This design comes from an exercise in tuning for small area, a short achievable clock period and few clock cycles on the open sky130 flow, not from production work. RTL that was checked went through simulation tests only; none was proved equivalent to the original. Some runs may be left out. An edit can pass the tests and still lose a function that they never use. Only the layout flow was run in run 4; the RTL was not checked for function there.

==> run_1/util_map.png <==
Drawn at 0.5 px/um. The die is cut into 29 by 29 equal tiles; black is low, pale yellow is high, 0 to 100% covered.
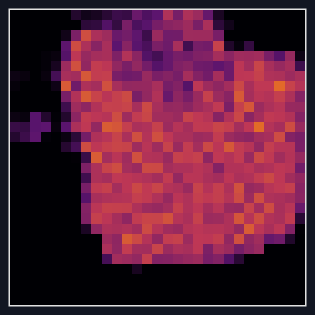
==> run_1/layers.png <==
Drawn at 1 px/um. Only two layers are drawn.
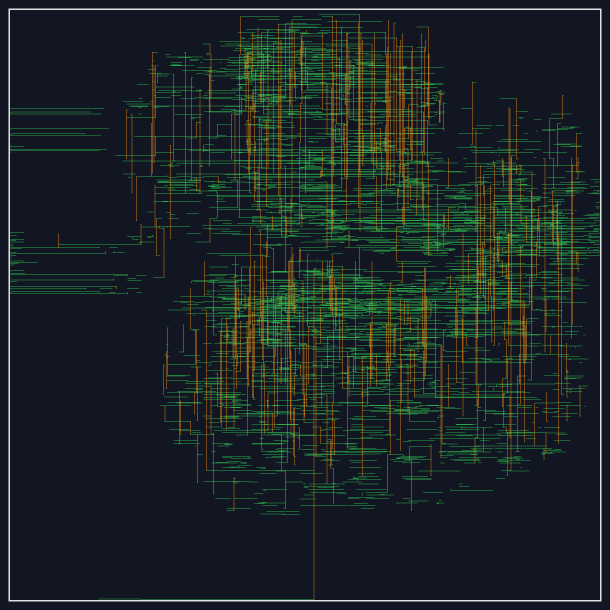
==> run_1/blocks.png <==
Drawn at 1 px/um.
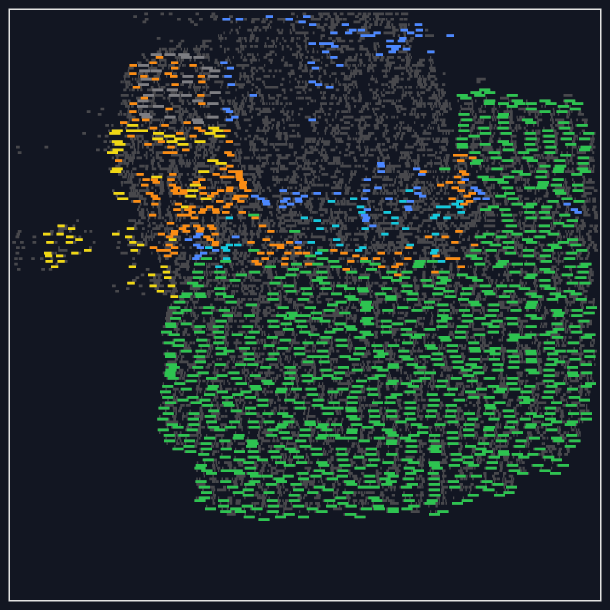
==> flow/design.v <==
`timescale 1ns / 1ps
`timescale 1ns / 1ps
 `timescale 1ns / 1ps
module ALU(
    input wire [31:0] Operand1,
    input wire [31:0] Operand2,
    input wire [3:0] AluContrl,
    output reg [31:0] AluOut
    );
    always@(*)
    begin
      case(AluContrl)
        4'd0 : AluOut = Operand1 << Operand2[4:0];
        4'd1 : AluOut = Operand1 >> Operand2[4:0];
        4'd2 : AluOut = $signed(Operand1) >>> Operand2[4:0];
        4'd3 : AluOut = Operand1 + Operand2;
        4'd4 : AluOut = Operand1 - Operand2;
        4'd5 : AluOut = Operand1 ^ Operand2;
        4'd6  : AluOut = Operand1 | Operand2;
        4'd7 : AluOut = Operand1 & Operand2;
        4'd8 : AluOut = $signed(Operand1) < $signed(Operand2) ? 32'b01 : 32'b0;
        4'd9: AluOut = $unsigned(Operand1) < $unsigned(Operand2) ? 32'b01 : 32'b0;
        4'd10 : AluOut = Operand2;
        default : AluOut = 32'b0; 
      endcase
    end
endmodule
`timescale 1ns / 1ps
 `timescale 1ns / 1ps
module BranchDecisionMaking(
    input wire [2:0] BranchTypeE,
    input wire signed [31:0] Operand1,Operand2,
    output reg BranchE
    );
    always@(*)
    begin
      case(BranchTypeE)
        3'd1 :   BranchE <= Operand1 == Operand2;
        3'd2 :   BranchE <= Operand1 != Operand2;
        3'd3 :   BranchE <= $signed(Operand1) < $signed(Operand2);
        3'd4:   BranchE <= $unsigned(Operand1) < $unsigned(Operand2);
        3'd5 :   BranchE <= $signed(Operand1) >= $signed(Operand2);
        3'd6:   BranchE <= $unsigned(Operand1) >= $unsigned(Operand2);
        default :   BranchE <= 1'b0;
      endcase
    end
endmodule
`timescale 1ns / 1ps
 `timescale 1ns / 1ps
module ControlUnit(
    input wire [6:0] Op,
    input wire [2:0] Fn3,
    input wire [6:0] Fn7,
    output wire JalD,
    output wire JalrD,
    output reg [2:0] RegWriteD,
    output wire MemToRegD,
    output reg [3:0] MemWriteD,
    output wire LoadNpcD,
    output reg [1:0] RegReadD,
    output reg [2:0] BranchTypeD,
    output reg [3:0] AluContrlD,
    output wire [1:0] AluSrc2D,
    output wire AluSrc1D,
    output reg [2:0] ImmType        
    );
    assign JalD     = (Op == 7'b1101111);    
    assign JalrD    = (Op == 7'b1100111);   
    assign MemToRegD= (Op == 7'b0000011);    
    assign LoadNpcD = JalD || JalrD;          
    assign AluSrc1D = (Op == 7'b0010111);    
    assign AluSrc2D = (Op == 7'b0010011) && ((Fn3 == 3'b001) || (Fn3 == 3'b101)) ? 2'b01 : ( (Op == 7'b0110011 || Op == 7'b1100011 ) ? 2'b00 : 2'b10 ) ;
    always@(*)
    begin
        case(Op)
            7'b0000011: 
            begin
                case(Fn3)
                    3'b000: 
                    begin
                        RegWriteD   <=  3'd1;
                        MemWriteD   <=  4'b0000;
                        RegReadD    <=  2'b10;
                        BranchTypeD <=  3'd0;
                        AluContrlD  <=  4'd3;
                        ImmType     <=  3'd1;
                    end
                    3'b001: 
                    begin
                        RegWriteD   <=  3'd2;
                        MemWriteD   <=  4'b0000;
                        RegReadD    <=  2'b10;
                        BranchTypeD <=  3'd0;
                        AluContrlD  <=  4'd3;
                        ImmType     <=  3'd1;
                    end
                    3'b010: 
                    begin
                        RegWriteD   <=  3'd3;
                        MemWriteD   <=  4'b0000;
                        RegReadD    <=  2'b10;
                        BranchTypeD <=  3'd0;
                        AluContrlD  <=  4'd3;
                        ImmType     <=  3'd1;
                    end
                    3'b100: 
                    begin
                        RegWriteD   <=  3'd4;
                        MemWriteD   <=  4'b0000;
                        RegReadD    <=  2'b10;
                        BranchTypeD <=  3'd0;
                        AluContrlD  <=  4'd3;
                        ImmType     <=  3'd1;
                    end
                    3'b101: 
                    begin
                        RegWriteD   <=  3'd5;
                        MemWriteD   <=  4'b0000;
                        RegReadD    <=  2'b10;
                        BranchTypeD <=  3'd0;
                        AluContrlD  <=  4'd3;
                        ImmType     <=  3'd1;
                    end
                    default:
                    begin
                        RegWriteD   <=  3'b0;
                        MemWriteD   <=  4'b0000;
                        RegReadD    <=  2'b00;
                        BranchTypeD <=  3'd0;
                        AluContrlD  <=  4'd3;
                        ImmType     <=  3'd0;
                    end
                endcase
            end
            7'b0100011: 
            begin
                case(Fn3)
                    3'b000: 
                    begin
                        RegWriteD   <=  3'b0;
                        MemWriteD   <=  4'b0001;
                        RegReadD    <=  2'b11;
                        BranchTypeD <=  3'd0;
                        AluContrlD  <=  4'd3;
                        ImmType     <=  3'd2;
                    end
                    3'b001: 
                    begin
                        RegWriteD   <=  3'b0;
                        MemWriteD   <=  4'b0011;
                        RegReadD    <=  2'b11;
                        BranchTypeD <=  3'd0;
                        AluContrlD  <=  4'd3;
                        ImmType     <=  3'd2;
                    end
                    3'b010: 
                    begin
                        RegWriteD   <=  3'b0;
                        MemWriteD   <=  4'b1111;
                        RegReadD    <=  2'b11;
                        BranchTypeD <=  3'd0;
                        AluContrlD  <=  4'd3;
                        ImmType     <=  3'd2;
                    end
                    default:
                    begin
                        RegWriteD   <=  3'b0;
                        MemWriteD   <=  4'b0000;
                        RegReadD    <=  2'b00;
                        BranchTypeD <=  3'd0;
                        AluContrlD  <=  4'd3;
                        ImmType     <=  3'd0;
                    end
                endcase
            end
            7'b0110011: 
            begin
                case(Fn3)
                    3'b000: 
                    begin
                        case(Fn7)
                            7'b0000000: 
                            begin
                                RegWriteD   <=  3'd3;
                                MemWriteD   <=  4'b0000;
                                RegReadD    <=  2'b11;
                                BranchTypeD <=  3'd0;
                                AluContrlD  <=  4'd3;
                                ImmType     <=  3'd0;
                            end
                            7'b0100000: 
                            begin
                                RegWriteD   <=  3'd3;
                                MemWriteD   <=  4'b0000;
                                RegReadD    <=  2'b11;
                                BranchTypeD <=  3'd0;
                                AluContrlD  <=  4'd4;
                                ImmType     <=  3'd0;
                            end
                            default:
                            begin
                                RegWriteD   <=  3'b0;
                                MemWriteD   <=  4'b0000;
                                RegReadD    <=  2'b00;
                                BranchTypeD <=  3'd0;
                                AluContrlD  <=  4'd3;
                                ImmType     <=  3'd0;
                            end
                        endcase
                    end
                    3'b100: 
                    begin
                        RegWriteD   <=  3'd3;
                        MemWriteD   <=  4'b0000;
                        RegReadD    <=  2'b11;
                        BranchTypeD <=  3'd0;
                        AluContrlD  <=  4'd5;
                        ImmType     <=  3'd0;
                    end
                    3'b110: 
                    begin
                        RegWriteD   <=  3'd3;
                        MemWriteD   <=  4'b0000;
                        RegReadD    <=  2'b11;
                        BranchTypeD <=  3'd0;
                        AluContrlD  <=  4'd6;
                        ImmType     <=  3'd0;
                    end
                    3'b111: 
                    begin
                        RegWriteD   <=  3'd3;
                        MemWriteD   <=  4'b0000;
                        RegReadD    <=  2'b11;
                        BranchTypeD <=  3'd0;
                        AluContrlD  <=  4'd7;
                        ImmType     <=  3'd0;
                    end
                    3'b001: 
                    begin
                        RegWriteD   <=  3'd3;
                        MemWriteD   <=  4'b0000;
                        RegReadD    <=  2'b11;
                        BranchTypeD <=  3'd0;
                        AluContrlD  <=  4'd0;
                        ImmType     <=  3'd0;
                    end
                    3'b101: 
                    begin
                        case(Fn7)
                            7'b0000000: 
                            begin
                                RegWriteD   <=  3'd3;
                                MemWriteD   <=  4'b0000;
                                RegReadD    <=  2'b11;
                                BranchTypeD <=  3'd0;
                                AluContrlD  <=  4'd1;
                                ImmType     <=  3'd0;
                            end
                            7'b0100000: 
                            begin
                                RegWriteD   <=  3'd3;
                                MemWriteD   <=  4'b0000;
                                RegReadD    <=  2'b11;
                                BranchTypeD <=  3'd0;
                                AluContrlD  <=  4'd2;
                                ImmType     <=  3'd0;
                            end
                            default:
                            begin
                                RegWriteD   <=  3'b0;
                                MemWriteD   <=  4'b0000;
                                RegReadD    <=  2'b00;
                                BranchTypeD <=  3'd0;
                                AluContrlD  <=  4'd3;
                                ImmType     <=  3'd0;
                            end
                        endcase
                    end
                    3'b010: 
                    begin
                        RegWriteD   <=  3'd3;
                        MemWriteD   <=  4'b0000;
                        RegReadD    <=  2'b11;
                        BranchTypeD <=  3'd0;
                        AluContrlD  <=  4'd8;
                        ImmType     <=  3'd0;
                    end
                    3'b011: 
                    begin
                        RegWriteD   <=  3'd3;
                        MemWriteD   <=  4'b0000;
                        RegReadD    <=  2'b11;
                        BranchTypeD <=  3'd0;
                        AluContrlD  <=  4'd9;
                        ImmType     <=  3'd0;
                    end
                    default:
                    begin
                        RegWriteD   <=  3'b0;
                        MemWriteD   <=  4'b0000;
                        RegReadD    <=  2'b00;
                        BranchTypeD <=  3'd0;
                        AluContrlD  <=  4'd3;
                        ImmType     <=  3'd0;
                    end
                endcase
            end
            7'b0010011: 
            begin
                case(Fn3)
                    3'b000: 
                    begin
                        RegWriteD   <=  3'd3;
                        MemWriteD   <=  4'b0000;
                        RegReadD    <=  2'b10;
                        BranchTypeD <=  3'd0;
                        AluContrlD  <=  4'd3;
                        ImmType     <=  3'd1;
                    end
                    3'b100: 
                    begin
                        RegWriteD   <=  3'd3;
                        MemWriteD   <=  4'b0000;
                        RegReadD    <=  2'b10;
                        BranchTypeD <=  3'd0;
                        AluContrlD  <=  4'd5;
                        ImmType     <=  3'd1;
                    end
                    3'b110: 
                    begin
                        RegWriteD   <=  3'd3;
                        MemWriteD   <=  4'b0000;
                        RegReadD    <=  2'b10;
                        BranchTypeD <=  3'd0;
                        AluContrlD  <=  4'd6;
                        ImmType     <=  3'd1;
                    end
                    3'b111: 
                    begin
                        RegWriteD   <=  3'd3;
                        MemWriteD   <=  4'b0000;
                        RegReadD    <=  2'b10;
                        BranchTypeD <=  3'd0;
                        AluContrlD  <=  4'd7;
                        ImmType     <=  3'd1;
                    end
                    3'b001: 
                    begin
                        RegWriteD   <=  3'd3;
                        MemWriteD   <=  4'b0000;
                        RegReadD    <=  2'b10;
                        BranchTypeD <=  3'd0;
                        AluContrlD  <=  4'd0;
                        ImmType     <=  3'd0;
                    end
                    3'b101: 
                    begin
                        case(Fn7)
                            7'b0000000: 
                            begin
                                RegWriteD   <=  3'd3;
                                MemWriteD   <=  4'b0000;
                                RegReadD    <=  2'b10;
                                BranchTypeD <=  3'd0;
                                AluContrlD  <=  4'd1;
                                ImmType     <=  3'd0;
                            end
                            7'b0100000: 
                            begin
                                RegWriteD   <=  3'd3;
                                MemWriteD   <=  4'b0000;
                                RegReadD    <=  2'b10;
                                BranchTypeD <=  3'd0;
                                AluContrlD  <=  4'd2;
                                ImmType     <=  3'd0;
                            end
                            default:
                            begin
                                RegWriteD   <=  3'b0;
                                MemWriteD   <=  4'b0000;
                                RegReadD    <=  2'b00;
                                BranchTypeD <=  3'd0;
                                AluContrlD  <=  4'd3;
                                ImmType     <=  3'd0;
                            end
                        endcase
                    end
                    3'b010: 
                    begin
                        RegWriteD   <=  3'd3;
                        MemWriteD   <=  4'b0000;
                        RegReadD    <=  2'b10;
                        BranchTypeD <=  3'd0;
                        AluContrlD  <=  4'd8;
                        ImmType     <=  3'd1;
                    end
                    3'b011: 
                    begin
                        RegWriteD   <=  3'd3;
                        MemWriteD   <=  4'b0000;
                        RegReadD    <=  2'b10;
                        BranchTypeD <=  3'd0;
                        AluContrlD  <=  4'd9;
                        ImmType     <=  3'd1;
                    end
                    default:
                    begin
                        RegWriteD   <=  3'b0;
                        MemWriteD   <=  4'b0000;
                        RegReadD    <=  2'b00;
                        BranchTypeD <=  3'd0;
                        AluContrlD  <=  4'd3;
                        ImmType     <=  3'd0;
                    end
                endcase
            end
            7'b0110111: 
            begin
                RegWriteD   <=  3'd3;
                MemWriteD   <=  4'b0000;
                RegReadD    <=  2'b00;
                BranchTypeD <=  3'd0;
                AluContrlD  <=  4'd10;
                ImmType     <=  3'd4;
            end
            7'b0010111: 
            begin
                RegWriteD   <=  3'd3;
                MemWriteD   <=  4'b0000;
                RegReadD    <=  2'b00;
                BranchTypeD <=  3'd0;
                AluContrlD  <=  4'd3;
                ImmType     <=  3'd4;
            end
            7'b1100011: 
            begin
                case(Fn3)
                    3'b000: 
                    begin
                        RegWriteD   <=  3'b0;
                        MemWriteD   <=  4'b0000;
                        RegReadD    <=  2'b11;
                        BranchTypeD <=  3'd1;
                        AluContrlD  <=  4'd3;
                        ImmType     <=  3'd3;
                    end
                    3'b001: 
                    begin
                        RegWriteD   <=  3'b0;
                        MemWriteD   <=  4'b0000;
                        RegReadD    <=  2'b11;
                        BranchTypeD <=  3'd2;
                        AluContrlD  <=  4'd3;
                        ImmType     <=  3'd3;
                    end
                    3'b100: 
                    begin
                        RegWriteD   <=  3'b0;
                        MemWriteD   <=  4'b0000;
                        RegReadD    <=  2'b11;
                        BranchTypeD <=  3'd3;
                        AluContrlD  <=  4'd3;
                        ImmType     <=  3'd3;
                    end
                    3'b101: 
                    begin
                        RegWriteD   <=  3'b0;
                        MemWriteD   <=  4'b0000;
                        RegReadD    <=  2'b11;
                        BranchTypeD <=  3'd5;
                        AluContrlD  <=  4'd3;
                        ImmType     <=  3'd3;
                    end
                    3'b110: 
                    begin
                        RegWriteD   <=  3'b0;
                        MemWriteD   <=  4'b0000;
                        RegReadD    <=  2'b11;
                        BranchTypeD <=  3'd4;
                        AluContrlD  <=  4'd3;
                        ImmType     <=  3'd3;
                    end
                    3'b111: 
                    begin
                        RegWriteD   <=  3'b0;
                        MemWriteD   <=  4'b0000;
                        RegReadD    <=  2'b11;
                        BranchTypeD <=  3'd6;
                        AluContrlD  <=  4'd3;
                        ImmType     <=  3'd3;
                    end
                    default:
                    begin
                        RegWriteD   <=  3'b0;
                        MemWriteD   <=  4'b0000;
                        RegReadD    <=  2'b00;
                        BranchTypeD <=  3'd0;
                        AluContrlD  <=  4'd3;
                        ImmType     <=  3'd0;
                    end
                endcase
            end
            7'b1101111: 
            begin
                RegWriteD   <=  3'd3;
                MemWriteD   <=  4'b0000;
                RegReadD    <=  2'b00;
                BranchTypeD <=  3'd0;
                AluContrlD  <=  4'd3;
                ImmType     <=  3'd5;
            end
            7'b1100111: 
            begin
                RegWriteD   <=  3'd3;
                MemWriteD   <=  4'b0000;
                RegReadD    <=  2'b10;
                BranchTypeD <=  3'd0;
                AluContrlD  <=  4'd3;
                ImmType     <=  3'd1;
            end
            default:
            begin
                RegWriteD   <=  3'b0;
                MemWriteD   <=  4'b0000;
                RegReadD    <=  2'b00;
                BranchTypeD <=  3'd0;
                AluContrlD  <=  4'd3;
                ImmType     <=  3'd0;
            end
        endcase
    end
endmodule
`timescale 1ns / 1ps
 `timescale 1ns / 1ps
module DataExt(
    input wire [31:0] IN,
    input wire [1:0] LoadedBytesSelect,
    input wire [2:0] RegWriteW,
    output reg [31:0] OUT
    );    
    always@(*)
    begin
        case(RegWriteW)
            3'd1 :
            begin
                case(LoadedBytesSelect)
                    2'b00:  OUT <= { {24{IN[7]}}, IN[7:0] };
                    2'b01:  OUT <= { {24{IN[15]}}, IN[15:8] };
                    2'b10:  OUT <= { {24{IN[23]}}, IN[23:16] };
                    2'b11:  OUT <= { {24{IN[31]}}, IN[31:24] };
                    default: OUT <= 32'b0;
                endcase
            end
            3'd2 :
            begin
                case(LoadedBytesSelect)
                    2'b00:  OUT <= { {16{IN[15]}}, IN[15:0] };
                    2'b01:  OUT <= { {16{IN[23]}}, IN[23:8] };
                    2'b10:  OUT <= { {16{IN[31]}}, IN[31:16] };
                    default: OUT <= 32'b0;
                endcase
            end
            3'd3 :
            begin
                OUT = IN;
            end
            3'd4:
            begin
                case(LoadedBytesSelect)
                    2'b00:  OUT <= { 24'b0, IN[7:0] };
                    2'b01:  OUT <= { 24'b0, IN[15:8] };
                    2'b10:  OUT <= { 24'b0, IN[23:16] };
                    2'b11:  OUT <= { 24'b0, IN[31:24] };
                    default: OUT <= 32'b0;
                endcase
            end
            3'd5:
            begin
                case(LoadedBytesSelect)
                    2'b00:  OUT <= { 16'b0, IN[15:0] };
                    2'b01:  OUT <= { 16'b0, IN[23:8] };
                    2'b10:  OUT <= { 16'b0, IN[31:16] };
                    default: OUT <= 32'b0;
                endcase
            end
        default:    OUT = 32'b0;
        endcase
    end
endmodule
`timescale 1ns / 1ps
module EXSegReg(
    input wire clk,
    input wire en,
    input wire clear,
    input wire [31:0] PCD,
    output reg [31:0] PCE, 
    input wire [31:0] JalNPC,
    output reg [31:0] BrNPC, 
    input wire [31:0] ImmD,
    output reg [31:0] ImmE,
    input wire [4:0] RdD,
    output reg [4:0] RdE,
    input wire [4:0] Rs1D,
    output reg [4:0] Rs1E,
    input wire [4:0] Rs2D,
    output reg [4:0] Rs2E,
    input wire [31:0] RegOut1D,
    output reg [31:0] RegOut1E,
    input wire [31:0] RegOut2D,
    output reg [31:0] RegOut2E,
    input wire JalrD,
    output reg JalrE,
    input wire [2:0] RegWriteD,
    output reg [2:0] RegWriteE,
    input wire MemToRegD,
    output reg MemToRegE,
    input wire [3:0] MemWriteD,
    output reg [3:0] MemWriteE,
    input wire LoadNpcD,
    output reg LoadNpcE,
    input wire [1:0] RegReadD,
    output reg [1:0] RegReadE, 
    input wire [2:0] BranchTypeD,
    output reg [2:0] BranchTypeE,
    input wire [3:0] AluContrlD,
    output reg [3:0] AluContrlE,
    input wire AluSrc1D,
    output reg AluSrc1E,
    input wire [1:0] AluSrc2D,
    output reg [1:0] AluSrc2E
    );
    always@(posedge clk) begin
        if(en)
            if(clear)
                begin
                PCE<=32'b0; 
                BrNPC<=32'b0; 
                ImmE<=32'b0;
                RdE<=32'b0;
                Rs1E<=5'b0;
                Rs2E<=5'b0;
                RegOut1E<=32'b0;
                RegOut2E<=32'b0;
                JalrE<=1'b0;
                RegWriteE<=1'b0;
                MemToRegE<=1'b0;
                MemWriteE<=1'b0;
                LoadNpcE<=1'b0;
                RegReadE<=2'b00;
                BranchTypeE<=3'b0;
                AluContrlE<=4'b0;
                AluSrc1E<=1'b0; 
                AluSrc2E<=2'b0;     
            end else begin
                PCE<=PCD; 
                BrNPC<=JalNPC; 
                ImmE<=ImmD;
                RdE<=RdD;
                Rs1E<=Rs1D;
                Rs2E<=Rs2D;
                RegOut1E<=RegOut1D;
                RegOut2E<=RegOut2D;
                JalrE<=JalrD;
                RegWriteE<=RegWriteD;
                MemToRegE<=MemToRegD;
                MemWriteE<=MemWriteD;
                LoadNpcE<=LoadNpcD;
                RegReadE<=RegReadD;
                BranchTypeE<=BranchTypeD;
                AluContrlE<=AluContrlD;
                AluSrc1E<=AluSrc1D;
                AluSrc2E<=AluSrc2D;         
            end
        end
endmodule
`timescale 1ns / 1ps
module HarzardUnit(
    input wire CpuRst, ICacheMiss, DCacheMiss, 
    input wire BranchE, JalrE, JalD, 
    input wire [4:0] Rs1D, Rs2D, Rs1E, Rs2E, RdE, RdM, RdW,
    input wire [1:0] RegReadE,
    input wire [2:0] MemToRegE, RegWriteM, RegWriteW,
    output reg StallF, FlushF, StallD, FlushD, StallE, FlushE, StallM, FlushM, StallW, FlushW,
    output reg [1:0] Forward1E, Forward2E
    );
    wire LoadUseE = (Rs1D == RdE || Rs2D == RdE) && MemToRegE[0] == 1'b1;
    always@(*)
    begin
        if(DCacheMiss)
        begin
            StallF <= 1'b1;
            StallD <= 1'b1;
            StallE <= 1'b1;
            StallM <= 1'b1;
            StallW <= 1'b1;
        end
        else if((Rs1D == RdE || Rs2D == RdE) && MemToRegE[0] == 1'b1)
        begin
            StallF <= 1'b1;
            StallD <= 1'b1;
            StallE <= 1'b0;
            StallM <= 1'b0;
            StallW <= 1'b0;
        end
        else
        begin
            StallF <= 1'b0;
            StallD <= 1'b0;
            StallE <= 1'b0;
            StallM <= 1'b0;
            StallW <= 1'b0;
        end
    end
    always@(*)
    begin
        if(CpuRst)
        begin
            FlushF <= 1'b1;
            FlushD <= 1'b1;
            FlushE <= 1'b1;
            FlushM <= 1'b1;
            FlushW <= 1'b1;
        end
        else if(BranchE || JalrE)
        begin
            FlushF <= 1'b0;
            FlushD <= 1'b1;
            FlushE <= 1'b1;
            FlushM <= 1'b0;
            FlushW <= 1'b0;
        end
        else if(JalD)
        begin
            FlushF <= 1'b0;
            FlushD <= 1'b1;
            FlushE <= LoadUseE;    
            FlushM <= 1'b0;
            FlushW <= 1'b0;
        end
        else
        begin
            FlushF <= 1'b0;
            FlushD <= 1'b0;
            FlushE <= LoadUseE;    
            FlushM <= 1'b0;
            FlushW <= 1'b0;
        end
    end
    always@(*)
    begin
        if(RegReadE[1] == 1'b1)
        begin
            if(RegWriteM != 3'b0 && RdM != 5'b0 && Rs1E == RdM)                      
                Forward1E <= 2'b10;
            else if(RegWriteW != 3'b0 && RdW != 5'b0 && Rs1E == RdW)  
                Forward1E <= 2'b01;
            else
                Forward1E <= 2'b00;
        end
        else    Forward1E <= 2'b00;
    end
    always@(*)
    begin
        if(RegReadE[0] == 1'b1)
        begin
            if(RegWriteM != 3'b0 && RdM != 5'b0 && Rs2E == RdM)                      
                Forward2E <= 2'b10;
            else if(RegWriteW != 3'b0 && RdW != 5'b0 && Rs2E == RdW)  
                Forward2E <= 2'b01;
            else
                Forward2E <= 2'b00;
        end
        else    Forward2E <= 2'b00;
    end
endmodule
`timescale 1ns / 1ps
module IDSegReg(
    input wire clk,
    input wire clear,
    input wire en,
    input wire [31:0] A,
    output wire [31:0] RD,
    output wire [31:0] IM_Addr,
    input wire [31:0] IM_RData,
    input wire [31:0] PCF,
    output reg [31:0] PCD
    );
    always@(posedge clk)
        if(en)
            PCD <= clear ? 0: PCF;
    assign IM_Addr = A;
    wire [31:0] RD_raw = IM_RData;
    reg stall_ff;
    reg clear_ff;
    reg [31:0] RD_old;
    always @ (posedge clk)
    begin
        stall_ff<=~en;
        clear_ff<=clear;
        RD_old<=RD_raw;
    end
    assign RD = stall_ff ? RD_old : (clear_ff ? 32'b0 : RD_raw );
endmodule
`timescale 1ns / 1ps
module IFSegReg(
    input wire clk,
    input wire en, clear,
    input wire [31:0] PC_In,
    output reg [31:0] PCF
    );
    always@(posedge clk)
        if(en) begin
            if(clear)
                PCF <= 0;
            else 
                PCF <= PC_In;
        end
endmodule
`timescale 1ns / 1ps
 `timescale 1ns / 1ps
module ImmOperandUnit(
    input wire [31:7] In,
    input wire [2:0] Type,
    output reg [31:0] Out
    );
    always@(*)
    begin
        case(Type)
            3'd1: Out <= { {21{In[31]}}, In[30:20] };
            3'd0: Out <= 32'b0;
            3'd2: Out <= { {21{In[31]}}, In[30:25], In[11:7] };
            3'd3: Out <= { {20{In[31]}}, In[7], In[30:25], In[11:8], 1'b0 };
            3'd4: Out <= { In[31:12], 12'b0 };
            3'd5: Out <= { {12{In[31]}}, In[19:12], In[20], In[30:21], 1'b0 };
            default:Out <= 32'hxxxxxxxx;
        endcase
    end
endmodule
`timescale 1ns / 1ps
module MEMSegReg(
    input wire clk,
    input wire en,
    input wire clear,
    input wire [31:0] AluOutE,
    output reg [31:0] AluOutM, 
    input wire [31:0] ForwardData2,
    output reg [31:0] StoreDataM, 
    input wire [4:0] RdE,
    output reg [4:0] RdM,
    input wire [31:0] PCE,
    output reg [31:0] PCM,
    input wire [2:0] RegWriteE,
    output reg [2:0] RegWriteM,
    input wire MemToRegE,
    output reg MemToRegM,
    input wire [3:0] MemWriteE,
    output reg [3:0] MemWriteM,
    input wire LoadNpcE,
    output reg LoadNpcM
    );
    always@(posedge clk)
        if(en) begin
            AluOutM    <= clear ?     0 : AluOutE;
            StoreDataM <= clear ?     0 : ForwardData2;
            RdM        <= clear ?  5'h0 : RdE;
            PCM        <= clear ?     0 : PCE;
            RegWriteM  <= clear ?  3'h0 : RegWriteE;
            MemToRegM  <= clear ?  1'b0 : MemToRegE;
            MemWriteM  <= clear ?  4'b0 : MemWriteE;
            LoadNpcM   <= clear ?     0 : LoadNpcE;
        end
endmodule
`timescale 1ns / 1ps
module NPC_Generator(
    input wire [31:0] PCF,JalrTarget, BranchTarget, JalTarget,
    input wire BranchE,JalD,JalrE,
    output reg [31:0] PC_In
    );
    always@(*)
    begin
        case({ BranchE, JalrE, JalD })
            3'b100  :   PC_In <= BranchTarget;
            3'b101  :   PC_In <= BranchTarget;   
            3'b010  :   PC_In <= JalrTarget;
            3'b011  :   PC_In <= JalrTarget;     
            3'b001  :   PC_In <= JalTarget;
            3'b000  :   PC_In <= PCF + 4;
            default :   PC_In <= PCF;
        endcase
    end
endmodule
`timescale 1ns / 1ps
module RegisterFile(
    input wire clk,
    input wire rst,
    input wire WE3,
    input wire [4:0] A1,
    input wire [4:0] A2,
    input wire [4:0] A3,
    input wire [31:0] WD3,
    output wire [31:0] RD1,
    output wire [31:0] RD2
    );
    reg [31:0] RegFile[31:1];
    integer i;
    always@(posedge clk)
    begin
        if(rst)                                 for(i=1;i<32;i=i+1) RegFile[i][31:0]<=32'b0;
        else if( (WE3==1'b1) && (A3!=5'b0) )    RegFile[A3]<=WD3;
    end
    wire Byp1 = (WE3==1'b1) && (A3==A1);
    wire Byp2 = (WE3==1'b1) && (A3==A2);
    assign RD1= (A1==5'b0)?32'b0:(Byp1?WD3:RegFile[A1]);
    assign RD2= (A2==5'b0)?32'b0:(Byp2?WD3:RegFile[A2]);
endmodule
`timescale 1ns / 1ps
module WBSegReg(
    input wire clk,
    input wire en,
    input wire clear,
    input wire [31:0] A,
    input wire [31:0] WD,
    input wire [3:0] WE,
    output wire [31:0] RD,
    output reg [1:0] LoadedBytesSelect,
    output wire [31:0] DM_Addr,
    output reg [3:0] DM_WE,
    output reg [31:0] DM_WData,
    input wire [31:0] DM_RData,
    input wire [31:0] ResultM,
    output reg [31:0] ResultW,
    input wire [4:0] RdM,
    output reg [4:0] RdW,
    input wire [2:0] RegWriteM,
    output reg [2:0] RegWriteW,
    input wire MemToRegM,
    output reg MemToRegW
    );
    always@(posedge clk)
        if(en) begin
            LoadedBytesSelect <= clear ? 2'b00 : A[1:0];
            RegWriteW         <= clear ?  3'b0 : RegWriteM;
            MemToRegW         <= clear ?  1'b0 : MemToRegM;
            ResultW           <= clear ?     0 : ResultM;
            RdW               <= clear ?  5'b0 : RdM;
        end
    always@(*)
    begin
        case(WE)
            4'b0001:    DM_WE = WE << A[1:0];
            4'b0011:    DM_WE = WE << A[1:0];
            4'b1111:    DM_WE = WE;
            default:    DM_WE = 4'b0000;
        endcase
        DM_WData = WD << (A[1:0] * 8);
    end
    assign DM_Addr = A;
    wire [31:0] RD_raw = DM_RData;
    reg stall_ff;
    reg clear_ff;
    reg [31:0] RD_old;
    always @ (posedge clk)
    begin
        stall_ff<=~en;
        clear_ff<=clear;
        RD_old<=RD_raw;
    end
    assign RD = stall_ff ? RD_old : (clear_ff ? 32'b0 : RD_raw );
endmodule
`timescale 1ns / 1ps
module RV32Core(
    input wire CPU_CLK,
    input wire CPU_RST,
    output wire [31:0] IM_Addr,
    input wire [31:0] IM_RData,
    output wire [31:0] DM_Addr,
    output wire [3:0] DM_WE,
    output wire [31:0] DM_WData,
    input wire [31:0] DM_RData
    );
    wire StallF, FlushF, StallD, FlushD, StallE, FlushE, StallM, FlushM, StallW, FlushW;
    wire [31:0] PC_In;
    wire [31:0] PCF;
    wire [31:0] Instr, PCD;
    wire JalD, JalrD, LoadNpcD, MemToRegD, AluSrc1D;
    wire [2:0] RegWriteD;
    wire [3:0] MemWriteD;
    wire [1:0] RegReadD;
    wire [2:0] BranchTypeD;
    wire [3:0] AluContrlD;
    wire [1:0] AluSrc2D;
    wire [2:0] RegWriteW;
    wire [4:0] RdW;
    wire [31:0] RegWriteData;
    wire [31:0] DM_RD_Ext;
    wire [2:0] ImmType;
    wire [31:0] ImmD;
    wire [31:0] JalNPC;
    wire [31:0] BrNPC; 
    wire [31:0] ImmE;
    wire [6:0] OpCodeD, Funct7D;
    wire [2:0] Funct3D;
    wire [4:0] Rs1D, Rs2D, RdD;
    wire [4:0] Rs1E, Rs2E, RdE;
    wire [31:0] RegOut1D;
    wire [31:0] RegOut1E;
    wire [31:0] RegOut2D;
    wire [31:0] RegOut2E;
    wire JalrE;
    wire [2:0] RegWriteE;
    wire MemToRegE;
    wire [3:0] MemWriteE;
    wire LoadNpcE;
    wire [1:0] RegReadE;
    wire [2:0] BranchTypeE;
    wire [3:0] AluContrlE;
    wire AluSrc1E;
    wire [1:0] AluSrc2E;
    wire [31:0] Operand1;
    wire [31:0] Operand2;
    wire BranchE;
    wire [31:0] AluOutE;
    wire [31:0] AluOutM; 
    wire [31:0] ForwardData1;
    wire [31:0] ForwardData2;
    wire [31:0] PCE;
    wire [31:0] StoreDataM; 
    wire [4:0] RdM;
    wire [31:0] PCM;
    wire [2:0] RegWriteM;
    wire MemToRegM;
    wire [3:0] MemWriteM;
    wire LoadNpcM;
    wire [31:0] DM_RD;
    wire [31:0] ResultM;
    wire [31:0] ResultW;
    wire MemToRegW;
    wire [1:0] Forward1E;
    wire [1:0] Forward2E;
    wire [1:0] LoadedBytesSelect;
    assign {Funct7D, Rs2D, Rs1D, Funct3D, RdD, OpCodeD} = Instr;
    assign JalNPC=ImmD+PCD;
    assign ForwardData1 = Forward1E[1]?(AluOutM):( Forward1E[0]?RegWriteData:RegOut1E );
    assign Operand1 = AluSrc1E?PCE:ForwardData1;
    assign ForwardData2 = Forward2E[1]?(AluOutM):( Forward2E[0]?RegWriteData:RegOut2E );
    assign Operand2 = AluSrc2E[1]?(ImmE):( AluSrc2E[0]?Rs2E:ForwardData2 );
    assign ResultM = LoadNpcM ? (PCM+4) : AluOutM;
    assign RegWriteData = ~MemToRegW?ResultW:DM_RD_Ext;
    NPC_Generator NPC_Generator1(
        .PCF(PCF),
        .JalrTarget(AluOutE), 
        .BranchTarget(BrNPC), 
        .JalTarget(JalNPC),
        .BranchE(BranchE),
        .JalD(JalD),
        .JalrE(JalrE),
        .PC_In(PC_In)
    );
    IFSegReg IFSegReg1(
        .clk(CPU_CLK),
        .en(~StallF),
        .clear(FlushF), 
        .PC_In(PC_In),
        .PCF(PCF)
    );
    IDSegReg IDSegReg1(
        .clk(CPU_CLK),
        .clear(FlushD),
        .en(~StallD),
        .A(PCF),
        .RD(Instr),
        .IM_Addr(IM_Addr),
        .IM_RData(IM_RData),
        .PCF(PCF),
        .PCD(PCD) 
    );
    ControlUnit ControlUnit1(
        .Op(OpCodeD),
        .Fn3(Funct3D),
        .Fn7(Funct7D),
        .JalD(JalD),
        .JalrD(JalrD),
        .RegWriteD(RegWriteD),
        .MemToRegD(MemToRegD),
        .MemWriteD(MemWriteD),
        .LoadNpcD(LoadNpcD),
        .RegReadD(RegReadD),
        .BranchTypeD(BranchTypeD),
        .AluContrlD(AluContrlD),
        .AluSrc1D(AluSrc1D),
        .AluSrc2D(AluSrc2D),
        .ImmType(ImmType)
    );
    ImmOperandUnit ImmOperandUnit1(
        .In(Instr[31:7]),
        .Type(ImmType),
        .Out(ImmD)
    );
    RegisterFile RegisterFile1(
        .clk(CPU_CLK),
        .rst(CPU_RST),
        .WE3(|RegWriteW),
        .A1(Rs1D),
        .A2(Rs2D),
        .A3(RdW),
        .WD3(RegWriteData),
        .RD1(RegOut1D),
        .RD2(RegOut2D)
    );
    EXSegReg EXSegReg1(
        .clk(CPU_CLK),
        .en(~StallE),
        .clear(FlushE),
        .PCD(PCD),
        .PCE(PCE), 
        .JalNPC(JalNPC),
        .BrNPC(BrNPC), 
        .ImmD(ImmD),
        .ImmE(ImmE),
        .RdD(RdD),
        .RdE(RdE),
        .Rs1D(Rs1D),
        .Rs1E(Rs1E),
        .Rs2D(Rs2D),
        .Rs2E(Rs2E),
        .RegOut1D(RegOut1D),
        .RegOut1E(RegOut1E),
        .RegOut2D(RegOut2D),
        .RegOut2E(RegOut2E),
        .JalrD(JalrD),
        .JalrE(JalrE),
        .RegWriteD(RegWriteD),
        .RegWriteE(RegWriteE),
        .MemToRegD(MemToRegD),
        .MemToRegE(MemToRegE),
        .MemWriteD(MemWriteD),
        .MemWriteE(MemWriteE),
        .LoadNpcD(LoadNpcD),
        .LoadNpcE(LoadNpcE),
        .RegReadD(RegReadD),
        .RegReadE(RegReadE),
        .BranchTypeD(BranchTypeD),
        .BranchTypeE(BranchTypeE),
        .AluContrlD(AluContrlD),
        .AluContrlE(AluContrlE),
        .AluSrc1D(AluSrc1D),
        .AluSrc1E(AluSrc1E),
        .AluSrc2D(AluSrc2D),
        .AluSrc2E(AluSrc2E)
    	); 
    ALU ALU1(
        .Operand1(Operand1),
        .Operand2(Operand2),
        .AluContrl(AluContrlE),
        .AluOut(AluOutE)
    	);
    BranchDecisionMaking BranchDecisionMaking1(
        .BranchTypeE(BranchTypeE),
        .Operand1(Operand1),
        .Operand2(Operand2),
        .BranchE(BranchE)
        );
    MEMSegReg MEMSegReg1(
        .clk(CPU_CLK),
        .en(~StallM),
        .clear(FlushM),
        .AluOutE(AluOutE),
        .AluOutM(AluOutM), 
        .ForwardData2(ForwardData2),
        .StoreDataM(StoreDataM), 
        .RdE(RdE),
        .RdM(RdM),
        .PCE(PCE),
        .PCM(PCM),
        .RegWriteE(RegWriteE),
        .RegWriteM(RegWriteM),
        .MemToRegE(MemToRegE),
        .MemToRegM(MemToRegM),
        .MemWriteE(MemWriteE),
        .MemWriteM(MemWriteM),
        .LoadNpcE(LoadNpcE),
        .LoadNpcM(LoadNpcM)
    );
    WBSegReg WBSegReg1(
        .clk(CPU_CLK),
        .en(~StallW),
        .clear(FlushW),
        .A(AluOutM),
        .WD(StoreDataM),
        .WE(MemWriteM),
        .RD(DM_RD),
        .LoadedBytesSelect(LoadedBytesSelect),
        .DM_Addr(DM_Addr),
        .DM_WE(DM_WE),
        .DM_WData(DM_WData),
        .DM_RData(DM_RData),
        .ResultM(ResultM),
        .ResultW(ResultW), 
        .RdM(RdM),
        .RdW(RdW),
        .RegWriteM(RegWriteM),
        .RegWriteW(RegWriteW),
        .MemToRegM(MemToRegM),
        .MemToRegW(MemToRegW)
    );
    DataExt DataExt1(
        .IN(DM_RD),
        .LoadedBytesSelect(LoadedBytesSelect),
        .RegWriteW(RegWriteW),
        .OUT(DM_RD_Ext)
    );
    HarzardUnit HarzardUnit1(
        .CpuRst(CPU_RST),
        .BranchE(BranchE),
        .JalrE(JalrE),
        .JalD(JalD),
        .Rs1D(Rs1D),
        .Rs2D(Rs2D),
        .Rs1E(Rs1E),
        .Rs2E(Rs2E),
        .RegReadE(RegReadE),
        .MemToRegE({2'b0, MemToRegE}),
        .RdE(RdE),
        .RdM(RdM),
        .RegWriteM(RegWriteM),
        .RdW(RdW),
        .RegWriteW(RegWriteW),
        .ICacheMiss(1'b0),
        .DCacheMiss(1'b0),
        .StallF(StallF),
        .FlushF(FlushF),
        .StallD(StallD),
        .FlushD(FlushD),
        .StallE(StallE),
        .FlushE(FlushE),
        .StallM(StallM),
        .FlushM(FlushM),
        .StallW(StallW),
        .FlushW(FlushW),
        .Forward1E(Forward1E),
        .Forward2E(Forward2E)
    	);    
endmodule
==> flow/run.sh <==
#!/bin/bash
# synth_recipe.tcl (not shown) runs the flow's synth.tcl, then flattens the netlist and writes it again
# the make line also repeats each setting of config.mk as NAME=value (left out here)
make -C /OpenROAD-flow-scripts/flow DESIGN_CONFIG=/design/flow/config.mk WORK_HOME=/design/flow/orfs CLKGATE_MAP_FILE= SYNTH_SCRIPT=/design/flow/synth_recipe.tcl finish
==> flow/config.mk <==
export PLATFORM = sky130hd
export DESIGN_NAME = RV32Core
export DESIGN_NICKNAME = RV32Core
export VERILOG_FILES = /design/flow/design.v
export SDC_FILE = /design/flow/constraint.sdc
export NUM_CORES = 4
export LEC_CHECK = 0
export CAP_MARGIN = 20
export CORE_MARGIN = 2
export CORE_UTILIZATION = 25
export PLACE_DENSITY = 0.5
export SLEW_MARGIN = 20
==> flow/constraint.sdc <==
create_clock -name core_clock -period 10.0 [get_ports {CPU_CLK}]
set_input_delay 2.0000 -clock core_clock [delete_from_list [all_inputs] [get_ports {CPU_CLK}]]
set_output_delay 2.0000 -clock core_clock [all_outputs]
set_load 0.01 [all_outputs]
==> results.cfg, run 1 <==
[outcome]
outcome = no timing/DRC/antenna violations

[worst_hold_path]
min_to = MEMSegReg1.RegWriteM[2]$_SDFF_PP0_
hold_path_depth = 1

[cells_and_area]
bufAreaShareNonClock_pct = 4.23
drive_gt1_share_pct = 8.16
nNonClkBuffers = 460
finalInstanceArea_mm2 = 0.0986
layout_common_cells = 2324 x nand2_1, 1480 x nor2_1, 1101 x nand3_1, 1088 x edfxtp_1, 376 x dfxtp_1
finalNetCount = 10200
multi_input_area_mm2 = 0.0420
num-clock-buffers = 247
clock_cell_area_share_pct = 5.70
diodes = 18
seq_area_mm2 = 0.0403
n_all_inverters = 176
multi_input_area_share_pct = 42.6
largest_class = multi-input gates

[synth]
synth_area_mm2 = 0.0858
yosys_register_bits = 1471
synth-compound-area-share_pct = 14.3
synth.most_common_cell = nand2_1
ys.flop_type = edfxtp_1
ys_warn_count = 13
synth_xor_area_share_pct = 1.46
synthTopCellsByArea = edfxtp_1 38%, nand2_1 10%, dfxtp_1 8.9%
yosys-top-cells-count = 2356 x nand2_1, 1487 x nor2_1, 1101 x nand3_1, 1088 x edfxtp_1, 750 x clkbuf_1
avgSynthCellArea_um2 = 8.36
synthArstFlopShare_pct = 0
synth_mux_area_share_pct = 1.74
yosysTopAreaCell = edfxtp_1
synth_top_family_by_area = simple AND/OR/NAND/NOR gates
synth_edf_count = 1088

[routing]
vias_per_cell = 5.61
wl_met1_um = 181000
drc = 0
top_layer = met5
antenna_left = 0
routed-wl-met2_um = 182000

[clocking]
holdBufCountCts = 0
clkLatencyLatePin_ns = 0.93
cts_max_path_buffers = 4
cts_sinks = 1471
htreeDepth = 4

[die]
die_x_um = 590
std_cell_rows = 215
taps = 4557
io_pins = 166
die_y_um = 590

[power]
power.group.top = sequential cells
p_total_uw = 16400
powerComb_uw = 2980
comb_power_share_pct = 18.1
clk-power_uw = 6470
power.leakage_uw = 0.0355
p_switching_uw = 5200
p_sw_share_pct = 31.6
p_seq_share_pct = 42.5
p_int_uw = 11200

[setup_path]
r2r_slack_ns = 1.68
crit_chain = clkdlybuf4s50_1 -> mux4_2 -> nand3_2 -> o21ai_0 -> a221oi_4 -> a211oi_1 -> a22oi_1 -> inv_1 -> ha_1 -> or3_1 -> nor2_1 -> a211o_1 -> o21ai_0 -> a31oi_1 -> o311a_1 -> nor2_1 -> a21oi_1 -> inv_1 -> ha_1 -> nor2b_4 -> buf_4 -> nand2_2 -> nor2_1 -> and3_1
crit_type = in2reg
cpPeakStageDelay_ns = 0.63
cp_num_cells = 24
slowest_stage = mux4_2
endpoint_kind = register
crit_path_start_kind = primary input
worstPathRequired_ns = 10.76
rr_worst_depth = 24
cpLargestDelayFamily = compound AO/OA/AOI/OAI gates

[placed_design]
gp_congestion = 1.04
numPortBuffers = 165
pre_cts_slack_ns = 0.718
post_dp_cell_area_mm2 = 0.0928

[sta]
slew_headroom_pct = 8.86
holdWs_ns = 0.432
clock_skew_ns = 0.128
setup-tns-final_ns = 0
fin_ws_ns = 1.21
fmax_mhz = 114
grt_setup_unrepaired = no
finalMaxSlewViolations = 0
setup_viol = 0
tightestPinTransition_ns = 1.36

[grt]
grt.met3_usage_pct = 7.24
grt_busiest_layer = met2
use_met1_pct = 33.1
grt_pass1_vias = 75800
grt_max_degree = 130
grt_antenna_before_repair = 46
grt-ovfl-total = 0
grt_pass1_wl_um = 611000

[run]
cap_violations = 0
Testbench counts for the RTL of run 1, summed over its fixed seeds: cycles 86,895.
Notes on util_map.png above:
35% of the tiles are nearly empty. The fullest tile reaches 65%. The emptiest ninth of the die: lower left. The mean over all tiles is 27%.
core area: 0.342 mm2
starting density of the core: 25.1%

Notes on layers.png above:
Key: M4 = orange [wire length 25.9 mm]; M3 = green [wire length 54.5 mm]
DR WL/cell: 30.1 um
routed via count: 82600

Notes on blocks.png above:
Key: MEMSegReg1 = blue [sequential cells 109]; EXSegReg1 = orange [sequential cells 196]; WBSegReg1 = cyan [sequential cells 44]; IDSegReg1 = yellow [sequential cells 66]; RegisterFile1 = green [sequential cells 1024]
Another 32 sequential cells are not colored.
fin util: 28.8%
die footprint: 0.348 mm2
Post-Layout Cell Count: 14700

==> run_1/m2.png <==
Drawn at 1 px/um.
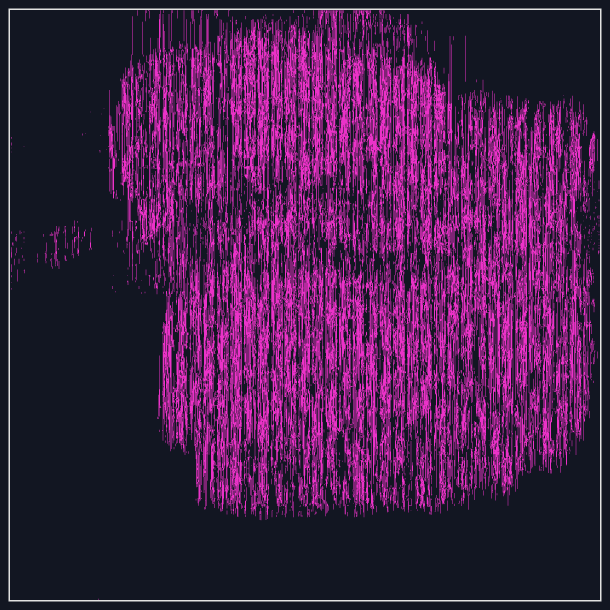

--- run 2 (changed files replaced; the others as in run 1) ---
==> flow/design.v <==
`timescale 1ns / 1ps
module RegisterFile(
    input wire clk,
    input wire rst,
    input wire we,
    input wire [4:0] wa,
    input wire [31:0] wd,
    input wire [4:0] ra1,
    input wire [4:0] ra2,
    output wire [31:0] rd1,
    output wire [31:0] rd2
    );
    reg [31:0] rf [1:31];
    wire [31:0] wdm = rst ? 32'b0 : wd;
    genvar i;
    generate
        for (i = 1; i < 32; i = i + 1) begin : g_reg
            always @(posedge clk)
                if (rst || (we && wa == i)) rf[i] <= wdm;
        end
    endgenerate
    assign rd1 = (ra1 == 5'd0) ? 32'b0 : rf[ra1];
    assign rd2 = (ra2 == 5'd0) ? 32'b0 : rf[ra2];
endmodule
`timescale 1ns / 1ps
module RV32Core(
    input wire CPU_CLK,
    input wire CPU_RST,
    output wire [31:0] IM_Addr,
    input wire [31:0] IM_RData,
    output wire [31:0] DM_Addr,
    output wire [3:0] DM_WE,
    output wire [31:0] DM_WData,
    input wire [31:0] DM_RData
    );
    wire clk = CPU_CLK;
    wire rst = CPU_RST;
    reg  [31:2] pc_f;            
    reg  [31:2] pc_d;            
    reg         v_d;             
    reg  [31:0] rs1v_e, rs2v_e;  
    reg  [31:0] imm_e;
    reg  [31:2] pc_e;
    reg  [4:0]  rd_e;
    reg         we_e, ld_e, st_e, br_e, jalr_e;
    reg  [3:0]  fa_e, fb_e;      
    reg         apc_e, azero_e, bimm_e, sub_e, sra_e, addonly_e, link_e;
    reg  [2:0]  f3_e;
    reg  [31:0] res_m, wdat_m;
    reg  [3:0]  dmwe_m;
    reg  [4:0]  rd_m;
    reg         we_m, ld_m;
    reg  [2:0]  f3_m;
    reg  [31:0] res_w;
    reg  [4:0]  rd_w;
    reg         we_w, ld_w;
    reg  [2:0]  f3_w;
    reg  [31:0] res_x;
    assign IM_Addr  = {pc_f, 2'b00};
    assign DM_Addr  = res_m;
    assign DM_WE    = dmwe_m;
    assign DM_WData = wdat_m;
    wire [15:0] ld_half = res_w[1] ? DM_RData[31:16] : DM_RData[15:0];
    wire [7:0]  ld_byte = res_w[0] ? ld_half[15:8] : ld_half[7:0];
    wire        ld_sgn  = ~f3_w[2] & (f3_w[0] ? ld_half[15] : ld_byte[7]);
    wire [31:0] ld_val  = f3_w[1] ? DM_RData :
                          f3_w[0] ? {{16{ld_sgn}}, ld_half} :
                                    {{24{ld_sgn}}, ld_byte};
    wire [31:0] wb_val  = ld_w ? ld_val : res_w;
    wire [31:0] ins = IM_RData;
    wire [4:0]  op  = ins[6:2];
    wire [4:0]  rd  = ins[11:7];
    wire [4:0]  rs1 = ins[19:15];
    wire [4:0]  rs2 = ins[24:20];
    wire [2:0]  f3  = ins[14:12];
    wire is_jal    =  op[4] &  op[1];
    wire is_jalr   =  op[4] & ~op[1] &  op[0];
    wire is_br     =  op[4] & ~op[0];
    wire is_load   = ~op[4] & ~op[3] & ~op[2];
    wire is_store  = ~op[4] &  op[3] & ~op[2];
    wire is_opimm  = ~op[4] & ~op[3] &  op[2] & ~op[0];
    wire is_auipc  = ~op[4] & ~op[3] &  op[2] &  op[0];
    wire is_op     = ~op[4] &  op[3] &  op[2] & ~op[0];
    wire is_lui    = ~op[4] &  op[3] &  op[2] &  op[0];
    wire use1      = ~op[0] | is_jalr;
    wire use2      =  op[3] & ~op[0];
    wire wr        = ~is_br & ~is_store & (rd != 5'd0);
    wire [31:0] imm_i = {{21{ins[31]}}, ins[30:20]};
    wire [31:0] imm_s = {{21{ins[31]}}, ins[30:25], ins[11:7]};
    wire [31:0] imm_b = {{20{ins[31]}}, ins[7], ins[30:25], ins[11:8], 1'b0};
    wire [31:0] imm_u = {ins[31:12], 12'b0};
    wire [31:0] imm_d = is_store ? imm_s :
                        is_br    ? imm_b :
                        (is_lui | is_auipc) ? imm_u : imm_i;
    wire [31:2] jal_off = {{12{ins[31]}}, ins[19:12], ins[20], ins[30:22]};
    wire [31:2] jal_tgt = pc_d + jal_off;
    wire [31:0] rf1, rf2;
    RegisterFile RegisterFile1(
        .clk(clk), .rst(rst),
        .we(we_w), .wa(rd_w), .wd(wb_val),
        .ra1(rs1), .ra2(rs2),
        .rd1(rf1), .rd2(rf2)
    );
    wire a_m = we_e & (rd_e == rs1);
    wire a_w = we_m & (rd_m == rs1);
    wire a_x = we_w & (rd_w == rs1);
    wire b_m = we_e & (rd_e == rs2);
    wire b_w = we_m & (rd_m == rs2);
    wire b_x = we_w & (rd_w == rs2);
    wire lu  = (use1 & ((a_m & ld_e) | (~a_m & a_w & ld_m))) |
               (use2 & ((b_m & ld_e) | (~b_m & b_w & ld_m)));
    wire [31:0] fwd_a = ({32{fa_e[0]}} & rs1v_e) | ({32{fa_e[1]}} & res_m) |
                        ({32{fa_e[2]}} & res_w)  | ({32{fa_e[3]}} & res_x);
    wire [31:0] fwd_b = ({32{fb_e[0]}} & rs2v_e) | ({32{fb_e[1]}} & res_m) |
                        ({32{fb_e[2]}} & res_w)  | ({32{fb_e[3]}} & res_x);
    wire [31:0] alu_a = apc_e ? {pc_e, 2'b00} : (azero_e ? 32'b0 : fwd_a);
    wire [31:0] alu_b = bimm_e ? imm_e : fwd_b;
    wire [32:0] sum   = {1'b0, alu_a} + {1'b0, alu_b ^ {32{sub_e}}} + {32'b0, sub_e};
    wire        eq    = (fwd_a == fwd_b);
    wire        ltu   = ~sum[32];
    wire        lts   = (alu_a[31] ^ alu_b[31]) ? alu_a[31] : sum[31];
    wire        shl   = ~f3_e[2];
    reg  [31:0] sh_in_r, sh_out_r;
    integer k;
    always @(*) begin
        for (k = 0; k < 32; k = k + 1) sh_in_r[k] = shl ? alu_a[31-k] : alu_a[k];
    end
    wire [31:0] sh_r  = $signed({sra_e & alu_a[31], sh_in_r}) >>> alu_b[4:0];
    always @(*) begin
        for (k = 0; k < 32; k = k + 1) sh_out_r[k] = shl ? sh_r[31-k] : sh_r[k];
    end
    reg [31:0] alu_out;
    always @(*) begin
        if (addonly_e) alu_out = sum[31:0];
        else case (f3_e)
            3'b000: alu_out = sum[31:0];
            3'b001: alu_out = sh_out_r;
            3'b010: alu_out = {31'b0, lts};
            3'b011: alu_out = {31'b0, ltu};
            3'b100: alu_out = alu_a ^ alu_b;
            3'b101: alu_out = sh_out_r;
            3'b110: alu_out = alu_a | alu_b;
            default: alu_out = alu_a & alu_b;
        endcase
    end
    wire [31:0] res_e = link_e ? {pc_d, 2'b00} : alu_out;
    reg cond;
    always @(*) begin
        case (f3_e)
            3'b000: cond = eq;
            3'b001: cond = ~eq;
            3'b100: cond = lts;
            3'b101: cond = ~lts;
            3'b110: cond = ltu;
            default: cond = ~ltu;
        endcase
    end
    wire [31:2] br_tgt = pc_e + imm_e[31:2];
    wire        take_br = br_e & cond;
    wire        redir_e = take_br | jalr_e;
    wire [3:0]  st_we = f3_e[1] ? 4'b1111 :
                        f3_e[0] ? (sum[1] ? 4'b1100 : 4'b0011) :
                                  (4'b0001 << sum[1:0]);
    wire [31:0] st_dat = f3_e[1] ? fwd_b :
                         f3_e[0] ? {2{fwd_b[15:0]}} : {4{fwd_b[7:0]}};
    wire dv      = v_d & ~redir_e;           
    wire replay  = dv & lu;
    wire jal_go  = dv & ~lu & is_jal;
    wire issue   = dv & ~lu;
    always @(posedge clk) begin
        if (rst)          pc_f <= 30'b0;
        else if (redir_e) pc_f <= take_br ? br_tgt : sum[31:2];
        else if (replay)  pc_f <= pc_d;
        else if (jal_go)  pc_f <= jal_tgt;
        else              pc_f <= pc_f + 30'd1;
        pc_d <= pc_f;
        v_d  <= ~rst & ~redir_e & ~replay & ~jal_go;
        rs1v_e  <= rf1;
        rs2v_e  <= rf2;
        imm_e   <= imm_d;
        pc_e    <= pc_d;
        rd_e    <= rd;
        we_e    <= ~rst & issue & wr;
        ld_e    <= ~rst & issue & is_load;
        st_e    <= ~rst & issue & is_store;
        br_e    <= ~rst & issue & is_br;
        jalr_e  <= ~rst & issue & is_jalr;
        fa_e    <= {a_x & ~a_w & ~a_m, a_w & ~a_m, a_m, ~a_m & ~a_w & ~a_x};
        fb_e    <= {b_x & ~b_w & ~b_m, b_w & ~b_m, b_m, ~b_m & ~b_w & ~b_x};
        apc_e   <= is_auipc;
        azero_e <= is_lui;
        bimm_e  <= ~is_op & ~is_br;
        sub_e   <= is_br | ((is_op | is_opimm) & (f3 == 3'b010 || f3 == 3'b011)) |
                   (is_op & f3 == 3'b000 & ins[30]);
        sra_e   <= ins[30];
        addonly_e <= ~is_op & ~is_opimm;
        link_e  <= is_jal | is_jalr;
        f3_e    <= f3;
        res_m  <= res_e;
        wdat_m <= st_dat;
        dmwe_m <= (~rst & st_e) ? st_we : 4'b0000;
        rd_m   <= rd_e;
        we_m   <= ~rst & we_e;
        ld_m   <= ~rst & ld_e;
        f3_m   <= f3_e;
        res_w  <= res_m;
        rd_w   <= rd_m;
        we_w   <= ~rst & we_m;
        ld_w   <= ld_m;
        f3_w   <= f3_m;
        res_x  <= wb_val;
    end
endmodule
==> run_2/m2.png <==
Drawn at 1 px/um.
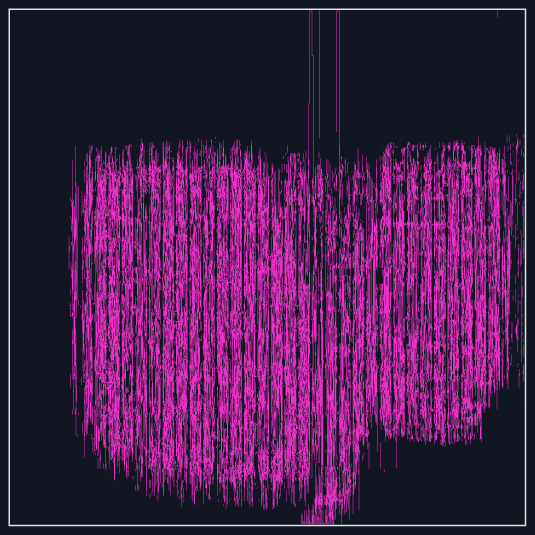
The layer carries 148 mm of wire. The longest straight run is 204 um. 5090 nets have wire on it. The wires run mostly vertical. The layer holds 42% of the routed length.
drt total wl: 351000 um
routed via count: 58200
M2 GR Usage: 37.8%

==> run_2/layers.png <==
Drawn at 1 px/um. Only two layers are drawn.
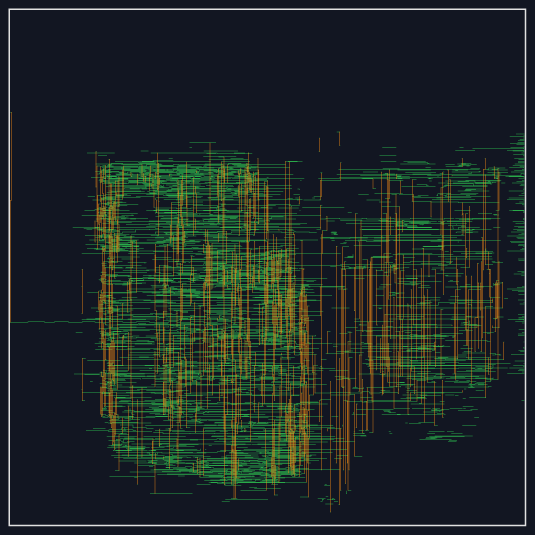
Key: M4 = orange [wire length 25.9 mm]; M3 = green [wire length 50.7 mm]

==> run_2/util_map.png <==
The die is cut into 26 by 26 equal tiles; black is low, pale yellow is high, 0 to 100% covered.
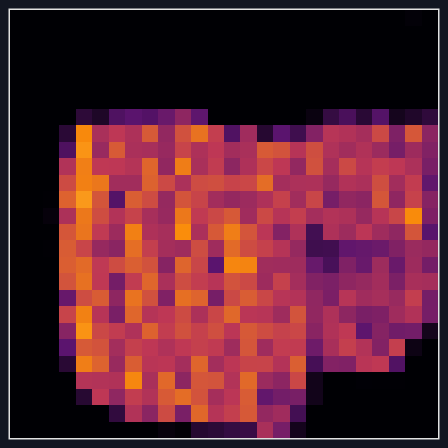
The densest ninth of the die: center. The emptiest ninth of the die: upper left. The mean over all tiles is 27%.

==> run_2/critical_path.png <==
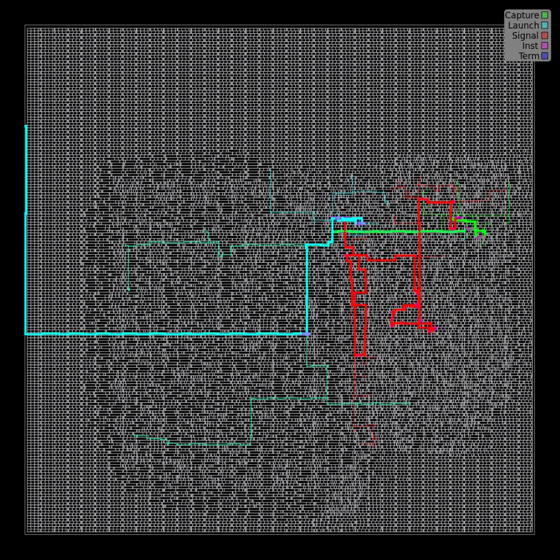
Fin Setup TNS: 0 ns
Final Critical Period: 6.46 ns
fin util: 29.6%
final worst slack: 3.54 ns

==> results.cfg, run 2 <==
[cells_and_area]
n_all_inverters = 130
diodes = 14
final_cells = 9232
largest_class = registers
seq_area_mm2 = 0.0371
drive_gt1_share_pct = 10.9
largest_reg_flops = 992
num-clock-buffers = 174
layout_common_cells = 992 x edfxtp_1, 521 x a22oi_1, 362 x dfxtp_1, 337 x a21oi_1, 324 x nand2_1
seq_cells = 1359
multi_input_area_mm2 = 0.0268
nNonClkBuffers = 365
bufAreaShareNonClock_pct = 4.22
finalInstanceArea_mm2 = 0.0767
multi_input_area_share_pct = 34.9
clock_cell_area_share_pct = 6.28
finalNetCount = 5916

[clocking]
cts_max_path_buffers = 3
cts_sinks = 1359
holdBufCountCts = 0
htreeDepth = 4
clkLatencyLatePin_ns = 0.82
clkTransAtPathRegs_ns = 0.06

[die]
taps = 3402
std_cell_rows = 187
core_mm2 = 0.259
die_x_um = 515
io_pins = 166
start_util_pct = 25.1
dieArea_mm2 = 0.265
die_y_um = 515

[setup_path]
regToRegEndpoint = pc_f[7]$_SDFF_PP0_
crit_path_start_kind = register
crit_type = reg2reg
cpPeakStageDelay_ns = 0.96
worstPathRequired_ns = 10.69
cp_num_cells = 19
slowest_stage = dfxtp_1
rr_worst_depth = 19
cpLargestDelayFamily = compound AO/OA/AOI/OAI gates
endpoint_kind = register
crit_chain = buf_4 -> a22oi_1 -> nand3_1 -> o21ai_0 -> xnor2_1 -> ha_1 -> a21o_1 -> a21oi_1 -> o21bai_1 -> a21oi_1 -> o21bai_1 -> a21o_1 -> a221o_1 -> a22o_1 -> a211oi_2 -> nand3_2 -> nor2_2 -> o221ai_1 -> a221oi_1
r2r_slack_ns = 3.54

[grt]
grt_max_degree = 65
use_met1_pct = 31.3
grt-ovfl-total = 0
grt.met3_usage_pct = 9.14
grt_antenna_before_repair = 35
grt_pass1_wl_um = 466000
grt_busiest_layer = met2
grt_pass1_vias = 54100

[synth]
synth_edf_count = 992
synth.most_common_cell = edfxtp_1
avgSynthCellArea_um2 = 11.7
synth_mux_area_share_pct = 2.58
yosysTopAreaCell = edfxtp_1
yosys_register_bits = 1359
synth_area_mm2 = 0.0652
synth_top_family_by_area = compound AO/OA/AOI/OAI gates
synthArstFlopShare_pct = 0
ys_warn_count = 35
yosys-top-cells-count = 992 x edfxtp_1, 521 x a22oi_1, 367 x dfxtp_1, 337 x a21oi_1, 333 x nand2_1
ys_seq_area_share_pct = 57.0
post_synth_fa_ha_maj_area_fraction_pct = 2.88
synth-compound-area-share_pct = 22.3
synthTopCellsByArea = edfxtp_1 46%, dfxtp_1 11%, a22oi_1 6.0%
ys.flop_type = edfxtp_1
synth_xor_area_share_pct = 2.91

[routing]
drc = 0
routed-wl-met2_um = 148000
top_layer = met5
wire_per_inst_um = 38.0
met3_length_um = 50700
wl_met1_um = 126000
first_iter_violations = 11500
antenna_left = 0
vias_per_cell = 6.31

[power]
powerComb_uw = 4010
power.leakage_uw = 0.0271
p_seq_share_pct = 46.0
pg_seq_uw = 8160
p_switching_uw = 6060
power.group.top = sequential cells
p_sw_share_pct = 34.1
comb_power_share_pct = 22.6
p_int_uw = 11700
clk-power_uw = 5590
p_total_uw = 17800

[placed_design]
gp_congestion = 0.977
post_dp_cell_area_mm2 = 0.0719
pre_cts_slack_ns = 3.28
numPortBuffers = 161

[worst_hold_path]
min_to = f3_w[1]$_DFF_P_
hold_path_depth = 0

[sta]
grt_setup_unrepaired = no
clock_skew_ns = 0.0441
slew_headroom_pct = 15.4
finalMaxSlewViolations = 0
fmax_mhz = 155
holdWs_ns = 0.334
setup_viol = 0
tightestPinTransition_ns = 1.27

[outcome]
outcome = no timing/DRC/antenna violations

[run]
cap_violations = 0
Testbench counts for the RTL of run 2, summed over its fixed seeds: cycles 87,574.
==> run_2/pinout.png <==
Pins as bars across the die edge, other pins in gray.
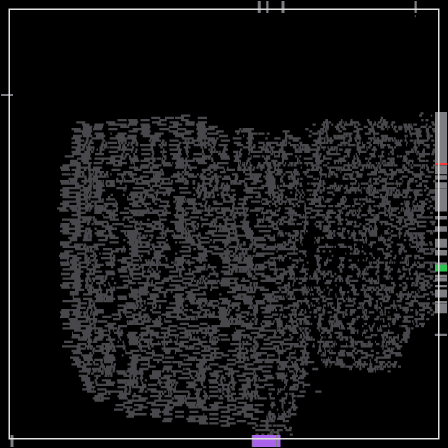

## Run 3: what changed since run 2
--- a/flow/config.mk
+++ b/flow/config.mk
@@ -10,3 +10,4 @@
 export CORE_UTILIZATION = 25
 export PLACE_DENSITY = 0.5
+export SETUP_SLACK_MARGIN = 5
 export SLEW_MARGIN = 20
==> run_3/pinout.png <==
Pins as bars across the die edge, other pins in gray.
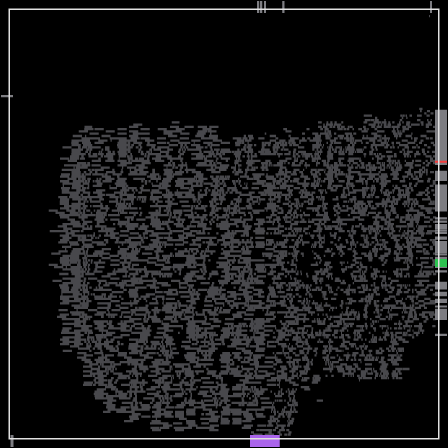
Key: DM_WE = green [pins 4, direction output, edge right]; CPU_RST = red [pins 1, direction input, edge right]; DM_RData = purple [pins 32, direction input, edge bottom]

==> run_3/util_map.png <==
The die is cut into 26 by 26 equal tiles; black is low, pale yellow is high, 0 to 100% covered.
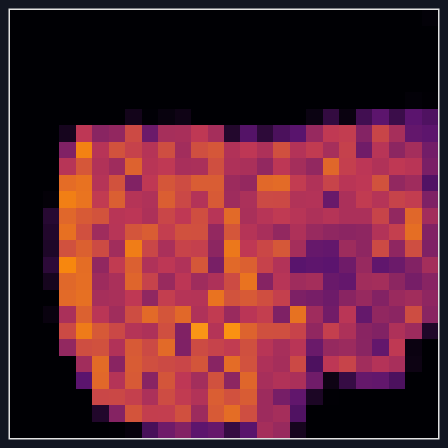
0.30% of the tiles are over 75% full. The emptiest ninth of the die: upper left. The fullest tile reaches 77%.

==> run_3/layers.png <==
Drawn at 1 px/um. Only two layers are drawn.
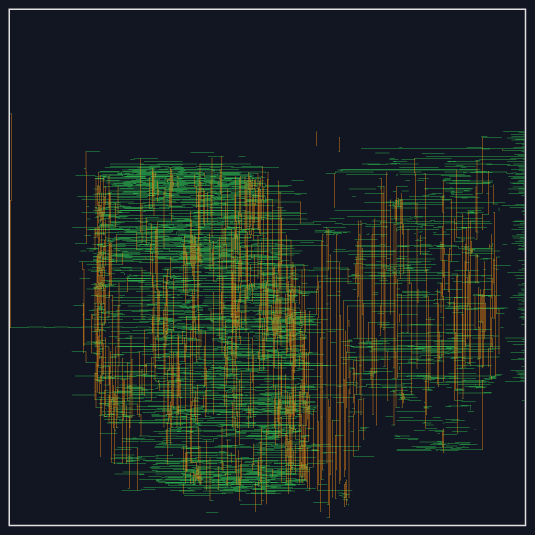
Key: M4 = orange [wire length 29.2 mm]; M3 = green [wire length 51.0 mm]
drt total wl: 359000 um
Total GRT Usage: 26.0%

==> run_3/m2.png <==
Drawn at 1 px/um.
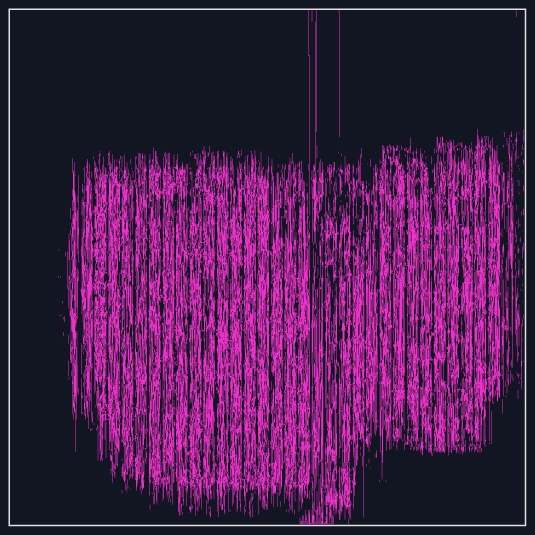
The layer holds 41% of the routed length. The layer carries 149 mm of wire. 5138 nets have wire on it.
M2 GR Usage: 38.1%
routed via count: 59100

==> results.cfg, run 3 <==
[synth]
yosysTopAreaCell = edfxtp_1
post_synth_fa_ha_maj_area_fraction_pct = 2.88
synth-compound-area-share_pct = 22.3
synth_edf_count = 992
avgSynthCellArea_um2 = 11.7
synth_area_mm2 = 0.0652
synthTopCellsByArea = edfxtp_1 46%, dfxtp_1 11%, a22oi_1 6.0%
ys_warn_count = 35
yosys_register_bits = 1359
yosys-top-cells-count = 992 x edfxtp_1, 521 x a22oi_1, 367 x dfxtp_1, 337 x a21oi_1, 333 x nand2_1
synth.most_common_cell = edfxtp_1
synth_mux_area_share_pct = 2.58
synthArstFlopShare_pct = 0

[grt]
grt_pass1_vias = 54600
grt.met3_usage_pct = 9.07
grt_pass1_wl_um = 476000
grt_max_degree = 65
grt_busiest_layer = met2
grt-ovfl-total = 0

[die]
io_pins = 166
die_y_um = 515
taps = 3402
core_mm2 = 0.259
start_util_pct = 25.1
die_x_um = 515
std_cell_rows = 187
dieArea_mm2 = 0.265

[cells_and_area]
largest_class = registers
multi_input_area_share_pct = 34.9
seq_cells = 1359
final_util_pct = 30.0
diodes = 17
num-clock-buffers = 189
seq_area_mm2 = 0.0372
drive_gt1_share_pct = 13.6
finalInstanceArea_mm2 = 0.0780
n_all_inverters = 131
multi_input_area_mm2 = 0.0272
bufAreaShareNonClock_pct = 4.95
finalNetCount = 5969
final_cells = 9299
layout_common_cells = 992 x edfxtp_1, 503 x a22oi_1, 357 x dfxtp_1, 332 x a21oi_1, 317 x nand2_1

[power]
power.leakage_uw = 0.0276
p_total_uw = 17900
powerComb_uw = 4150
p_sw_share_pct = 34.5
p_int_uw = 11700
p_seq_share_pct = 45.5
pg_seq_uw = 8160
clk-power_uw = 5620
power.group.top = sequential cells

[clocking]
holdBufCountCts = 0
cts_sinks = 1359
clkLatencyLatePin_ns = 0.83
htreeDepth = 4
clkTransAtPathRegs_ns = 0.07

[setup_path]
crit_path_start_kind = primary input
slowest_stage = nor2_4
r2r_slack_ns = 5.09
cpLargestDelayFamily = simple AND/OR/NAND/NOR gates
endpoint_kind = register
cp_num_cells = 10
regToRegEndpoint = pc_f[31]$_SDFF_PP0_
cpPeakStageDelay_ns = 0.83
crit_type = in2reg
rr_worst_depth = 16

[sta]
tightestPinTransition_ns = 1.24
slew_headroom_pct = 17.3
grt_setup_unrepaired = yes
setup_viol = 0
finalMaxSlewViolations = 0
setup-tns-final_ns = 0
clock_skew_ns = 0.0600
holdWs_ns = 0.316

[placed_design]
numPortBuffers = 161
post_dp_cell_area_mm2 = 0.0720
pre_cts_slack_ns = 3.28
gp_congestion = 0.971

[outcome]
outcome = no timing/DRC/antenna violations

[routing]
met3_length_um = 51000
drc = 0
routed-wl-met2_um = 149000
top_layer = met5

[worst_hold_path]
hold_path_depth = 0
min_to = f3_w[2]$_DFF_P_
==> run_3/critical_path.png <==
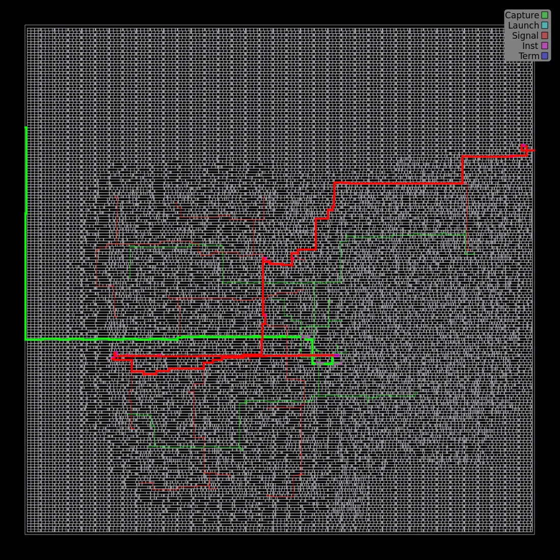

## Run 4: what changed since run 3
--- a/flow/design.v
+++ b/flow/design.v
@@ -37,13 +37,15 @@
     wire rst = CPU_RST;
     reg  [31:2] pc_f;            
+    reg  [31:2] pc_i;            
+    reg         v_i;             
+    reg  [31:2] ir;              
     reg  [31:2] pc_d;            
     reg         v_d;             
     reg  [31:0] rs1v_e, rs2v_e;  
-    reg  [31:0] imm_e;
-    reg  [31:2] pc_e;
+    reg  [31:0] imm_e;           
     reg  [4:0]  rd_e;
     reg         we_e, ld_e, st_e, br_e, jalr_e;
     reg  [3:0]  fa_e, fb_e;      
-    reg         apc_e, azero_e, bimm_e, sub_e, sra_e, addonly_e, link_e;
+    reg         azero_e, bimm_e, sub_e, sra_e, addonly_e, link_e;
     reg  [2:0]  f3_e;
     reg  [31:0] res_m, wdat_m;
@@ -57,4 +59,6 @@
     reg  [2:0]  f3_w;
     reg  [31:0] res_x;
+    reg  [4:0]  rd_x;
+    reg         we_x;
     assign IM_Addr  = {pc_f, 2'b00};
     assign DM_Addr  = res_m;
@@ -68,5 +72,5 @@
                                     {{24{ld_sgn}}, ld_byte};
     wire [31:0] wb_val  = ld_w ? ld_val : res_w;
-    wire [31:0] ins = IM_RData;
+    wire [31:0] ins = {ir, 2'b11};
     wire [4:0]  op  = ins[6:2];
     wire [4:0]  rd  = ins[11:7];
@@ -88,18 +92,22 @@
     wire [31:0] imm_i = {{21{ins[31]}}, ins[30:20]};
     wire [31:0] imm_s = {{21{ins[31]}}, ins[30:25], ins[11:7]};
-    wire [31:0] imm_b = {{20{ins[31]}}, ins[7], ins[30:25], ins[11:8], 1'b0};
     wire [31:0] imm_u = {ins[31:12], 12'b0};
+    wire [31:2] off_j = {{12{ins[31]}}, ins[19:12], ins[20], ins[30:22]};
+    wire [31:2] off_b = {{20{ins[31]}}, ins[7], ins[30:25], ins[11:9]};
+    wire [31:2] off_u = {ins[31:12], 10'b0};
+    wire [31:2] off   = op[1] ? off_j : (op[4] ? off_b : off_u);
+    wire [31:2] tgt_d = pc_d + off;
     wire [31:0] imm_d = is_store ? imm_s :
-                        is_br    ? imm_b :
-                        (is_lui | is_auipc) ? imm_u : imm_i;
-    wire [31:2] jal_off = {{12{ins[31]}}, ins[19:12], ins[20], ins[30:22]};
-    wire [31:2] jal_tgt = pc_d + jal_off;
+                        (is_br | is_auipc) ? {tgt_d, 2'b00} :
+                        is_lui ? imm_u : imm_i;
     wire [31:0] rf1, rf2;
     RegisterFile RegisterFile1(
         .clk(clk), .rst(rst),
-        .we(we_w), .wa(rd_w), .wd(wb_val),
+        .we(we_x), .wa(rd_x), .wd(res_x),
         .ra1(rs1), .ra2(rs2),
         .rd1(rf1), .rd2(rf2)
     );
+    wire [31:0] rv1 = (we_x && rd_x == rs1) ? res_x : rf1;
+    wire [31:0] rv2 = (we_x && rd_x == rs2) ? res_x : rf2;
     wire a_m = we_e & (rd_e == rs1);
     wire a_w = we_m & (rd_m == rs1);
@@ -114,5 +122,5 @@
     wire [31:0] fwd_b = ({32{fb_e[0]}} & rs2v_e) | ({32{fb_e[1]}} & res_m) |
                         ({32{fb_e[2]}} & res_w)  | ({32{fb_e[3]}} & res_x);
-    wire [31:0] alu_a = apc_e ? {pc_e, 2'b00} : (azero_e ? 32'b0 : fwd_a);
+    wire [31:0] alu_a = azero_e ? 32'b0 : fwd_a;
     wire [31:0] alu_b = bimm_e ? imm_e : fwd_b;
     wire [32:0] sum   = {1'b0, alu_a} + {1'b0, alu_b ^ {32{sub_e}}} + {32'b0, sub_e};
@@ -156,5 +164,4 @@
         endcase
     end
-    wire [31:2] br_tgt = pc_e + imm_e[31:2];
     wire        take_br = br_e & cond;
     wire        redir_e = take_br | jalr_e;
@@ -168,16 +175,19 @@
     wire jal_go  = dv & ~lu & is_jal;
     wire issue   = dv & ~lu;
+    wire flush   = rst | redir_e | replay | jal_go;
     always @(posedge clk) begin
         if (rst)          pc_f <= 30'b0;
-        else if (redir_e) pc_f <= take_br ? br_tgt : sum[31:2];
+        else if (redir_e) pc_f <= take_br ? imm_e[31:2] : sum[31:2];
         else if (replay)  pc_f <= pc_d;
-        else if (jal_go)  pc_f <= jal_tgt;
+        else if (jal_go)  pc_f <= tgt_d;
         else              pc_f <= pc_f + 30'd1;
-        pc_d <= pc_f;
-        v_d  <= ~rst & ~redir_e & ~replay & ~jal_go;
-        rs1v_e  <= rf1;
-        rs2v_e  <= rf2;
+        pc_i <= pc_f;
+        v_i  <= ~flush;
+        ir   <= IM_RData[31:2];
+        pc_d <= pc_i;
+        v_d  <= ~flush & v_i;
+        rs1v_e  <= rv1;
+        rs2v_e  <= rv2;
         imm_e   <= imm_d;
-        pc_e    <= pc_d;
         rd_e    <= rd;
         we_e    <= ~rst & issue & wr;
@@ -188,6 +198,5 @@
         fa_e    <= {a_x & ~a_w & ~a_m, a_w & ~a_m, a_m, ~a_m & ~a_w & ~a_x};
         fb_e    <= {b_x & ~b_w & ~b_m, b_w & ~b_m, b_m, ~b_m & ~b_w & ~b_x};
-        apc_e   <= is_auipc;
-        azero_e <= is_lui;
+        azero_e <= is_lui | is_auipc;
         bimm_e  <= ~is_op & ~is_br;
         sub_e   <= is_br | ((is_op | is_opimm) & (f3 == 3'b010 || f3 == 3'b011)) |
@@ -210,4 +219,6 @@
         f3_w   <= f3_m;
         res_x  <= wb_val;
+        rd_x   <= rd_w;
+        we_x   <= ~rst & we_w;
     end
 endmodule
==> flow/flow/run.sh (new file) <==
#!/bin/bash
set -euo pipefail
bash standard.sh SETUP_SLACK_MARGIN=${MARGIN:-6.5} finish > standard_flow.log 2>&1
==> flow/standard.sh (new file) <==
#!/bin/bash
# synth_recipe.tcl (not shown) runs the flow's synth.tcl, then flattens the netlist and writes it again
# the make line also repeats each setting of config.mk as NAME=value (left out here)
make -C /OpenROAD-flow-scripts/flow DESIGN_CONFIG=/design/flow/config.mk WORK_HOME=/design/flow/orfs CLKGATE_MAP_FILE= SYNTH_SCRIPT=/design/flow/synth_recipe.tcl "${@:-finish}"
removed: flow/run.sh
==> run_4/critical_path.png <==
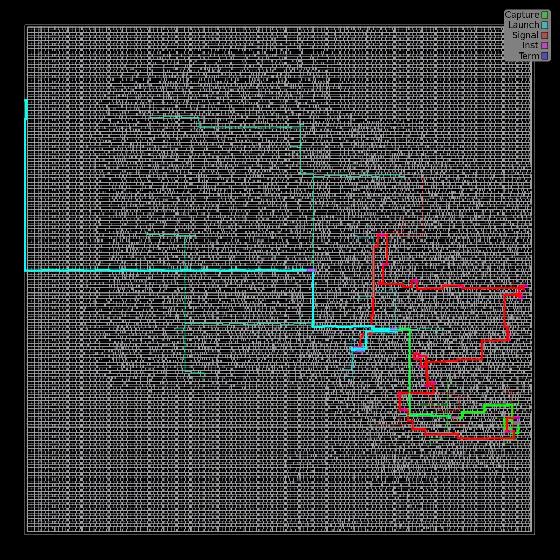
Post-Layout Cell Count: 9657
fin util: 32.1%
final worst slack: 5.23 ns

==> run_4/layers.png <==
Drawn at 1 px/um. Only two layers are drawn.
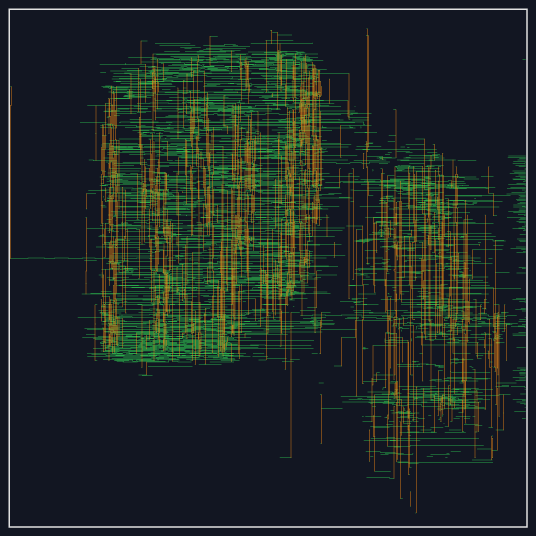
Key: M3 = green [wire length 51.9 mm]; M4 = orange [wire length 29.6 mm]

==> run_4/util_map.png <==
The die is cut into 26 by 26 equal tiles; black is low, pale yellow is high, 0 to 100% covered.
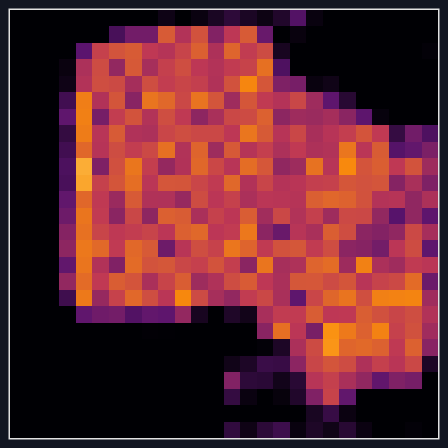
The fullest tile reaches 82%. 35% of the tiles are nearly empty. The mean over all tiles is 30%. The emptiest ninth of the die: lower left. 0.60% of the tiles are over 75% full.

==> run_4/m2.png <==
Drawn at 1 px/um.
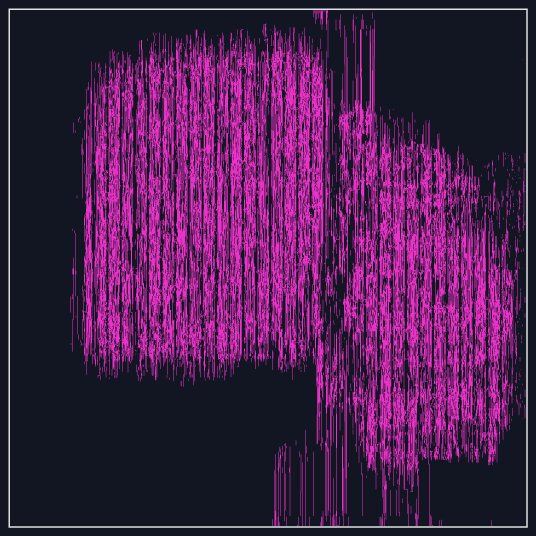
The layer carries 148 mm of wire. The longest straight run is 174 um. 5377 nets have wire on it. The layer holds 42% of the routed length. The wires run mostly vertical.

==> results.cfg, run 4 <==
[worst_hold_path]
min_to = pc_d[28]$_DFF_P_
hold_path_depth = 0

[power]
comb_power_share_pct = 24.5
p_sw_share_pct = 33.5
p_int_uw = 12900
p_switching_uw = 6480
power.leakage_uw = 0.0298
powerComb_uw = 4740
pg_seq_uw = 8360
p_total_uw = 19400

[placed_design]
numPortBuffers = 161
dp_cells = 9052
gp_congestion = 0.959
pre_cts_slack_ns = 2.63
post_dp_cell_area_mm2 = 0.0725

[sta]
setup_viol = 0
setup-tns-final_ns = 0
holdWs_ns = 0.325
slew_headroom_pct = 27.5
fmax_mhz = 210
period_needed_ns = 4.77
clock_skew_ns = 0.0747
grt_setup_unrepaired = yes
finalMaxSlewViolations = 0

[synth]
synth_top_area_share_pct = 45.4
synthArstFlopShare_pct = 0
synth_top_family_by_area = compound AO/OA/AOI/OAI gates
synthTopCellsByArea = edfxtp_1 45%, dfxtp_1 12%, a22oi_1 7.2%
ys_warn_count = 35
synth_area_mm2 = 0.0656
ys.flop_type = edfxtp_1
yosysTopAreaCell = edfxtp_1
post_synth_fa_ha_maj_area_fraction_pct = 2.45
avgSynthCellArea_um2 = 11.8
synth_mux_area_share_pct = 2.38
ys_seq_area_share_pct = 57.7
synth_edf_count = 992
yosys_register_bits = 1395
yosys-top-cells-count = 992 x edfxtp_1, 628 x a22oi_1, 403 x dfxtp_1, 342 x a21oi_1, 331 x clkbuf_1
synth_xor_area_share_pct = 2.06

[run]
cap_violations = 0

[grt]
grt_pass1_vias = 56800
grt_usage_pct = 25.7
grt-ovfl-total = 0
grt_max_degree = 65
grt.met3_usage_pct = 8.55
grt_pass1_wl_um = 477000
grtUsageMet2_pct = 38.0
use_met1_pct = 31.9
grt_busiest_layer = met2

[die]
io_pins = 166
start_util_pct = 25.1
die_x_um = 516
die_y_um = 516
dieArea_mm2 = 0.266
std_cell_rows = 188
taps = 3515

[routing]
met3_length_um = 51900
vias_per_cell = 6.24
wire_per_inst_um = 36.9
routed-wl-met2_um = 148000
wl_met1_um = 126000
antenna_left = 0
first_iter_violations = 10800
top_layer = met5
wl_um = 356000

[outcome]
outcome = no timing/DRC/antenna violations

[cells_and_area]
bufAreaShareNonClock_pct = 7.65
finalInstanceArea_mm2 = 0.0840
seq_share_pct = 45.4
finalNetCount = 6197
seq_cells = 1395
layout_common_cells = 992 x edfxtp_1, 584 x a22oi_1, 376 x buf_4, 325 x dfxtp_1, 301 x a21oi_1
nFillCells = 26200
largest_reg_flops = 992
num-clock-buffers = 201
seq_area_mm2 = 0.0381
multi_input_area_share_pct = 34.4
n_all_inverters = 117
diodes = 7
nNonClkBuffers = 680
clock_cell_area_share_pct = 6.64
multi_input_area_mm2 = 0.0289

[clocking]
holdBufCountCts = 0
clkTransAtPathRegs_ns = 0.06
cts_sinks = 1395
htreeDepth = 4
cts_max_path_buffers = 3
clkLatencyLatePin_ns = 0.86

[setup_path]
crit_path_start_kind = register
cpPeakStageDelay_ns = 0.48
cpLargestDelayFamily = compound AO/OA/AOI/OAI gates
cp_num_cells = 20
rr_worst_depth = 20
crit_type = reg2reg
worstPathRequired_ns = 10.72
r2r_slack_ns = 5.23
==> run_4/pinout.png <==
Pins as bars across the die edge, other pins in gray.
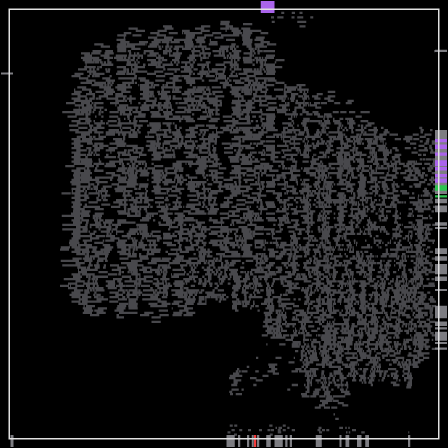

--- run 5 (changed files replaced; the others as in run 4) ---
==> flow/design.v <==
`timescale 1ns / 1ps
module AddKS #(parameter W = 32) (
    input wire [W-1:0] a,
    input wire [W-1:0] b,
    input wire cin,
    output wire [W-1:0] s
    );
    wire [W-1:0] p0 = a ^ b;
    wire [W-1:0] g0 = a & b;
    reg  [W-1:0] g, p;
    integer i, d;
    always @(*) begin
        g = g0;
        p = p0;
        g[0] = g0[0] | (p0[0] & cin);
        for (d = 1; d < W; d = d * 2)
            for (i = W - 1; i >= d; i = i - 1) begin
                g[i] = g[i] | (p[i] & g[i-d]);
                p[i] = p[i] & p[i-d];
            end
    end
    assign s = p0 ^ {g[W-2:0], cin};
endmodule
module LtTree (
    input wire [31:0] a,
    input wire [31:0] b,
    output wire lt
    );
    reg [31:0] l, e;
    integer i, d;
    always @(*) begin
        l = ~a & b;
        e = ~(a ^ b);
        for (d = 1; d < 32; d = d * 2)
            for (i = 0; i < 32; i = i + 2 * d) begin
                l[i] = l[i+d] | (e[i+d] & l[i]);
                e[i] = e[i+d] & e[i];
            end
    end
    assign lt = l[0];
endmodule
`timescale 1ns / 1ps
module RegisterFile(
    input wire clk,
    input wire rst,
    input wire we,
    input wire [4:0] wa,
    input wire [31:0] wd,
    input wire [4:0] ra1,
    input wire [4:0] ra2,
    output reg [31:0] rd1,
    output reg [31:0] rd2
    );
    reg [31:0] rf [1:31];
    wire [31:0] wdm = rst ? 32'b0 : wd;
    genvar i;
    generate
        for (i = 1; i < 32; i = i + 1) begin : g_reg
            always @(posedge clk)
                if (rst || (we && wa == i)) rf[i] <= wdm;
        end
    endgenerate
    integer k;
    always @(*) begin
        rd1 = 32'b0;
        rd2 = 32'b0;
        for (k = 1; k < 32; k = k + 1) begin
            rd1 = rd1 | ({32{ra1 == k}} & rf[k]);
            rd2 = rd2 | ({32{ra2 == k}} & rf[k]);
        end
    end
endmodule
`timescale 1ns / 1ps
module RV32Core(
    input wire CPU_CLK,
    input wire CPU_RST,
    output wire [31:0] IM_Addr,
    input wire [31:0] IM_RData,
    output wire [31:0] DM_Addr,
    output wire [3:0] DM_WE,
    output wire [31:0] DM_WData,
    input wire [31:0] DM_RData
    );
    wire clk = CPU_CLK;
    wire rst = CPU_RST;
    reg  [31:2] pc_f;            
    reg  [31:2] pc_d;            
    reg         v_d;             
    reg  [31:0] rs1v_e, rs2v_e;  
    reg  [31:0] imm_e;           
    reg  [4:0]  rd_e;
    reg  [31:2] pc_e;
    reg         we_e, ld_e, st_e, jalr_e, jal_e;
    reg         kill_e;          
    reg  [3:0]  fa_e;            
    reg  [3:0]  fb_e;            
    reg  [2:0]  fs_e;            
    reg  [5:0]  fh_e;            
    reg  [7:0]  rs_e;            
    reg  [3:0]  bc_e;            
    reg         sub_e, sgn_e, sra_e;
    reg  [2:0]  f3_e;
    reg  [31:0] res_m, wdat_m;
    reg  [3:0]  dmwe_m;
    reg  [4:0]  rd_m;
    reg         we_m, ld_m;
    reg  [2:0]  f3_m;
    reg  [31:0] res_w;
    reg  [4:0]  rd_w;
    reg         we_w, ld_w;
    reg  [2:0]  f3_w;
    assign IM_Addr  = {pc_f, 2'b00};
    assign DM_Addr  = res_m;
    assign DM_WE    = dmwe_m;
    assign DM_WData = wdat_m;
    wire [15:0] ld_half = res_w[1] ? DM_RData[31:16] : DM_RData[15:0];
    wire [7:0]  ld_byte = res_w[0] ? ld_half[15:8] : ld_half[7:0];
    wire        ld_sgn  = ~f3_w[2] & (f3_w[0] ? ld_half[15] : ld_byte[7]);
    wire [31:0] ld_val  = f3_w[1] ? DM_RData :
                          f3_w[0] ? {{16{ld_sgn}}, ld_half} :
                                    {{24{ld_sgn}}, ld_byte};
    wire [31:0] wb_val  = ld_w ? ld_val : res_w;
    wire [31:0] ins = IM_RData;
    wire [4:0]  op  = ins[6:2];
    wire [4:0]  rd  = ins[11:7];
    wire [4:0]  rs1 = ins[19:15];
    wire [4:0]  rs2 = ins[24:20];
    wire [2:0]  f3  = ins[14:12];
    wire is_jal    =  op[4] &  op[1];
    wire is_jalr   =  op[4] & ~op[1] &  op[0];
    wire is_br     =  op[4] & ~op[0];
    wire is_load   = ~op[4] & ~op[3] & ~op[2];
    wire is_store  = ~op[4] &  op[3] & ~op[2];
    wire is_opimm  = ~op[4] & ~op[3] &  op[2] & ~op[0];
    wire is_auipc  = ~op[4] & ~op[3] &  op[2] &  op[0];
    wire is_op     = ~op[4] &  op[3] &  op[2] & ~op[0];
    wire is_lui    = ~op[4] &  op[3] &  op[2] &  op[0];
    wire use1      = ~op[0] | is_jalr;
    wire use2      =  op[3] & ~op[0];
    wire wr        = ~is_br & ~is_store & (rd != 5'd0);
    wire [31:0] imm_i = {{21{ins[31]}}, ins[30:20]};
    wire [31:0] imm_s = {{21{ins[31]}}, ins[30:25], ins[11:7]};
    wire [31:0] imm_u = {ins[31:12], 12'b0};
    wire [31:0] imm_b = {{20{ins[31]}}, ins[7], ins[30:25], ins[11:8], 1'b0};
    wire [31:0] imm_j = {{12{ins[31]}}, ins[19:12], ins[20], ins[30:21], 1'b0};
    wire [31:0] imm_d = is_store ? imm_s :
                        is_br ? imm_b :
                        is_jal ? imm_j :
                        (is_lui | is_auipc) ? imm_u : imm_i;
    wire [31:0] rf1, rf2;
    RegisterFile RegisterFile1(
        .clk(clk), .rst(rst),
        .we(we_w), .wa(rd_w), .wd(wb_val),
        .ra1(rs1), .ra2(rs2),
        .rd1(rf1), .rd2(rf2)
    );
    wire [31:0] rv1 = (we_w && rd_w == rs1) ? wb_val : rf1;
    wire [31:0] rv2 = (we_w && rd_w == rs2) ? wb_val : rf2;
    wire a_m = we_e & (rd_e == rs1);
    wire a_w = we_m & (rd_m == rs1);
    wire b_m = we_e & (rd_e == rs2);
    wire b_w = we_m & (rd_m == rs2);
    wire [2:0] sel_a = {a_w & ~a_m, a_m, ~a_m & ~a_w};
    wire [2:0] sel_b = {b_w & ~b_m, b_m, ~b_m & ~b_w};
    wire alu_op = is_op | is_opimm;
    wire bimm   = ~is_op & ~is_br;
    wire lu  = (use1 & ((a_m & ld_e) | (~a_m & a_w & ld_m))) |
               (use2 & ((b_m & ld_e) | (~b_m & b_w & ld_m)));
    wire [31:0] alu_a = ({32{fa_e[0]}} & rs1v_e) | ({32{fa_e[1]}} & res_m) |
                        ({32{fa_e[2]}} & res_w)  | ({32{fa_e[3]}} & {pc_e, 2'b00});
    wire [31:0] alu_b = ({32{fb_e[0]}} & rs2v_e) | ({32{fb_e[1]}} & res_m) |
                        ({32{fb_e[2]}} & res_w)  | ({32{fb_e[3]}} & imm_e);
    wire [31:0] st_b  = ({32{fs_e[0]}} & rs2v_e) | ({32{fs_e[1]}} & res_m) |
                        ({32{fs_e[2]}} & res_w);
    function [31:0] rev32(input [31:0] x);
        integer j;
        for (j = 0; j < 32; j = j + 1) rev32[j] = x[31-j];
    endfunction
    wire [31:0] sh_in = ({32{fh_e[0]}} & rs1v_e) | ({32{fh_e[1]}} & res_m) |
                        ({32{fh_e[2]}} & res_w)  |
                        ({32{fh_e[3]}} & rev32(rs1v_e)) | ({32{fh_e[4]}} & rev32(res_m)) |
                        ({32{fh_e[5]}} & rev32(res_w));
    wire [31:0] sum;
    AddKS #(32) AddAlu(.a(alu_a), .b(alu_b ^ {32{sub_e}}), .cin(sub_e), .s(sum));
    wire [31:0] cmp_a = {alu_a[31] ^ sgn_e, alu_a[30:0]};
    wire [31:0] cmp_b = {alu_b[31] ^ sgn_e, alu_b[30:0]};
    wire        lt;
    LtTree Cmp(.a(cmp_a), .b(cmp_b), .lt(lt));
    wire        eq    = (alu_a == alu_b);
    wire [31:0] sh_r  = $signed({sra_e & sh_in[31], sh_in}) >>> alu_b[4:0];
    wire [31:0] res_e = ({32{rs_e[0]}} & sum) |
                        ({32{rs_e[1]}} & sh_r) |
                        ({32{rs_e[2]}} & rev32(sh_r)) |
                        {31'b0, rs_e[3] & lt} |
                        ({32{rs_e[4]}} & (alu_a ^ alu_b)) |
                        ({32{rs_e[5]}} & (alu_a | alu_b)) |
                        ({32{rs_e[6]}} & (alu_a & alu_b)) |
                        ({32{rs_e[7]}} & {pc_d, 2'b00});
    wire [3:0]  bcv     = bc_e & {4{~kill_e}};
    wire        jalv    = jal_e & ~kill_e;
    wire        jalrv   = jalr_e & ~kill_e;
    wire        take_br = (bcv[0] & eq) | (bcv[1] & ~eq) | (bcv[2] & lt) | (bcv[3] & ~lt);
    wire [31:2] tgt_e   = pc_e + imm_e[31:2];
    wire        redir_e = take_br | jalrv | jalv;
    wire [3:0]  st_we = f3_e[1] ? 4'b1111 :
                        f3_e[0] ? (sum[1] ? 4'b1100 : 4'b0011) :
                                  (4'b0001 << sum[1:0]);
    wire [31:0] st_dat = f3_e[1] ? st_b :
                         f3_e[0] ? {2{st_b[15:0]}} : {4{st_b[7:0]}};
    wire replay  = v_d & lu;
    wire issue   = v_d & ~lu;
    wire [31:2] pc_seq = rst    ? 30'b0 :
                         jalrv  ? sum[31:2] :
                         jalv   ? tgt_e :
                         replay ? pc_d : pc_f + 30'd1;
    always @(posedge clk) begin
        pc_f <= take_br ? tgt_e : pc_seq;
        pc_d <= pc_f;
        kill_e <= redir_e;
        v_d  <= ~rst & ~redir_e & ~replay;
        rs1v_e  <= rv1;
        rs2v_e  <= rv2;
        imm_e   <= imm_d;
        rd_e    <= rd;
        we_e    <= ~rst & issue & wr;
        ld_e    <= ~rst & issue & is_load;
        st_e    <= ~rst & issue & is_store;
        jalr_e  <= ~rst & issue & is_jalr;
        jal_e   <= ~rst & issue & is_jal;
        pc_e    <= pc_d;
        bc_e    <= (~rst & issue & is_br) ?
                   {f3[2] & f3[0], f3[2] & ~f3[0], ~f3[2] & f3[0], ~f3[2] & ~f3[0]} : 4'b0000;
        fa_e    <= is_lui ? 4'b0000 : is_auipc ? 4'b1000 : {1'b0, sel_a};
        fb_e    <= bimm ? 4'b1000 : {1'b0, sel_b};
        fs_e    <= sel_b;
        fh_e    <= (f3[2] ? {3'b000, sel_a} : {sel_a, 3'b000});
        rs_e    <= {is_jal | is_jalr,
                    alu_op & f3 == 3'b111,
                    alu_op & f3 == 3'b110,
                    alu_op & f3 == 3'b100,
                    alu_op & f3[2:1] == 2'b01,
                    alu_op & f3 == 3'b001,
                    alu_op & f3 == 3'b101,
                    ~alu_op & ~is_jal & ~is_jalr | alu_op & f3 == 3'b000};
        sub_e   <= is_op & ins[30];
        sgn_e   <= is_br ? ~f3[1] : ~f3[0];
        sra_e   <= ins[30];
        f3_e    <= f3;
        res_m  <= res_e;
        wdat_m <= st_dat;
        dmwe_m <= (~rst & st_e & ~kill_e) ? st_we : 4'b0000;
        rd_m   <= rd_e;
        we_m   <= ~rst & we_e & ~kill_e;
        ld_m   <= ~rst & ld_e & ~kill_e;
        f3_m   <= f3_e;
        res_w  <= res_m;
        rd_w   <= rd_m;
        we_w   <= ~rst & we_m;
        ld_w   <= ld_m;
        f3_w   <= f3_m;
    end
endmodule
==> flow/flow/run.sh <==
#!/bin/bash
# The standard layout (standard.sh: ORFS synthesis to final layout), with
# the port buffers that ORFS inserts made plain buffers (buf_4) instead of the
# delay cell buffer_ports picks by default. Every port still gets a buffer.
set -euo pipefail
bash standard.sh "BUFFER_PORTS_ARGS=-buffer_cell sky130_fd_sc_hd__buf_4" finish > standard_flow.log 2>&1
==> run_5/pinout.png <==
Pins as bars across the die edge, other pins in gray.
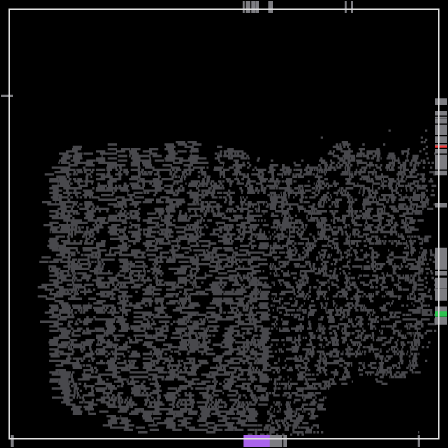
Key: DM_WE = green [pins 4, direction output, edge right]; DM_RData = purple [pins 32, direction input, edge bottom]; CPU_RST = red [pins 1, direction input, edge right]
All pins by edge: 97 right, 53 bottom, 15 top, 1 left.

==> run_5/layers.png <==
Drawn at 1 px/um. Only two layers are drawn.
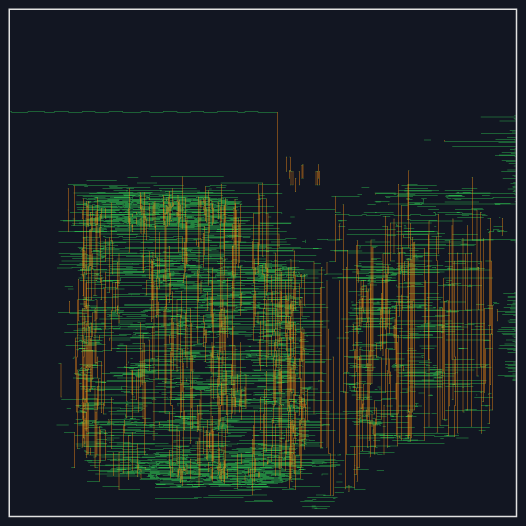
Key: M4 = orange [wire length 28.1 mm]; M3 = green [wire length 49.7 mm]

==> results.cfg, run 5 <==
[outcome]
outcome = no timing/DRC/antenna violations

[routing]
top_layer = met5
wl_met1_um = 125000
via_count = 56200
wl_um = 348000
wire_per_inst_um = 39.6

[cells_and_area]
seq_cells = 1345
layout_common_cells = 992 x edfxtp_1, 422 x a221oi_1, 418 x a22o_1, 370 x buf_4, 345 x dfxtp_1
n_all_inverters = 118
finalNetCount = 5552
multi_input_area_mm2 = 0.0250
clock_cell_area_share_pct = 6.26
multi_input_area_share_pct = 33.8
finalInstanceArea_mm2 = 0.0740
seq_area_mm2 = 0.0369

[setup_path]
crit_path_start_kind = primary input
crit_chain = buf_4 -> nand2b_1 -> nor2_4 -> buf_4 -> a22o_1 -> a221oi_1 -> nand4_1 -> nor3_1 -> a21oi_1
regToRegEndpoint = pc_f[25]$_DFF_P_
slowest_stage = nor3_1
rr_worst_depth = 14

[die]
dieArea_mm2 = 0.256
io_pins = 166
core_mm2 = 0.251
die_y_um = 506

[power]
pg_seq_uw = 8250
comb_power_share_pct = 20.1
power.leakage_uw = 0.0265
p_int_uw = 11200
power.group.top = sequential cells
p_total_uw = 17100

[synth]
post_synth_fa_ha_maj_area_fraction_pct = 3.16
ys_seq_area_share_pct = 58.6
yosys_register_bits = 1345
synth-compound-area-share_pct = 23.8
synth.most_common_cell = edfxtp_1
synth_mux_area_share_pct = 1.89
synthArstFlopShare_pct = 0
avgSynthCellArea_um2 = 12.1

[clocking]
holdBufCountCts = 0
htreeDepth = 4

[worst_hold_path]
hold_path_depth = 0

[grt]
grtUsageMet2_pct = 37.9
grt_usage_pct = 25.9
use_met1_pct = 32.0

[sta]
fin_ws_ns = 4.90
fmax_mhz = 196
setup_viol = 0
grt_setup_unrepaired = yes

[placed_design]
pre_cts_slack_ns = 4.37
post_dp_cell_area_mm2 = 0.0692
Testbench counts for the RTL of run 5, summed over its fixed seeds: cycles 89,076.
==> run_5/critical_path.png <==
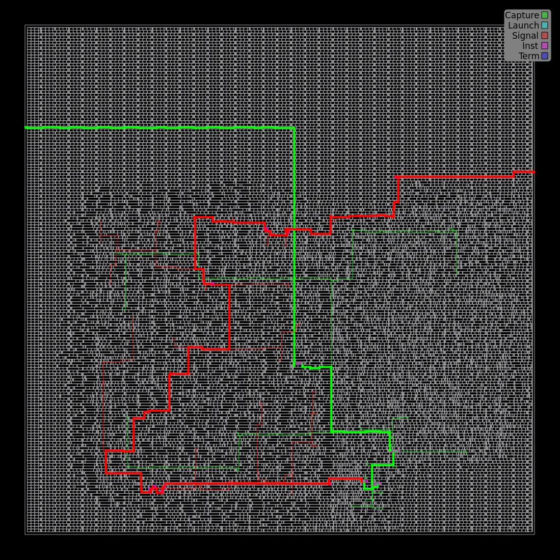
fin util: 29.5%
Final Critical Period: 5.10 ns
Post-Layout Cell Count: 8802

==> run_5/util_map.png <==
The die is cut into 25 by 25 equal tiles; black is low, pale yellow is high, 0 to 100% covered.
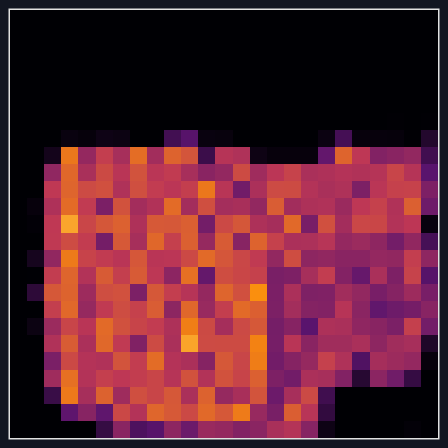
The mean over all tiles is 27%. The fullest tile reaches 81%. 0.50% of the tiles are over 75% full. 40% of the tiles are nearly empty.

==> run_5/m2.png <==
Drawn at 1 px/um.
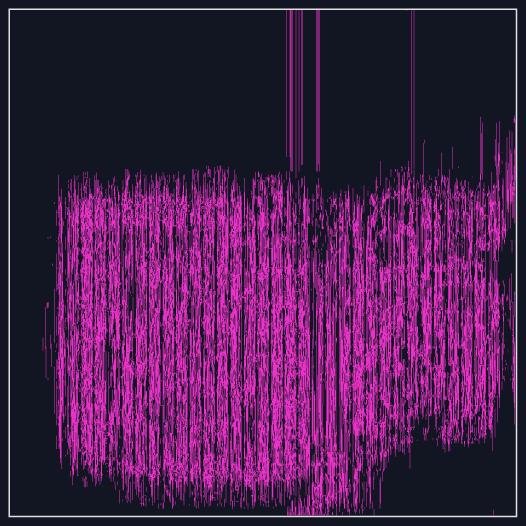

## Run 6: what changed since run 5
--- a/flow/config.mk
+++ b/flow/config.mk
@@ -9,4 +9,7 @@
 export CORE_MARGIN = 2
 export CORE_UTILIZATION = 25
+export CTS_BUF_LIST = sky130_fd_sc_hd__clkbuf_8
+export CTS_CLUSTER_DIAMETER = 60
+export CTS_CLUSTER_SIZE = 12
 export PLACE_DENSITY = 0.5
 export SETUP_SLACK_MARGIN = 5
==> run_6/m2.png <==
Drawn at 1 px/um.
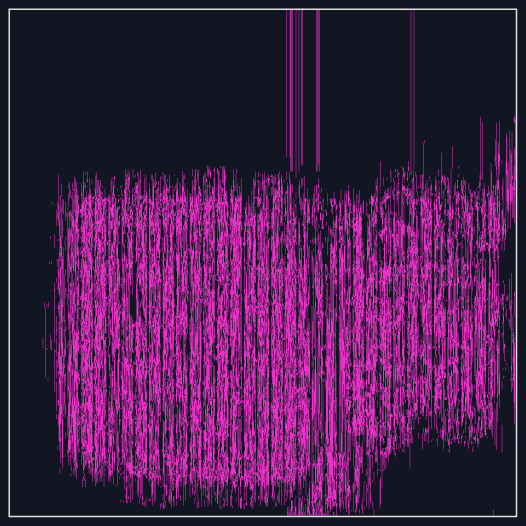
The layer carries 144 mm of wire. The longest straight run is 167 um.
M2 GR Usage: 37.5%
routed via count: 56100
drt total wl: 348000 um

==> run_6/pinout.png <==
Pins as bars across the die edge, other pins in gray.
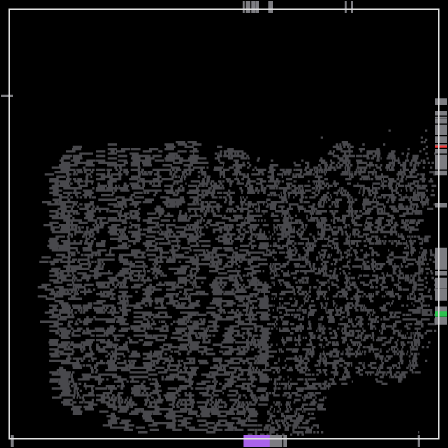
Key: CPU_RST = red [pins 1, direction input, edge right]; DM_RData = purple [pins 32, direction input, edge bottom]; DM_WE = green [pins 4, direction output, edge right]
All pins by edge: 97 right, 53 bottom, 15 top, 1 left.

==> results.cfg, run 6 <==
[grt]
use_met1_pct = 32.1
grt_busiest_layer = met2
grt.met3_usage_pct = 9.73
grt_max_degree = 49
grt_pass1_vias = 51800
grt_antenna_before_repair = 38
grt-ovfl-total = 0
grt_pass1_wl_um = 458000
grt_usage_pct = 25.9

[synth]
ys_warn_count = 5
synth-compound-area-share_pct = 23.8
synth_edf_count = 992
yosys_register_bits = 1345
synth_area_mm2 = 0.0629
synthTopCellsByArea = edfxtp_1 47%, dfxtp_1 11%, a221oi_1 5.9%
ys_seq_area_share_pct = 58.6
synth_xor_area_share_pct = 2.03
synth_mux_area_share_pct = 1.89
avgSynthCellArea_um2 = 12.1
synth_top_family_by_area = compound AO/OA/AOI/OAI gates
ys.flop_type = edfxtp_1
synthArstFlopShare_pct = 0
yosys-top-cells-count = 992 x edfxtp_1, 422 x a221oi_1, 418 x a22o_1, 353 x dfxtp_1, 337 x a22oi_1
yosysTopAreaCell = edfxtp_1
synth_top_area_share_pct = 47.3
synth.most_common_cell = edfxtp_1

[power]
powerComb_uw = 3430
pg_seq_uw = 8230
comb_power_share_pct = 22.7
p_clk_share_pct = 22.8
clk-power_uw = 3450
p_total_uw = 15100
p_int_uw = 9540
p_seq_share_pct = 54.5
power.leakage_uw = 0.0254
p_sw_share_pct = 36.9
power.group.top = sequential cells

[die]
io_pins = 166
start_util_pct = 25.1
die_x_um = 506
die_y_um = 506
taps = 3348
std_cell_rows = 184

[worst_hold_path]
hold_path_depth = 0
min_to = f3_w[0]$_DFF_P_

[setup_path]
crit_chain = buf_6 -> a22oi_1 -> nand2_1 -> ha_1 -> nor2_1 -> and4_1 -> o21a_1 -> a2111o_1 -> o311ai_1 -> and2_1 -> a21o_1 -> a32o_1 -> a31oi_1 -> o2bb2ai_1
crit_end = pc_f[25]$_DFF_P_
cpLargestDelayFamily = compound AO/OA/AOI/OAI gates
rr_worst_depth = 14
r2r_slack_ns = 5.05
cpPeakStageDelay_ns = 0.60
endpoint_kind = register
worstPathRequired_ns = 10.86
regToRegEndpoint = pc_f[25]$_DFF_P_
crit_path_start_kind = register
cp_num_cells = 14
crit_type = reg2reg

[cells_and_area]
clock_cell_area_share_pct = 3.20
largest_class = registers
num-clock-buffers = 141
seq_share_pct = 51.4
bufAreaShareNonClock_pct = 3.97
diodes = 23
nFillCells = 25600
seq_area_mm2 = 0.0369
n_all_inverters = 118
finalInstanceArea_mm2 = 0.0717
multi_input_area_mm2 = 0.0250
largest_reg_flops = 992
finalNetCount = 5550
layout_common_cells = 992 x edfxtp_1, 422 x a221oi_1, 418 x a22o_1, 370 x buf_4, 346 x dfxtp_1
nNonClkBuffers = 377
seq_cells = 1345
drive_gt1_share_pct = 13.3

[clocking]
holdBufCountCts = 0
cts_sinks = 1345
clkTransAtPathRegs_ns = 0.09
clkLatencyLatePin_ns = 0.98
htreeDepth = 4
cts_max_path_buffers = 3

[outcome]
outcome = no timing/DRC/antenna violations

[sta]
finalMaxSlewViolations = 0
holdWs_ns = 0.332
tightestPinTransition_ns = 1.32
grt_setup_unrepaired = yes
setup_viol = 0
setup-tns-final_ns = 0
slew_headroom_pct = 11.5

[run]
cap_violations = 0

[routing]
wire_per_inst_um = 39.9
routed-wl-met2_um = 144000
first_iter_violations = 11000
met3_length_um = 50900
antenna_left = 0
top_layer = met5
vias_per_cell = 6.42
wl_met1_um = 125000
drc = 0

[placed_design]
post_dp_cell_area_mm2 = 0.0692
dp_cells = 8531
pre_cts_slack_ns = 4.37
dpl.hpwl_um = 217000
numPortBuffers = 161
gp_congestion = 0.989
==> run_6/critical_path.png <==
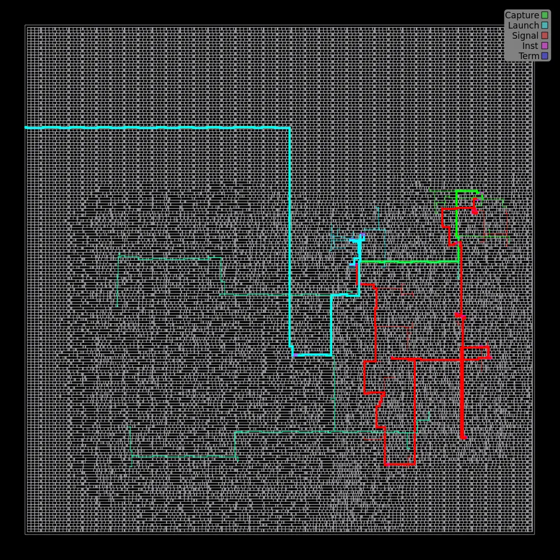
fin util: 28.6%
Final Critical Period: 4.95 ns
final worst slack: 5.05 ns
Post-Layout Cell Count: 8738

==> run_6/util_map.png <==
The die is cut into 25 by 25 equal tiles; black is low, pale yellow is high, 0 to 100% covered.
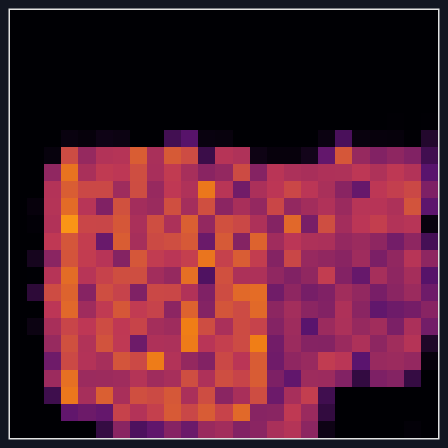
0.20% of the tiles are over 75% full. The mean over all tiles is 26%. The fullest tile reaches 77%. The emptiest ninth of the die: upper left.

==> run_6/layers.png <==
Drawn at 1 px/um. Only two layers are drawn.
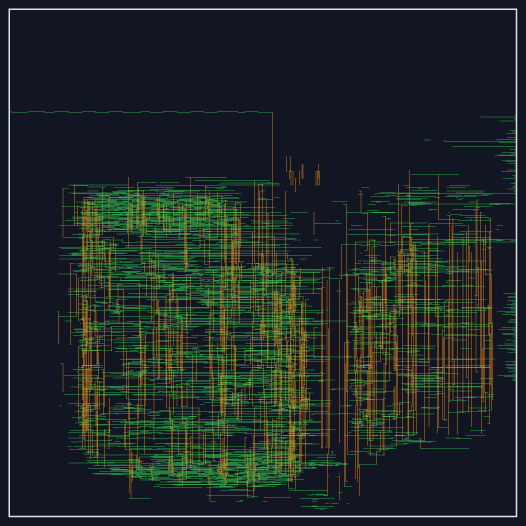

## Run 7: what changed since run 6
--- a/flow/config.mk
+++ b/flow/config.mk
@@ -8,9 +8,9 @@
 export CAP_MARGIN = 20
 export CORE_MARGIN = 2
-export CORE_UTILIZATION = 25
+export CORE_UTILIZATION = 45
 export CTS_BUF_LIST = sky130_fd_sc_hd__clkbuf_8
 export CTS_CLUSTER_DIAMETER = 60
 export CTS_CLUSTER_SIZE = 12
-export PLACE_DENSITY = 0.5
+export PLACE_DENSITY = 0.6
 export SETUP_SLACK_MARGIN = 5
 export SLEW_MARGIN = 20
==> run_7/layers.png <==
Drawn at 1.5 px/um. Only two layers are drawn.
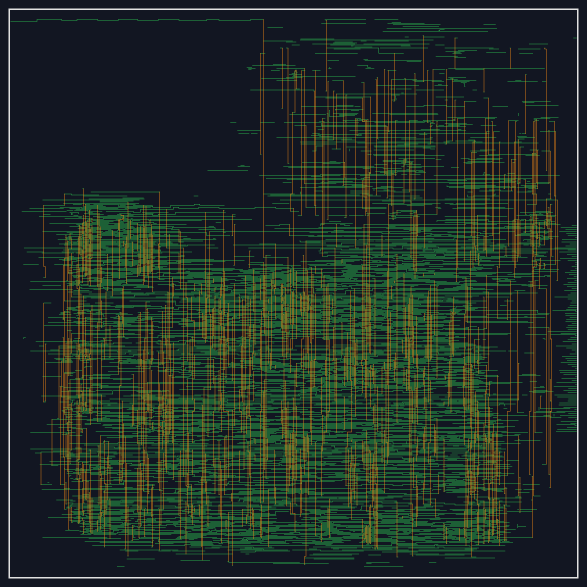
Key: M3 = green [wire length 59.2 mm]; M4 = orange [wire length 26.1 mm]

==> run_7/critical_path.png <==
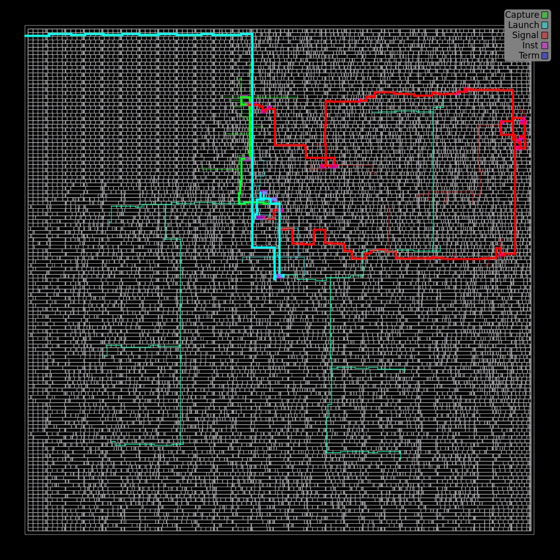
fin util: 50.2%
Post-Layout Cell Count: 7285

==> run_7/pinout.png <==
Drawn at 1 px/um. Pins as bars across the die edge, other pins in gray.
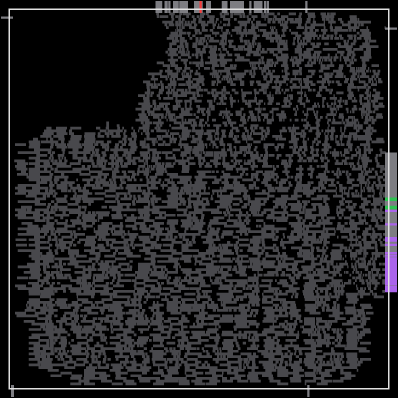
Key: DM_WE = green [pins 4, direction output, edge right]; DM_RData = purple [pins 32, direction input, edge right]; CPU_RST = red [pins 1, direction input, edge top]

==> run_7/util_map.png <==
Drawn at 1 px/um. The die is cut into 38 by 38 equal tiles; black is low, pale yellow is high, 0 to 100% covered.
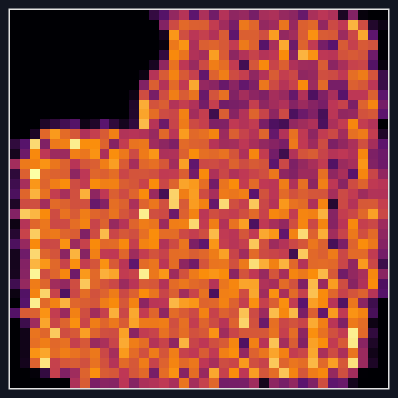
The mean over all tiles is 47%. 13% of the tiles are nearly empty. 10% of the tiles are over 75% full. The emptiest ninth of the die: upper left. The fullest tile reaches 100%.

==> results.cfg, run 7 <==
[routing]
first_iter_violations = 13100
met3_length_um = 59200
antenna_left = 0
vias_per_cell = 7.85
wl_met1_um = 109000
routed-wl-met2_um = 124000
top_layer = met5
wire_per_inst_um = 43.8

[grt]
grt_busiest_layer = met2
grt_max_degree = 57
use_met1_pct = 54.5
grt-ovfl-total = 0
grt_pass1_wl_um = 427000
grt_usage_pct = 43.3
grtUsageMet2_pct = 58.9
grt.met3_usage_pct = 21.4
grt_antenna_before_repair = 20

[cells_and_area]
regMostFlops = RegisterFile1.rf
finalInstanceArea_mm2 = 0.0699
nNonClkBuffers = 339
multi_input_area_mm2 = 0.0250
multi_input_area_share_pct = 35.7
seq_cells = 1345
diodes = 21
clock_cell_area_share_pct = 3.76
nFillCells = 12300
seq_area_mm2 = 0.0369
layout_common_cells = 992 x edfxtp_1, 422 x a221oi_1, 418 x a22o_1, 350 x dfxtp_1, 336 x a22oi_1
num-clock-buffers = 144
bufAreaShareNonClock_pct = 3.70
n_all_inverters = 120
largest_reg_flops = 992
seq_share_pct = 52.7

[sta]
clock_skew_ns = 0.0904
setup_viol = 0
period_needed_ns = 4.93
holdWs_ns = 0.331
fmax_mhz = 203
setup-tns-final_ns = 0
tightestPinTransition_ns = 1.47
slew_headroom_pct = 1.90

[synth]
ys.flop_type = edfxtp_1
yosys-top-cells-count = 992 x edfxtp_1, 422 x a221oi_1, 418 x a22o_1, 353 x dfxtp_1, 337 x a22oi_1
synthArstFlopShare_pct = 0
synth_edf_count = 992
post_synth_fa_ha_maj_area_fraction_pct = 3.16
synthTopCellsByArea = edfxtp_1 47%, dfxtp_1 11%, a221oi_1 5.9%
synth_xor_area_share_pct = 2.03
avgSynthCellArea_um2 = 12.1
synth-compound-area-share_pct = 23.8
yosys_register_bits = 1345
synth_mux_area_share_pct = 1.89
yosysTopAreaCell = edfxtp_1
ys_seq_area_share_pct = 58.6
synth.most_common_cell = edfxtp_1
synth_top_family_by_area = compound AO/OA/AOI/OAI gates
synthSimpleGateAreaFrac_pct = 7.47

[setup_path]
cp_num_cells = 16
r2r_slack_ns = 5.07
crit_end = pc_f[31]$_DFF_P_
crit_chain = buf_6 -> a22oi_1 -> nand2_1 -> clkinvlp_4 -> xnor2_1 -> ha_1 -> and4_1 -> a32oi_1 -> o311ai_1 -> or2_1 -> a21oi_1 -> a21oi_1 -> a41o_1 -> xnor2_2 -> o221ai_1 -> a2bb2oi_1
endpoint_kind = register
worstPathRequired_ns = 10.85
rr_worst_depth = 16
cpLargestDelayFamily = compound AO/OA/AOI/OAI gates
crit_path_start_kind = register

[power]
p_int_uw = 9640
p_total_uw = 15200
p_clk_share_pct = 23.8
power.leakage_uw = 0.0255
power.group.top = sequential cells
comb_power_share_pct = 21.5
pg_seq_uw = 8300
p_sw_share_pct = 36.4
p_seq_share_pct = 54.7
p_switching_uw = 5530

[die]
io_pins = 166
core_mm2 = 0.139
taps = 1876
die_x_um = 378
dieArea_mm2 = 0.143

[clocking]
cts_max_path_buffers = 3
clkTransAtPathRegs_ns = 0.08
clkLatencyLatePin_ns = 1.00
htreeDepth = 4
holdBufCountCts = 0

[run]
cap_violations = 0

[worst_hold_path]
hold_start = f3_e[2]$_DFF_P_
min_to = f3_m[2]$_DFF_P_
hold_path_depth = 0

[placed_design]
dp_cells = 7018
post_dp_cell_area_mm2 = 0.0671
pre_cts_slack_ns = 4.56
gp_congestion = 1.04
dpl.hpwl_um = 189000

[outcome]
outcome = no timing/DRC/antenna violations

## static timing again, ports no longer ideal
No port has a modelled driver above. Below, the same layouts with a new extraction and two added sets of constraints. Step 1, drivers: a clkbuf_16 drives CPU_CLK and a buf_2 each remaining input, both assumed. Step 2 adds t to the input delays and takes it off the output delays; t is the mean of the earliest and latest rising clock arrival at the registers after step 1. Input paths then give back, and output paths get back, about the clock's delay inside the block. Slacks: no drivers / after step 1 / after step 2; pairs: no drivers / after step 1.
run | shift t [ns] | slack for setup (ns) | worst slew at a driven data input, ns
run 1 | 0.963 | 1.213 / 1.292 / 0.329 | 0.16
run 2 | 0.883 | 3.537 / 3.537 / 3.115 | 0.18
run 3 | 0.898 | 4.790 / 4.853 / 3.955 | 0.17
run 4 | 0.918 | 5.229 / 5.229 / 5.229 | 0.07
run 5 | 0.903 | 4.896 / 4.853 / 3.951 | 0.17
run 6 | 1.030 | 5.052 / 5.052 / 4.033 | 0.18
run 7 | 1.039 | 5.073 / 5.073 / 4.117 | 0.09
After both steps every run listed still meets setup and hold. For run 6, which loses most, drivers alone change the setup slack by 0.000 ns; drivers and shift together by -1.019 ns.
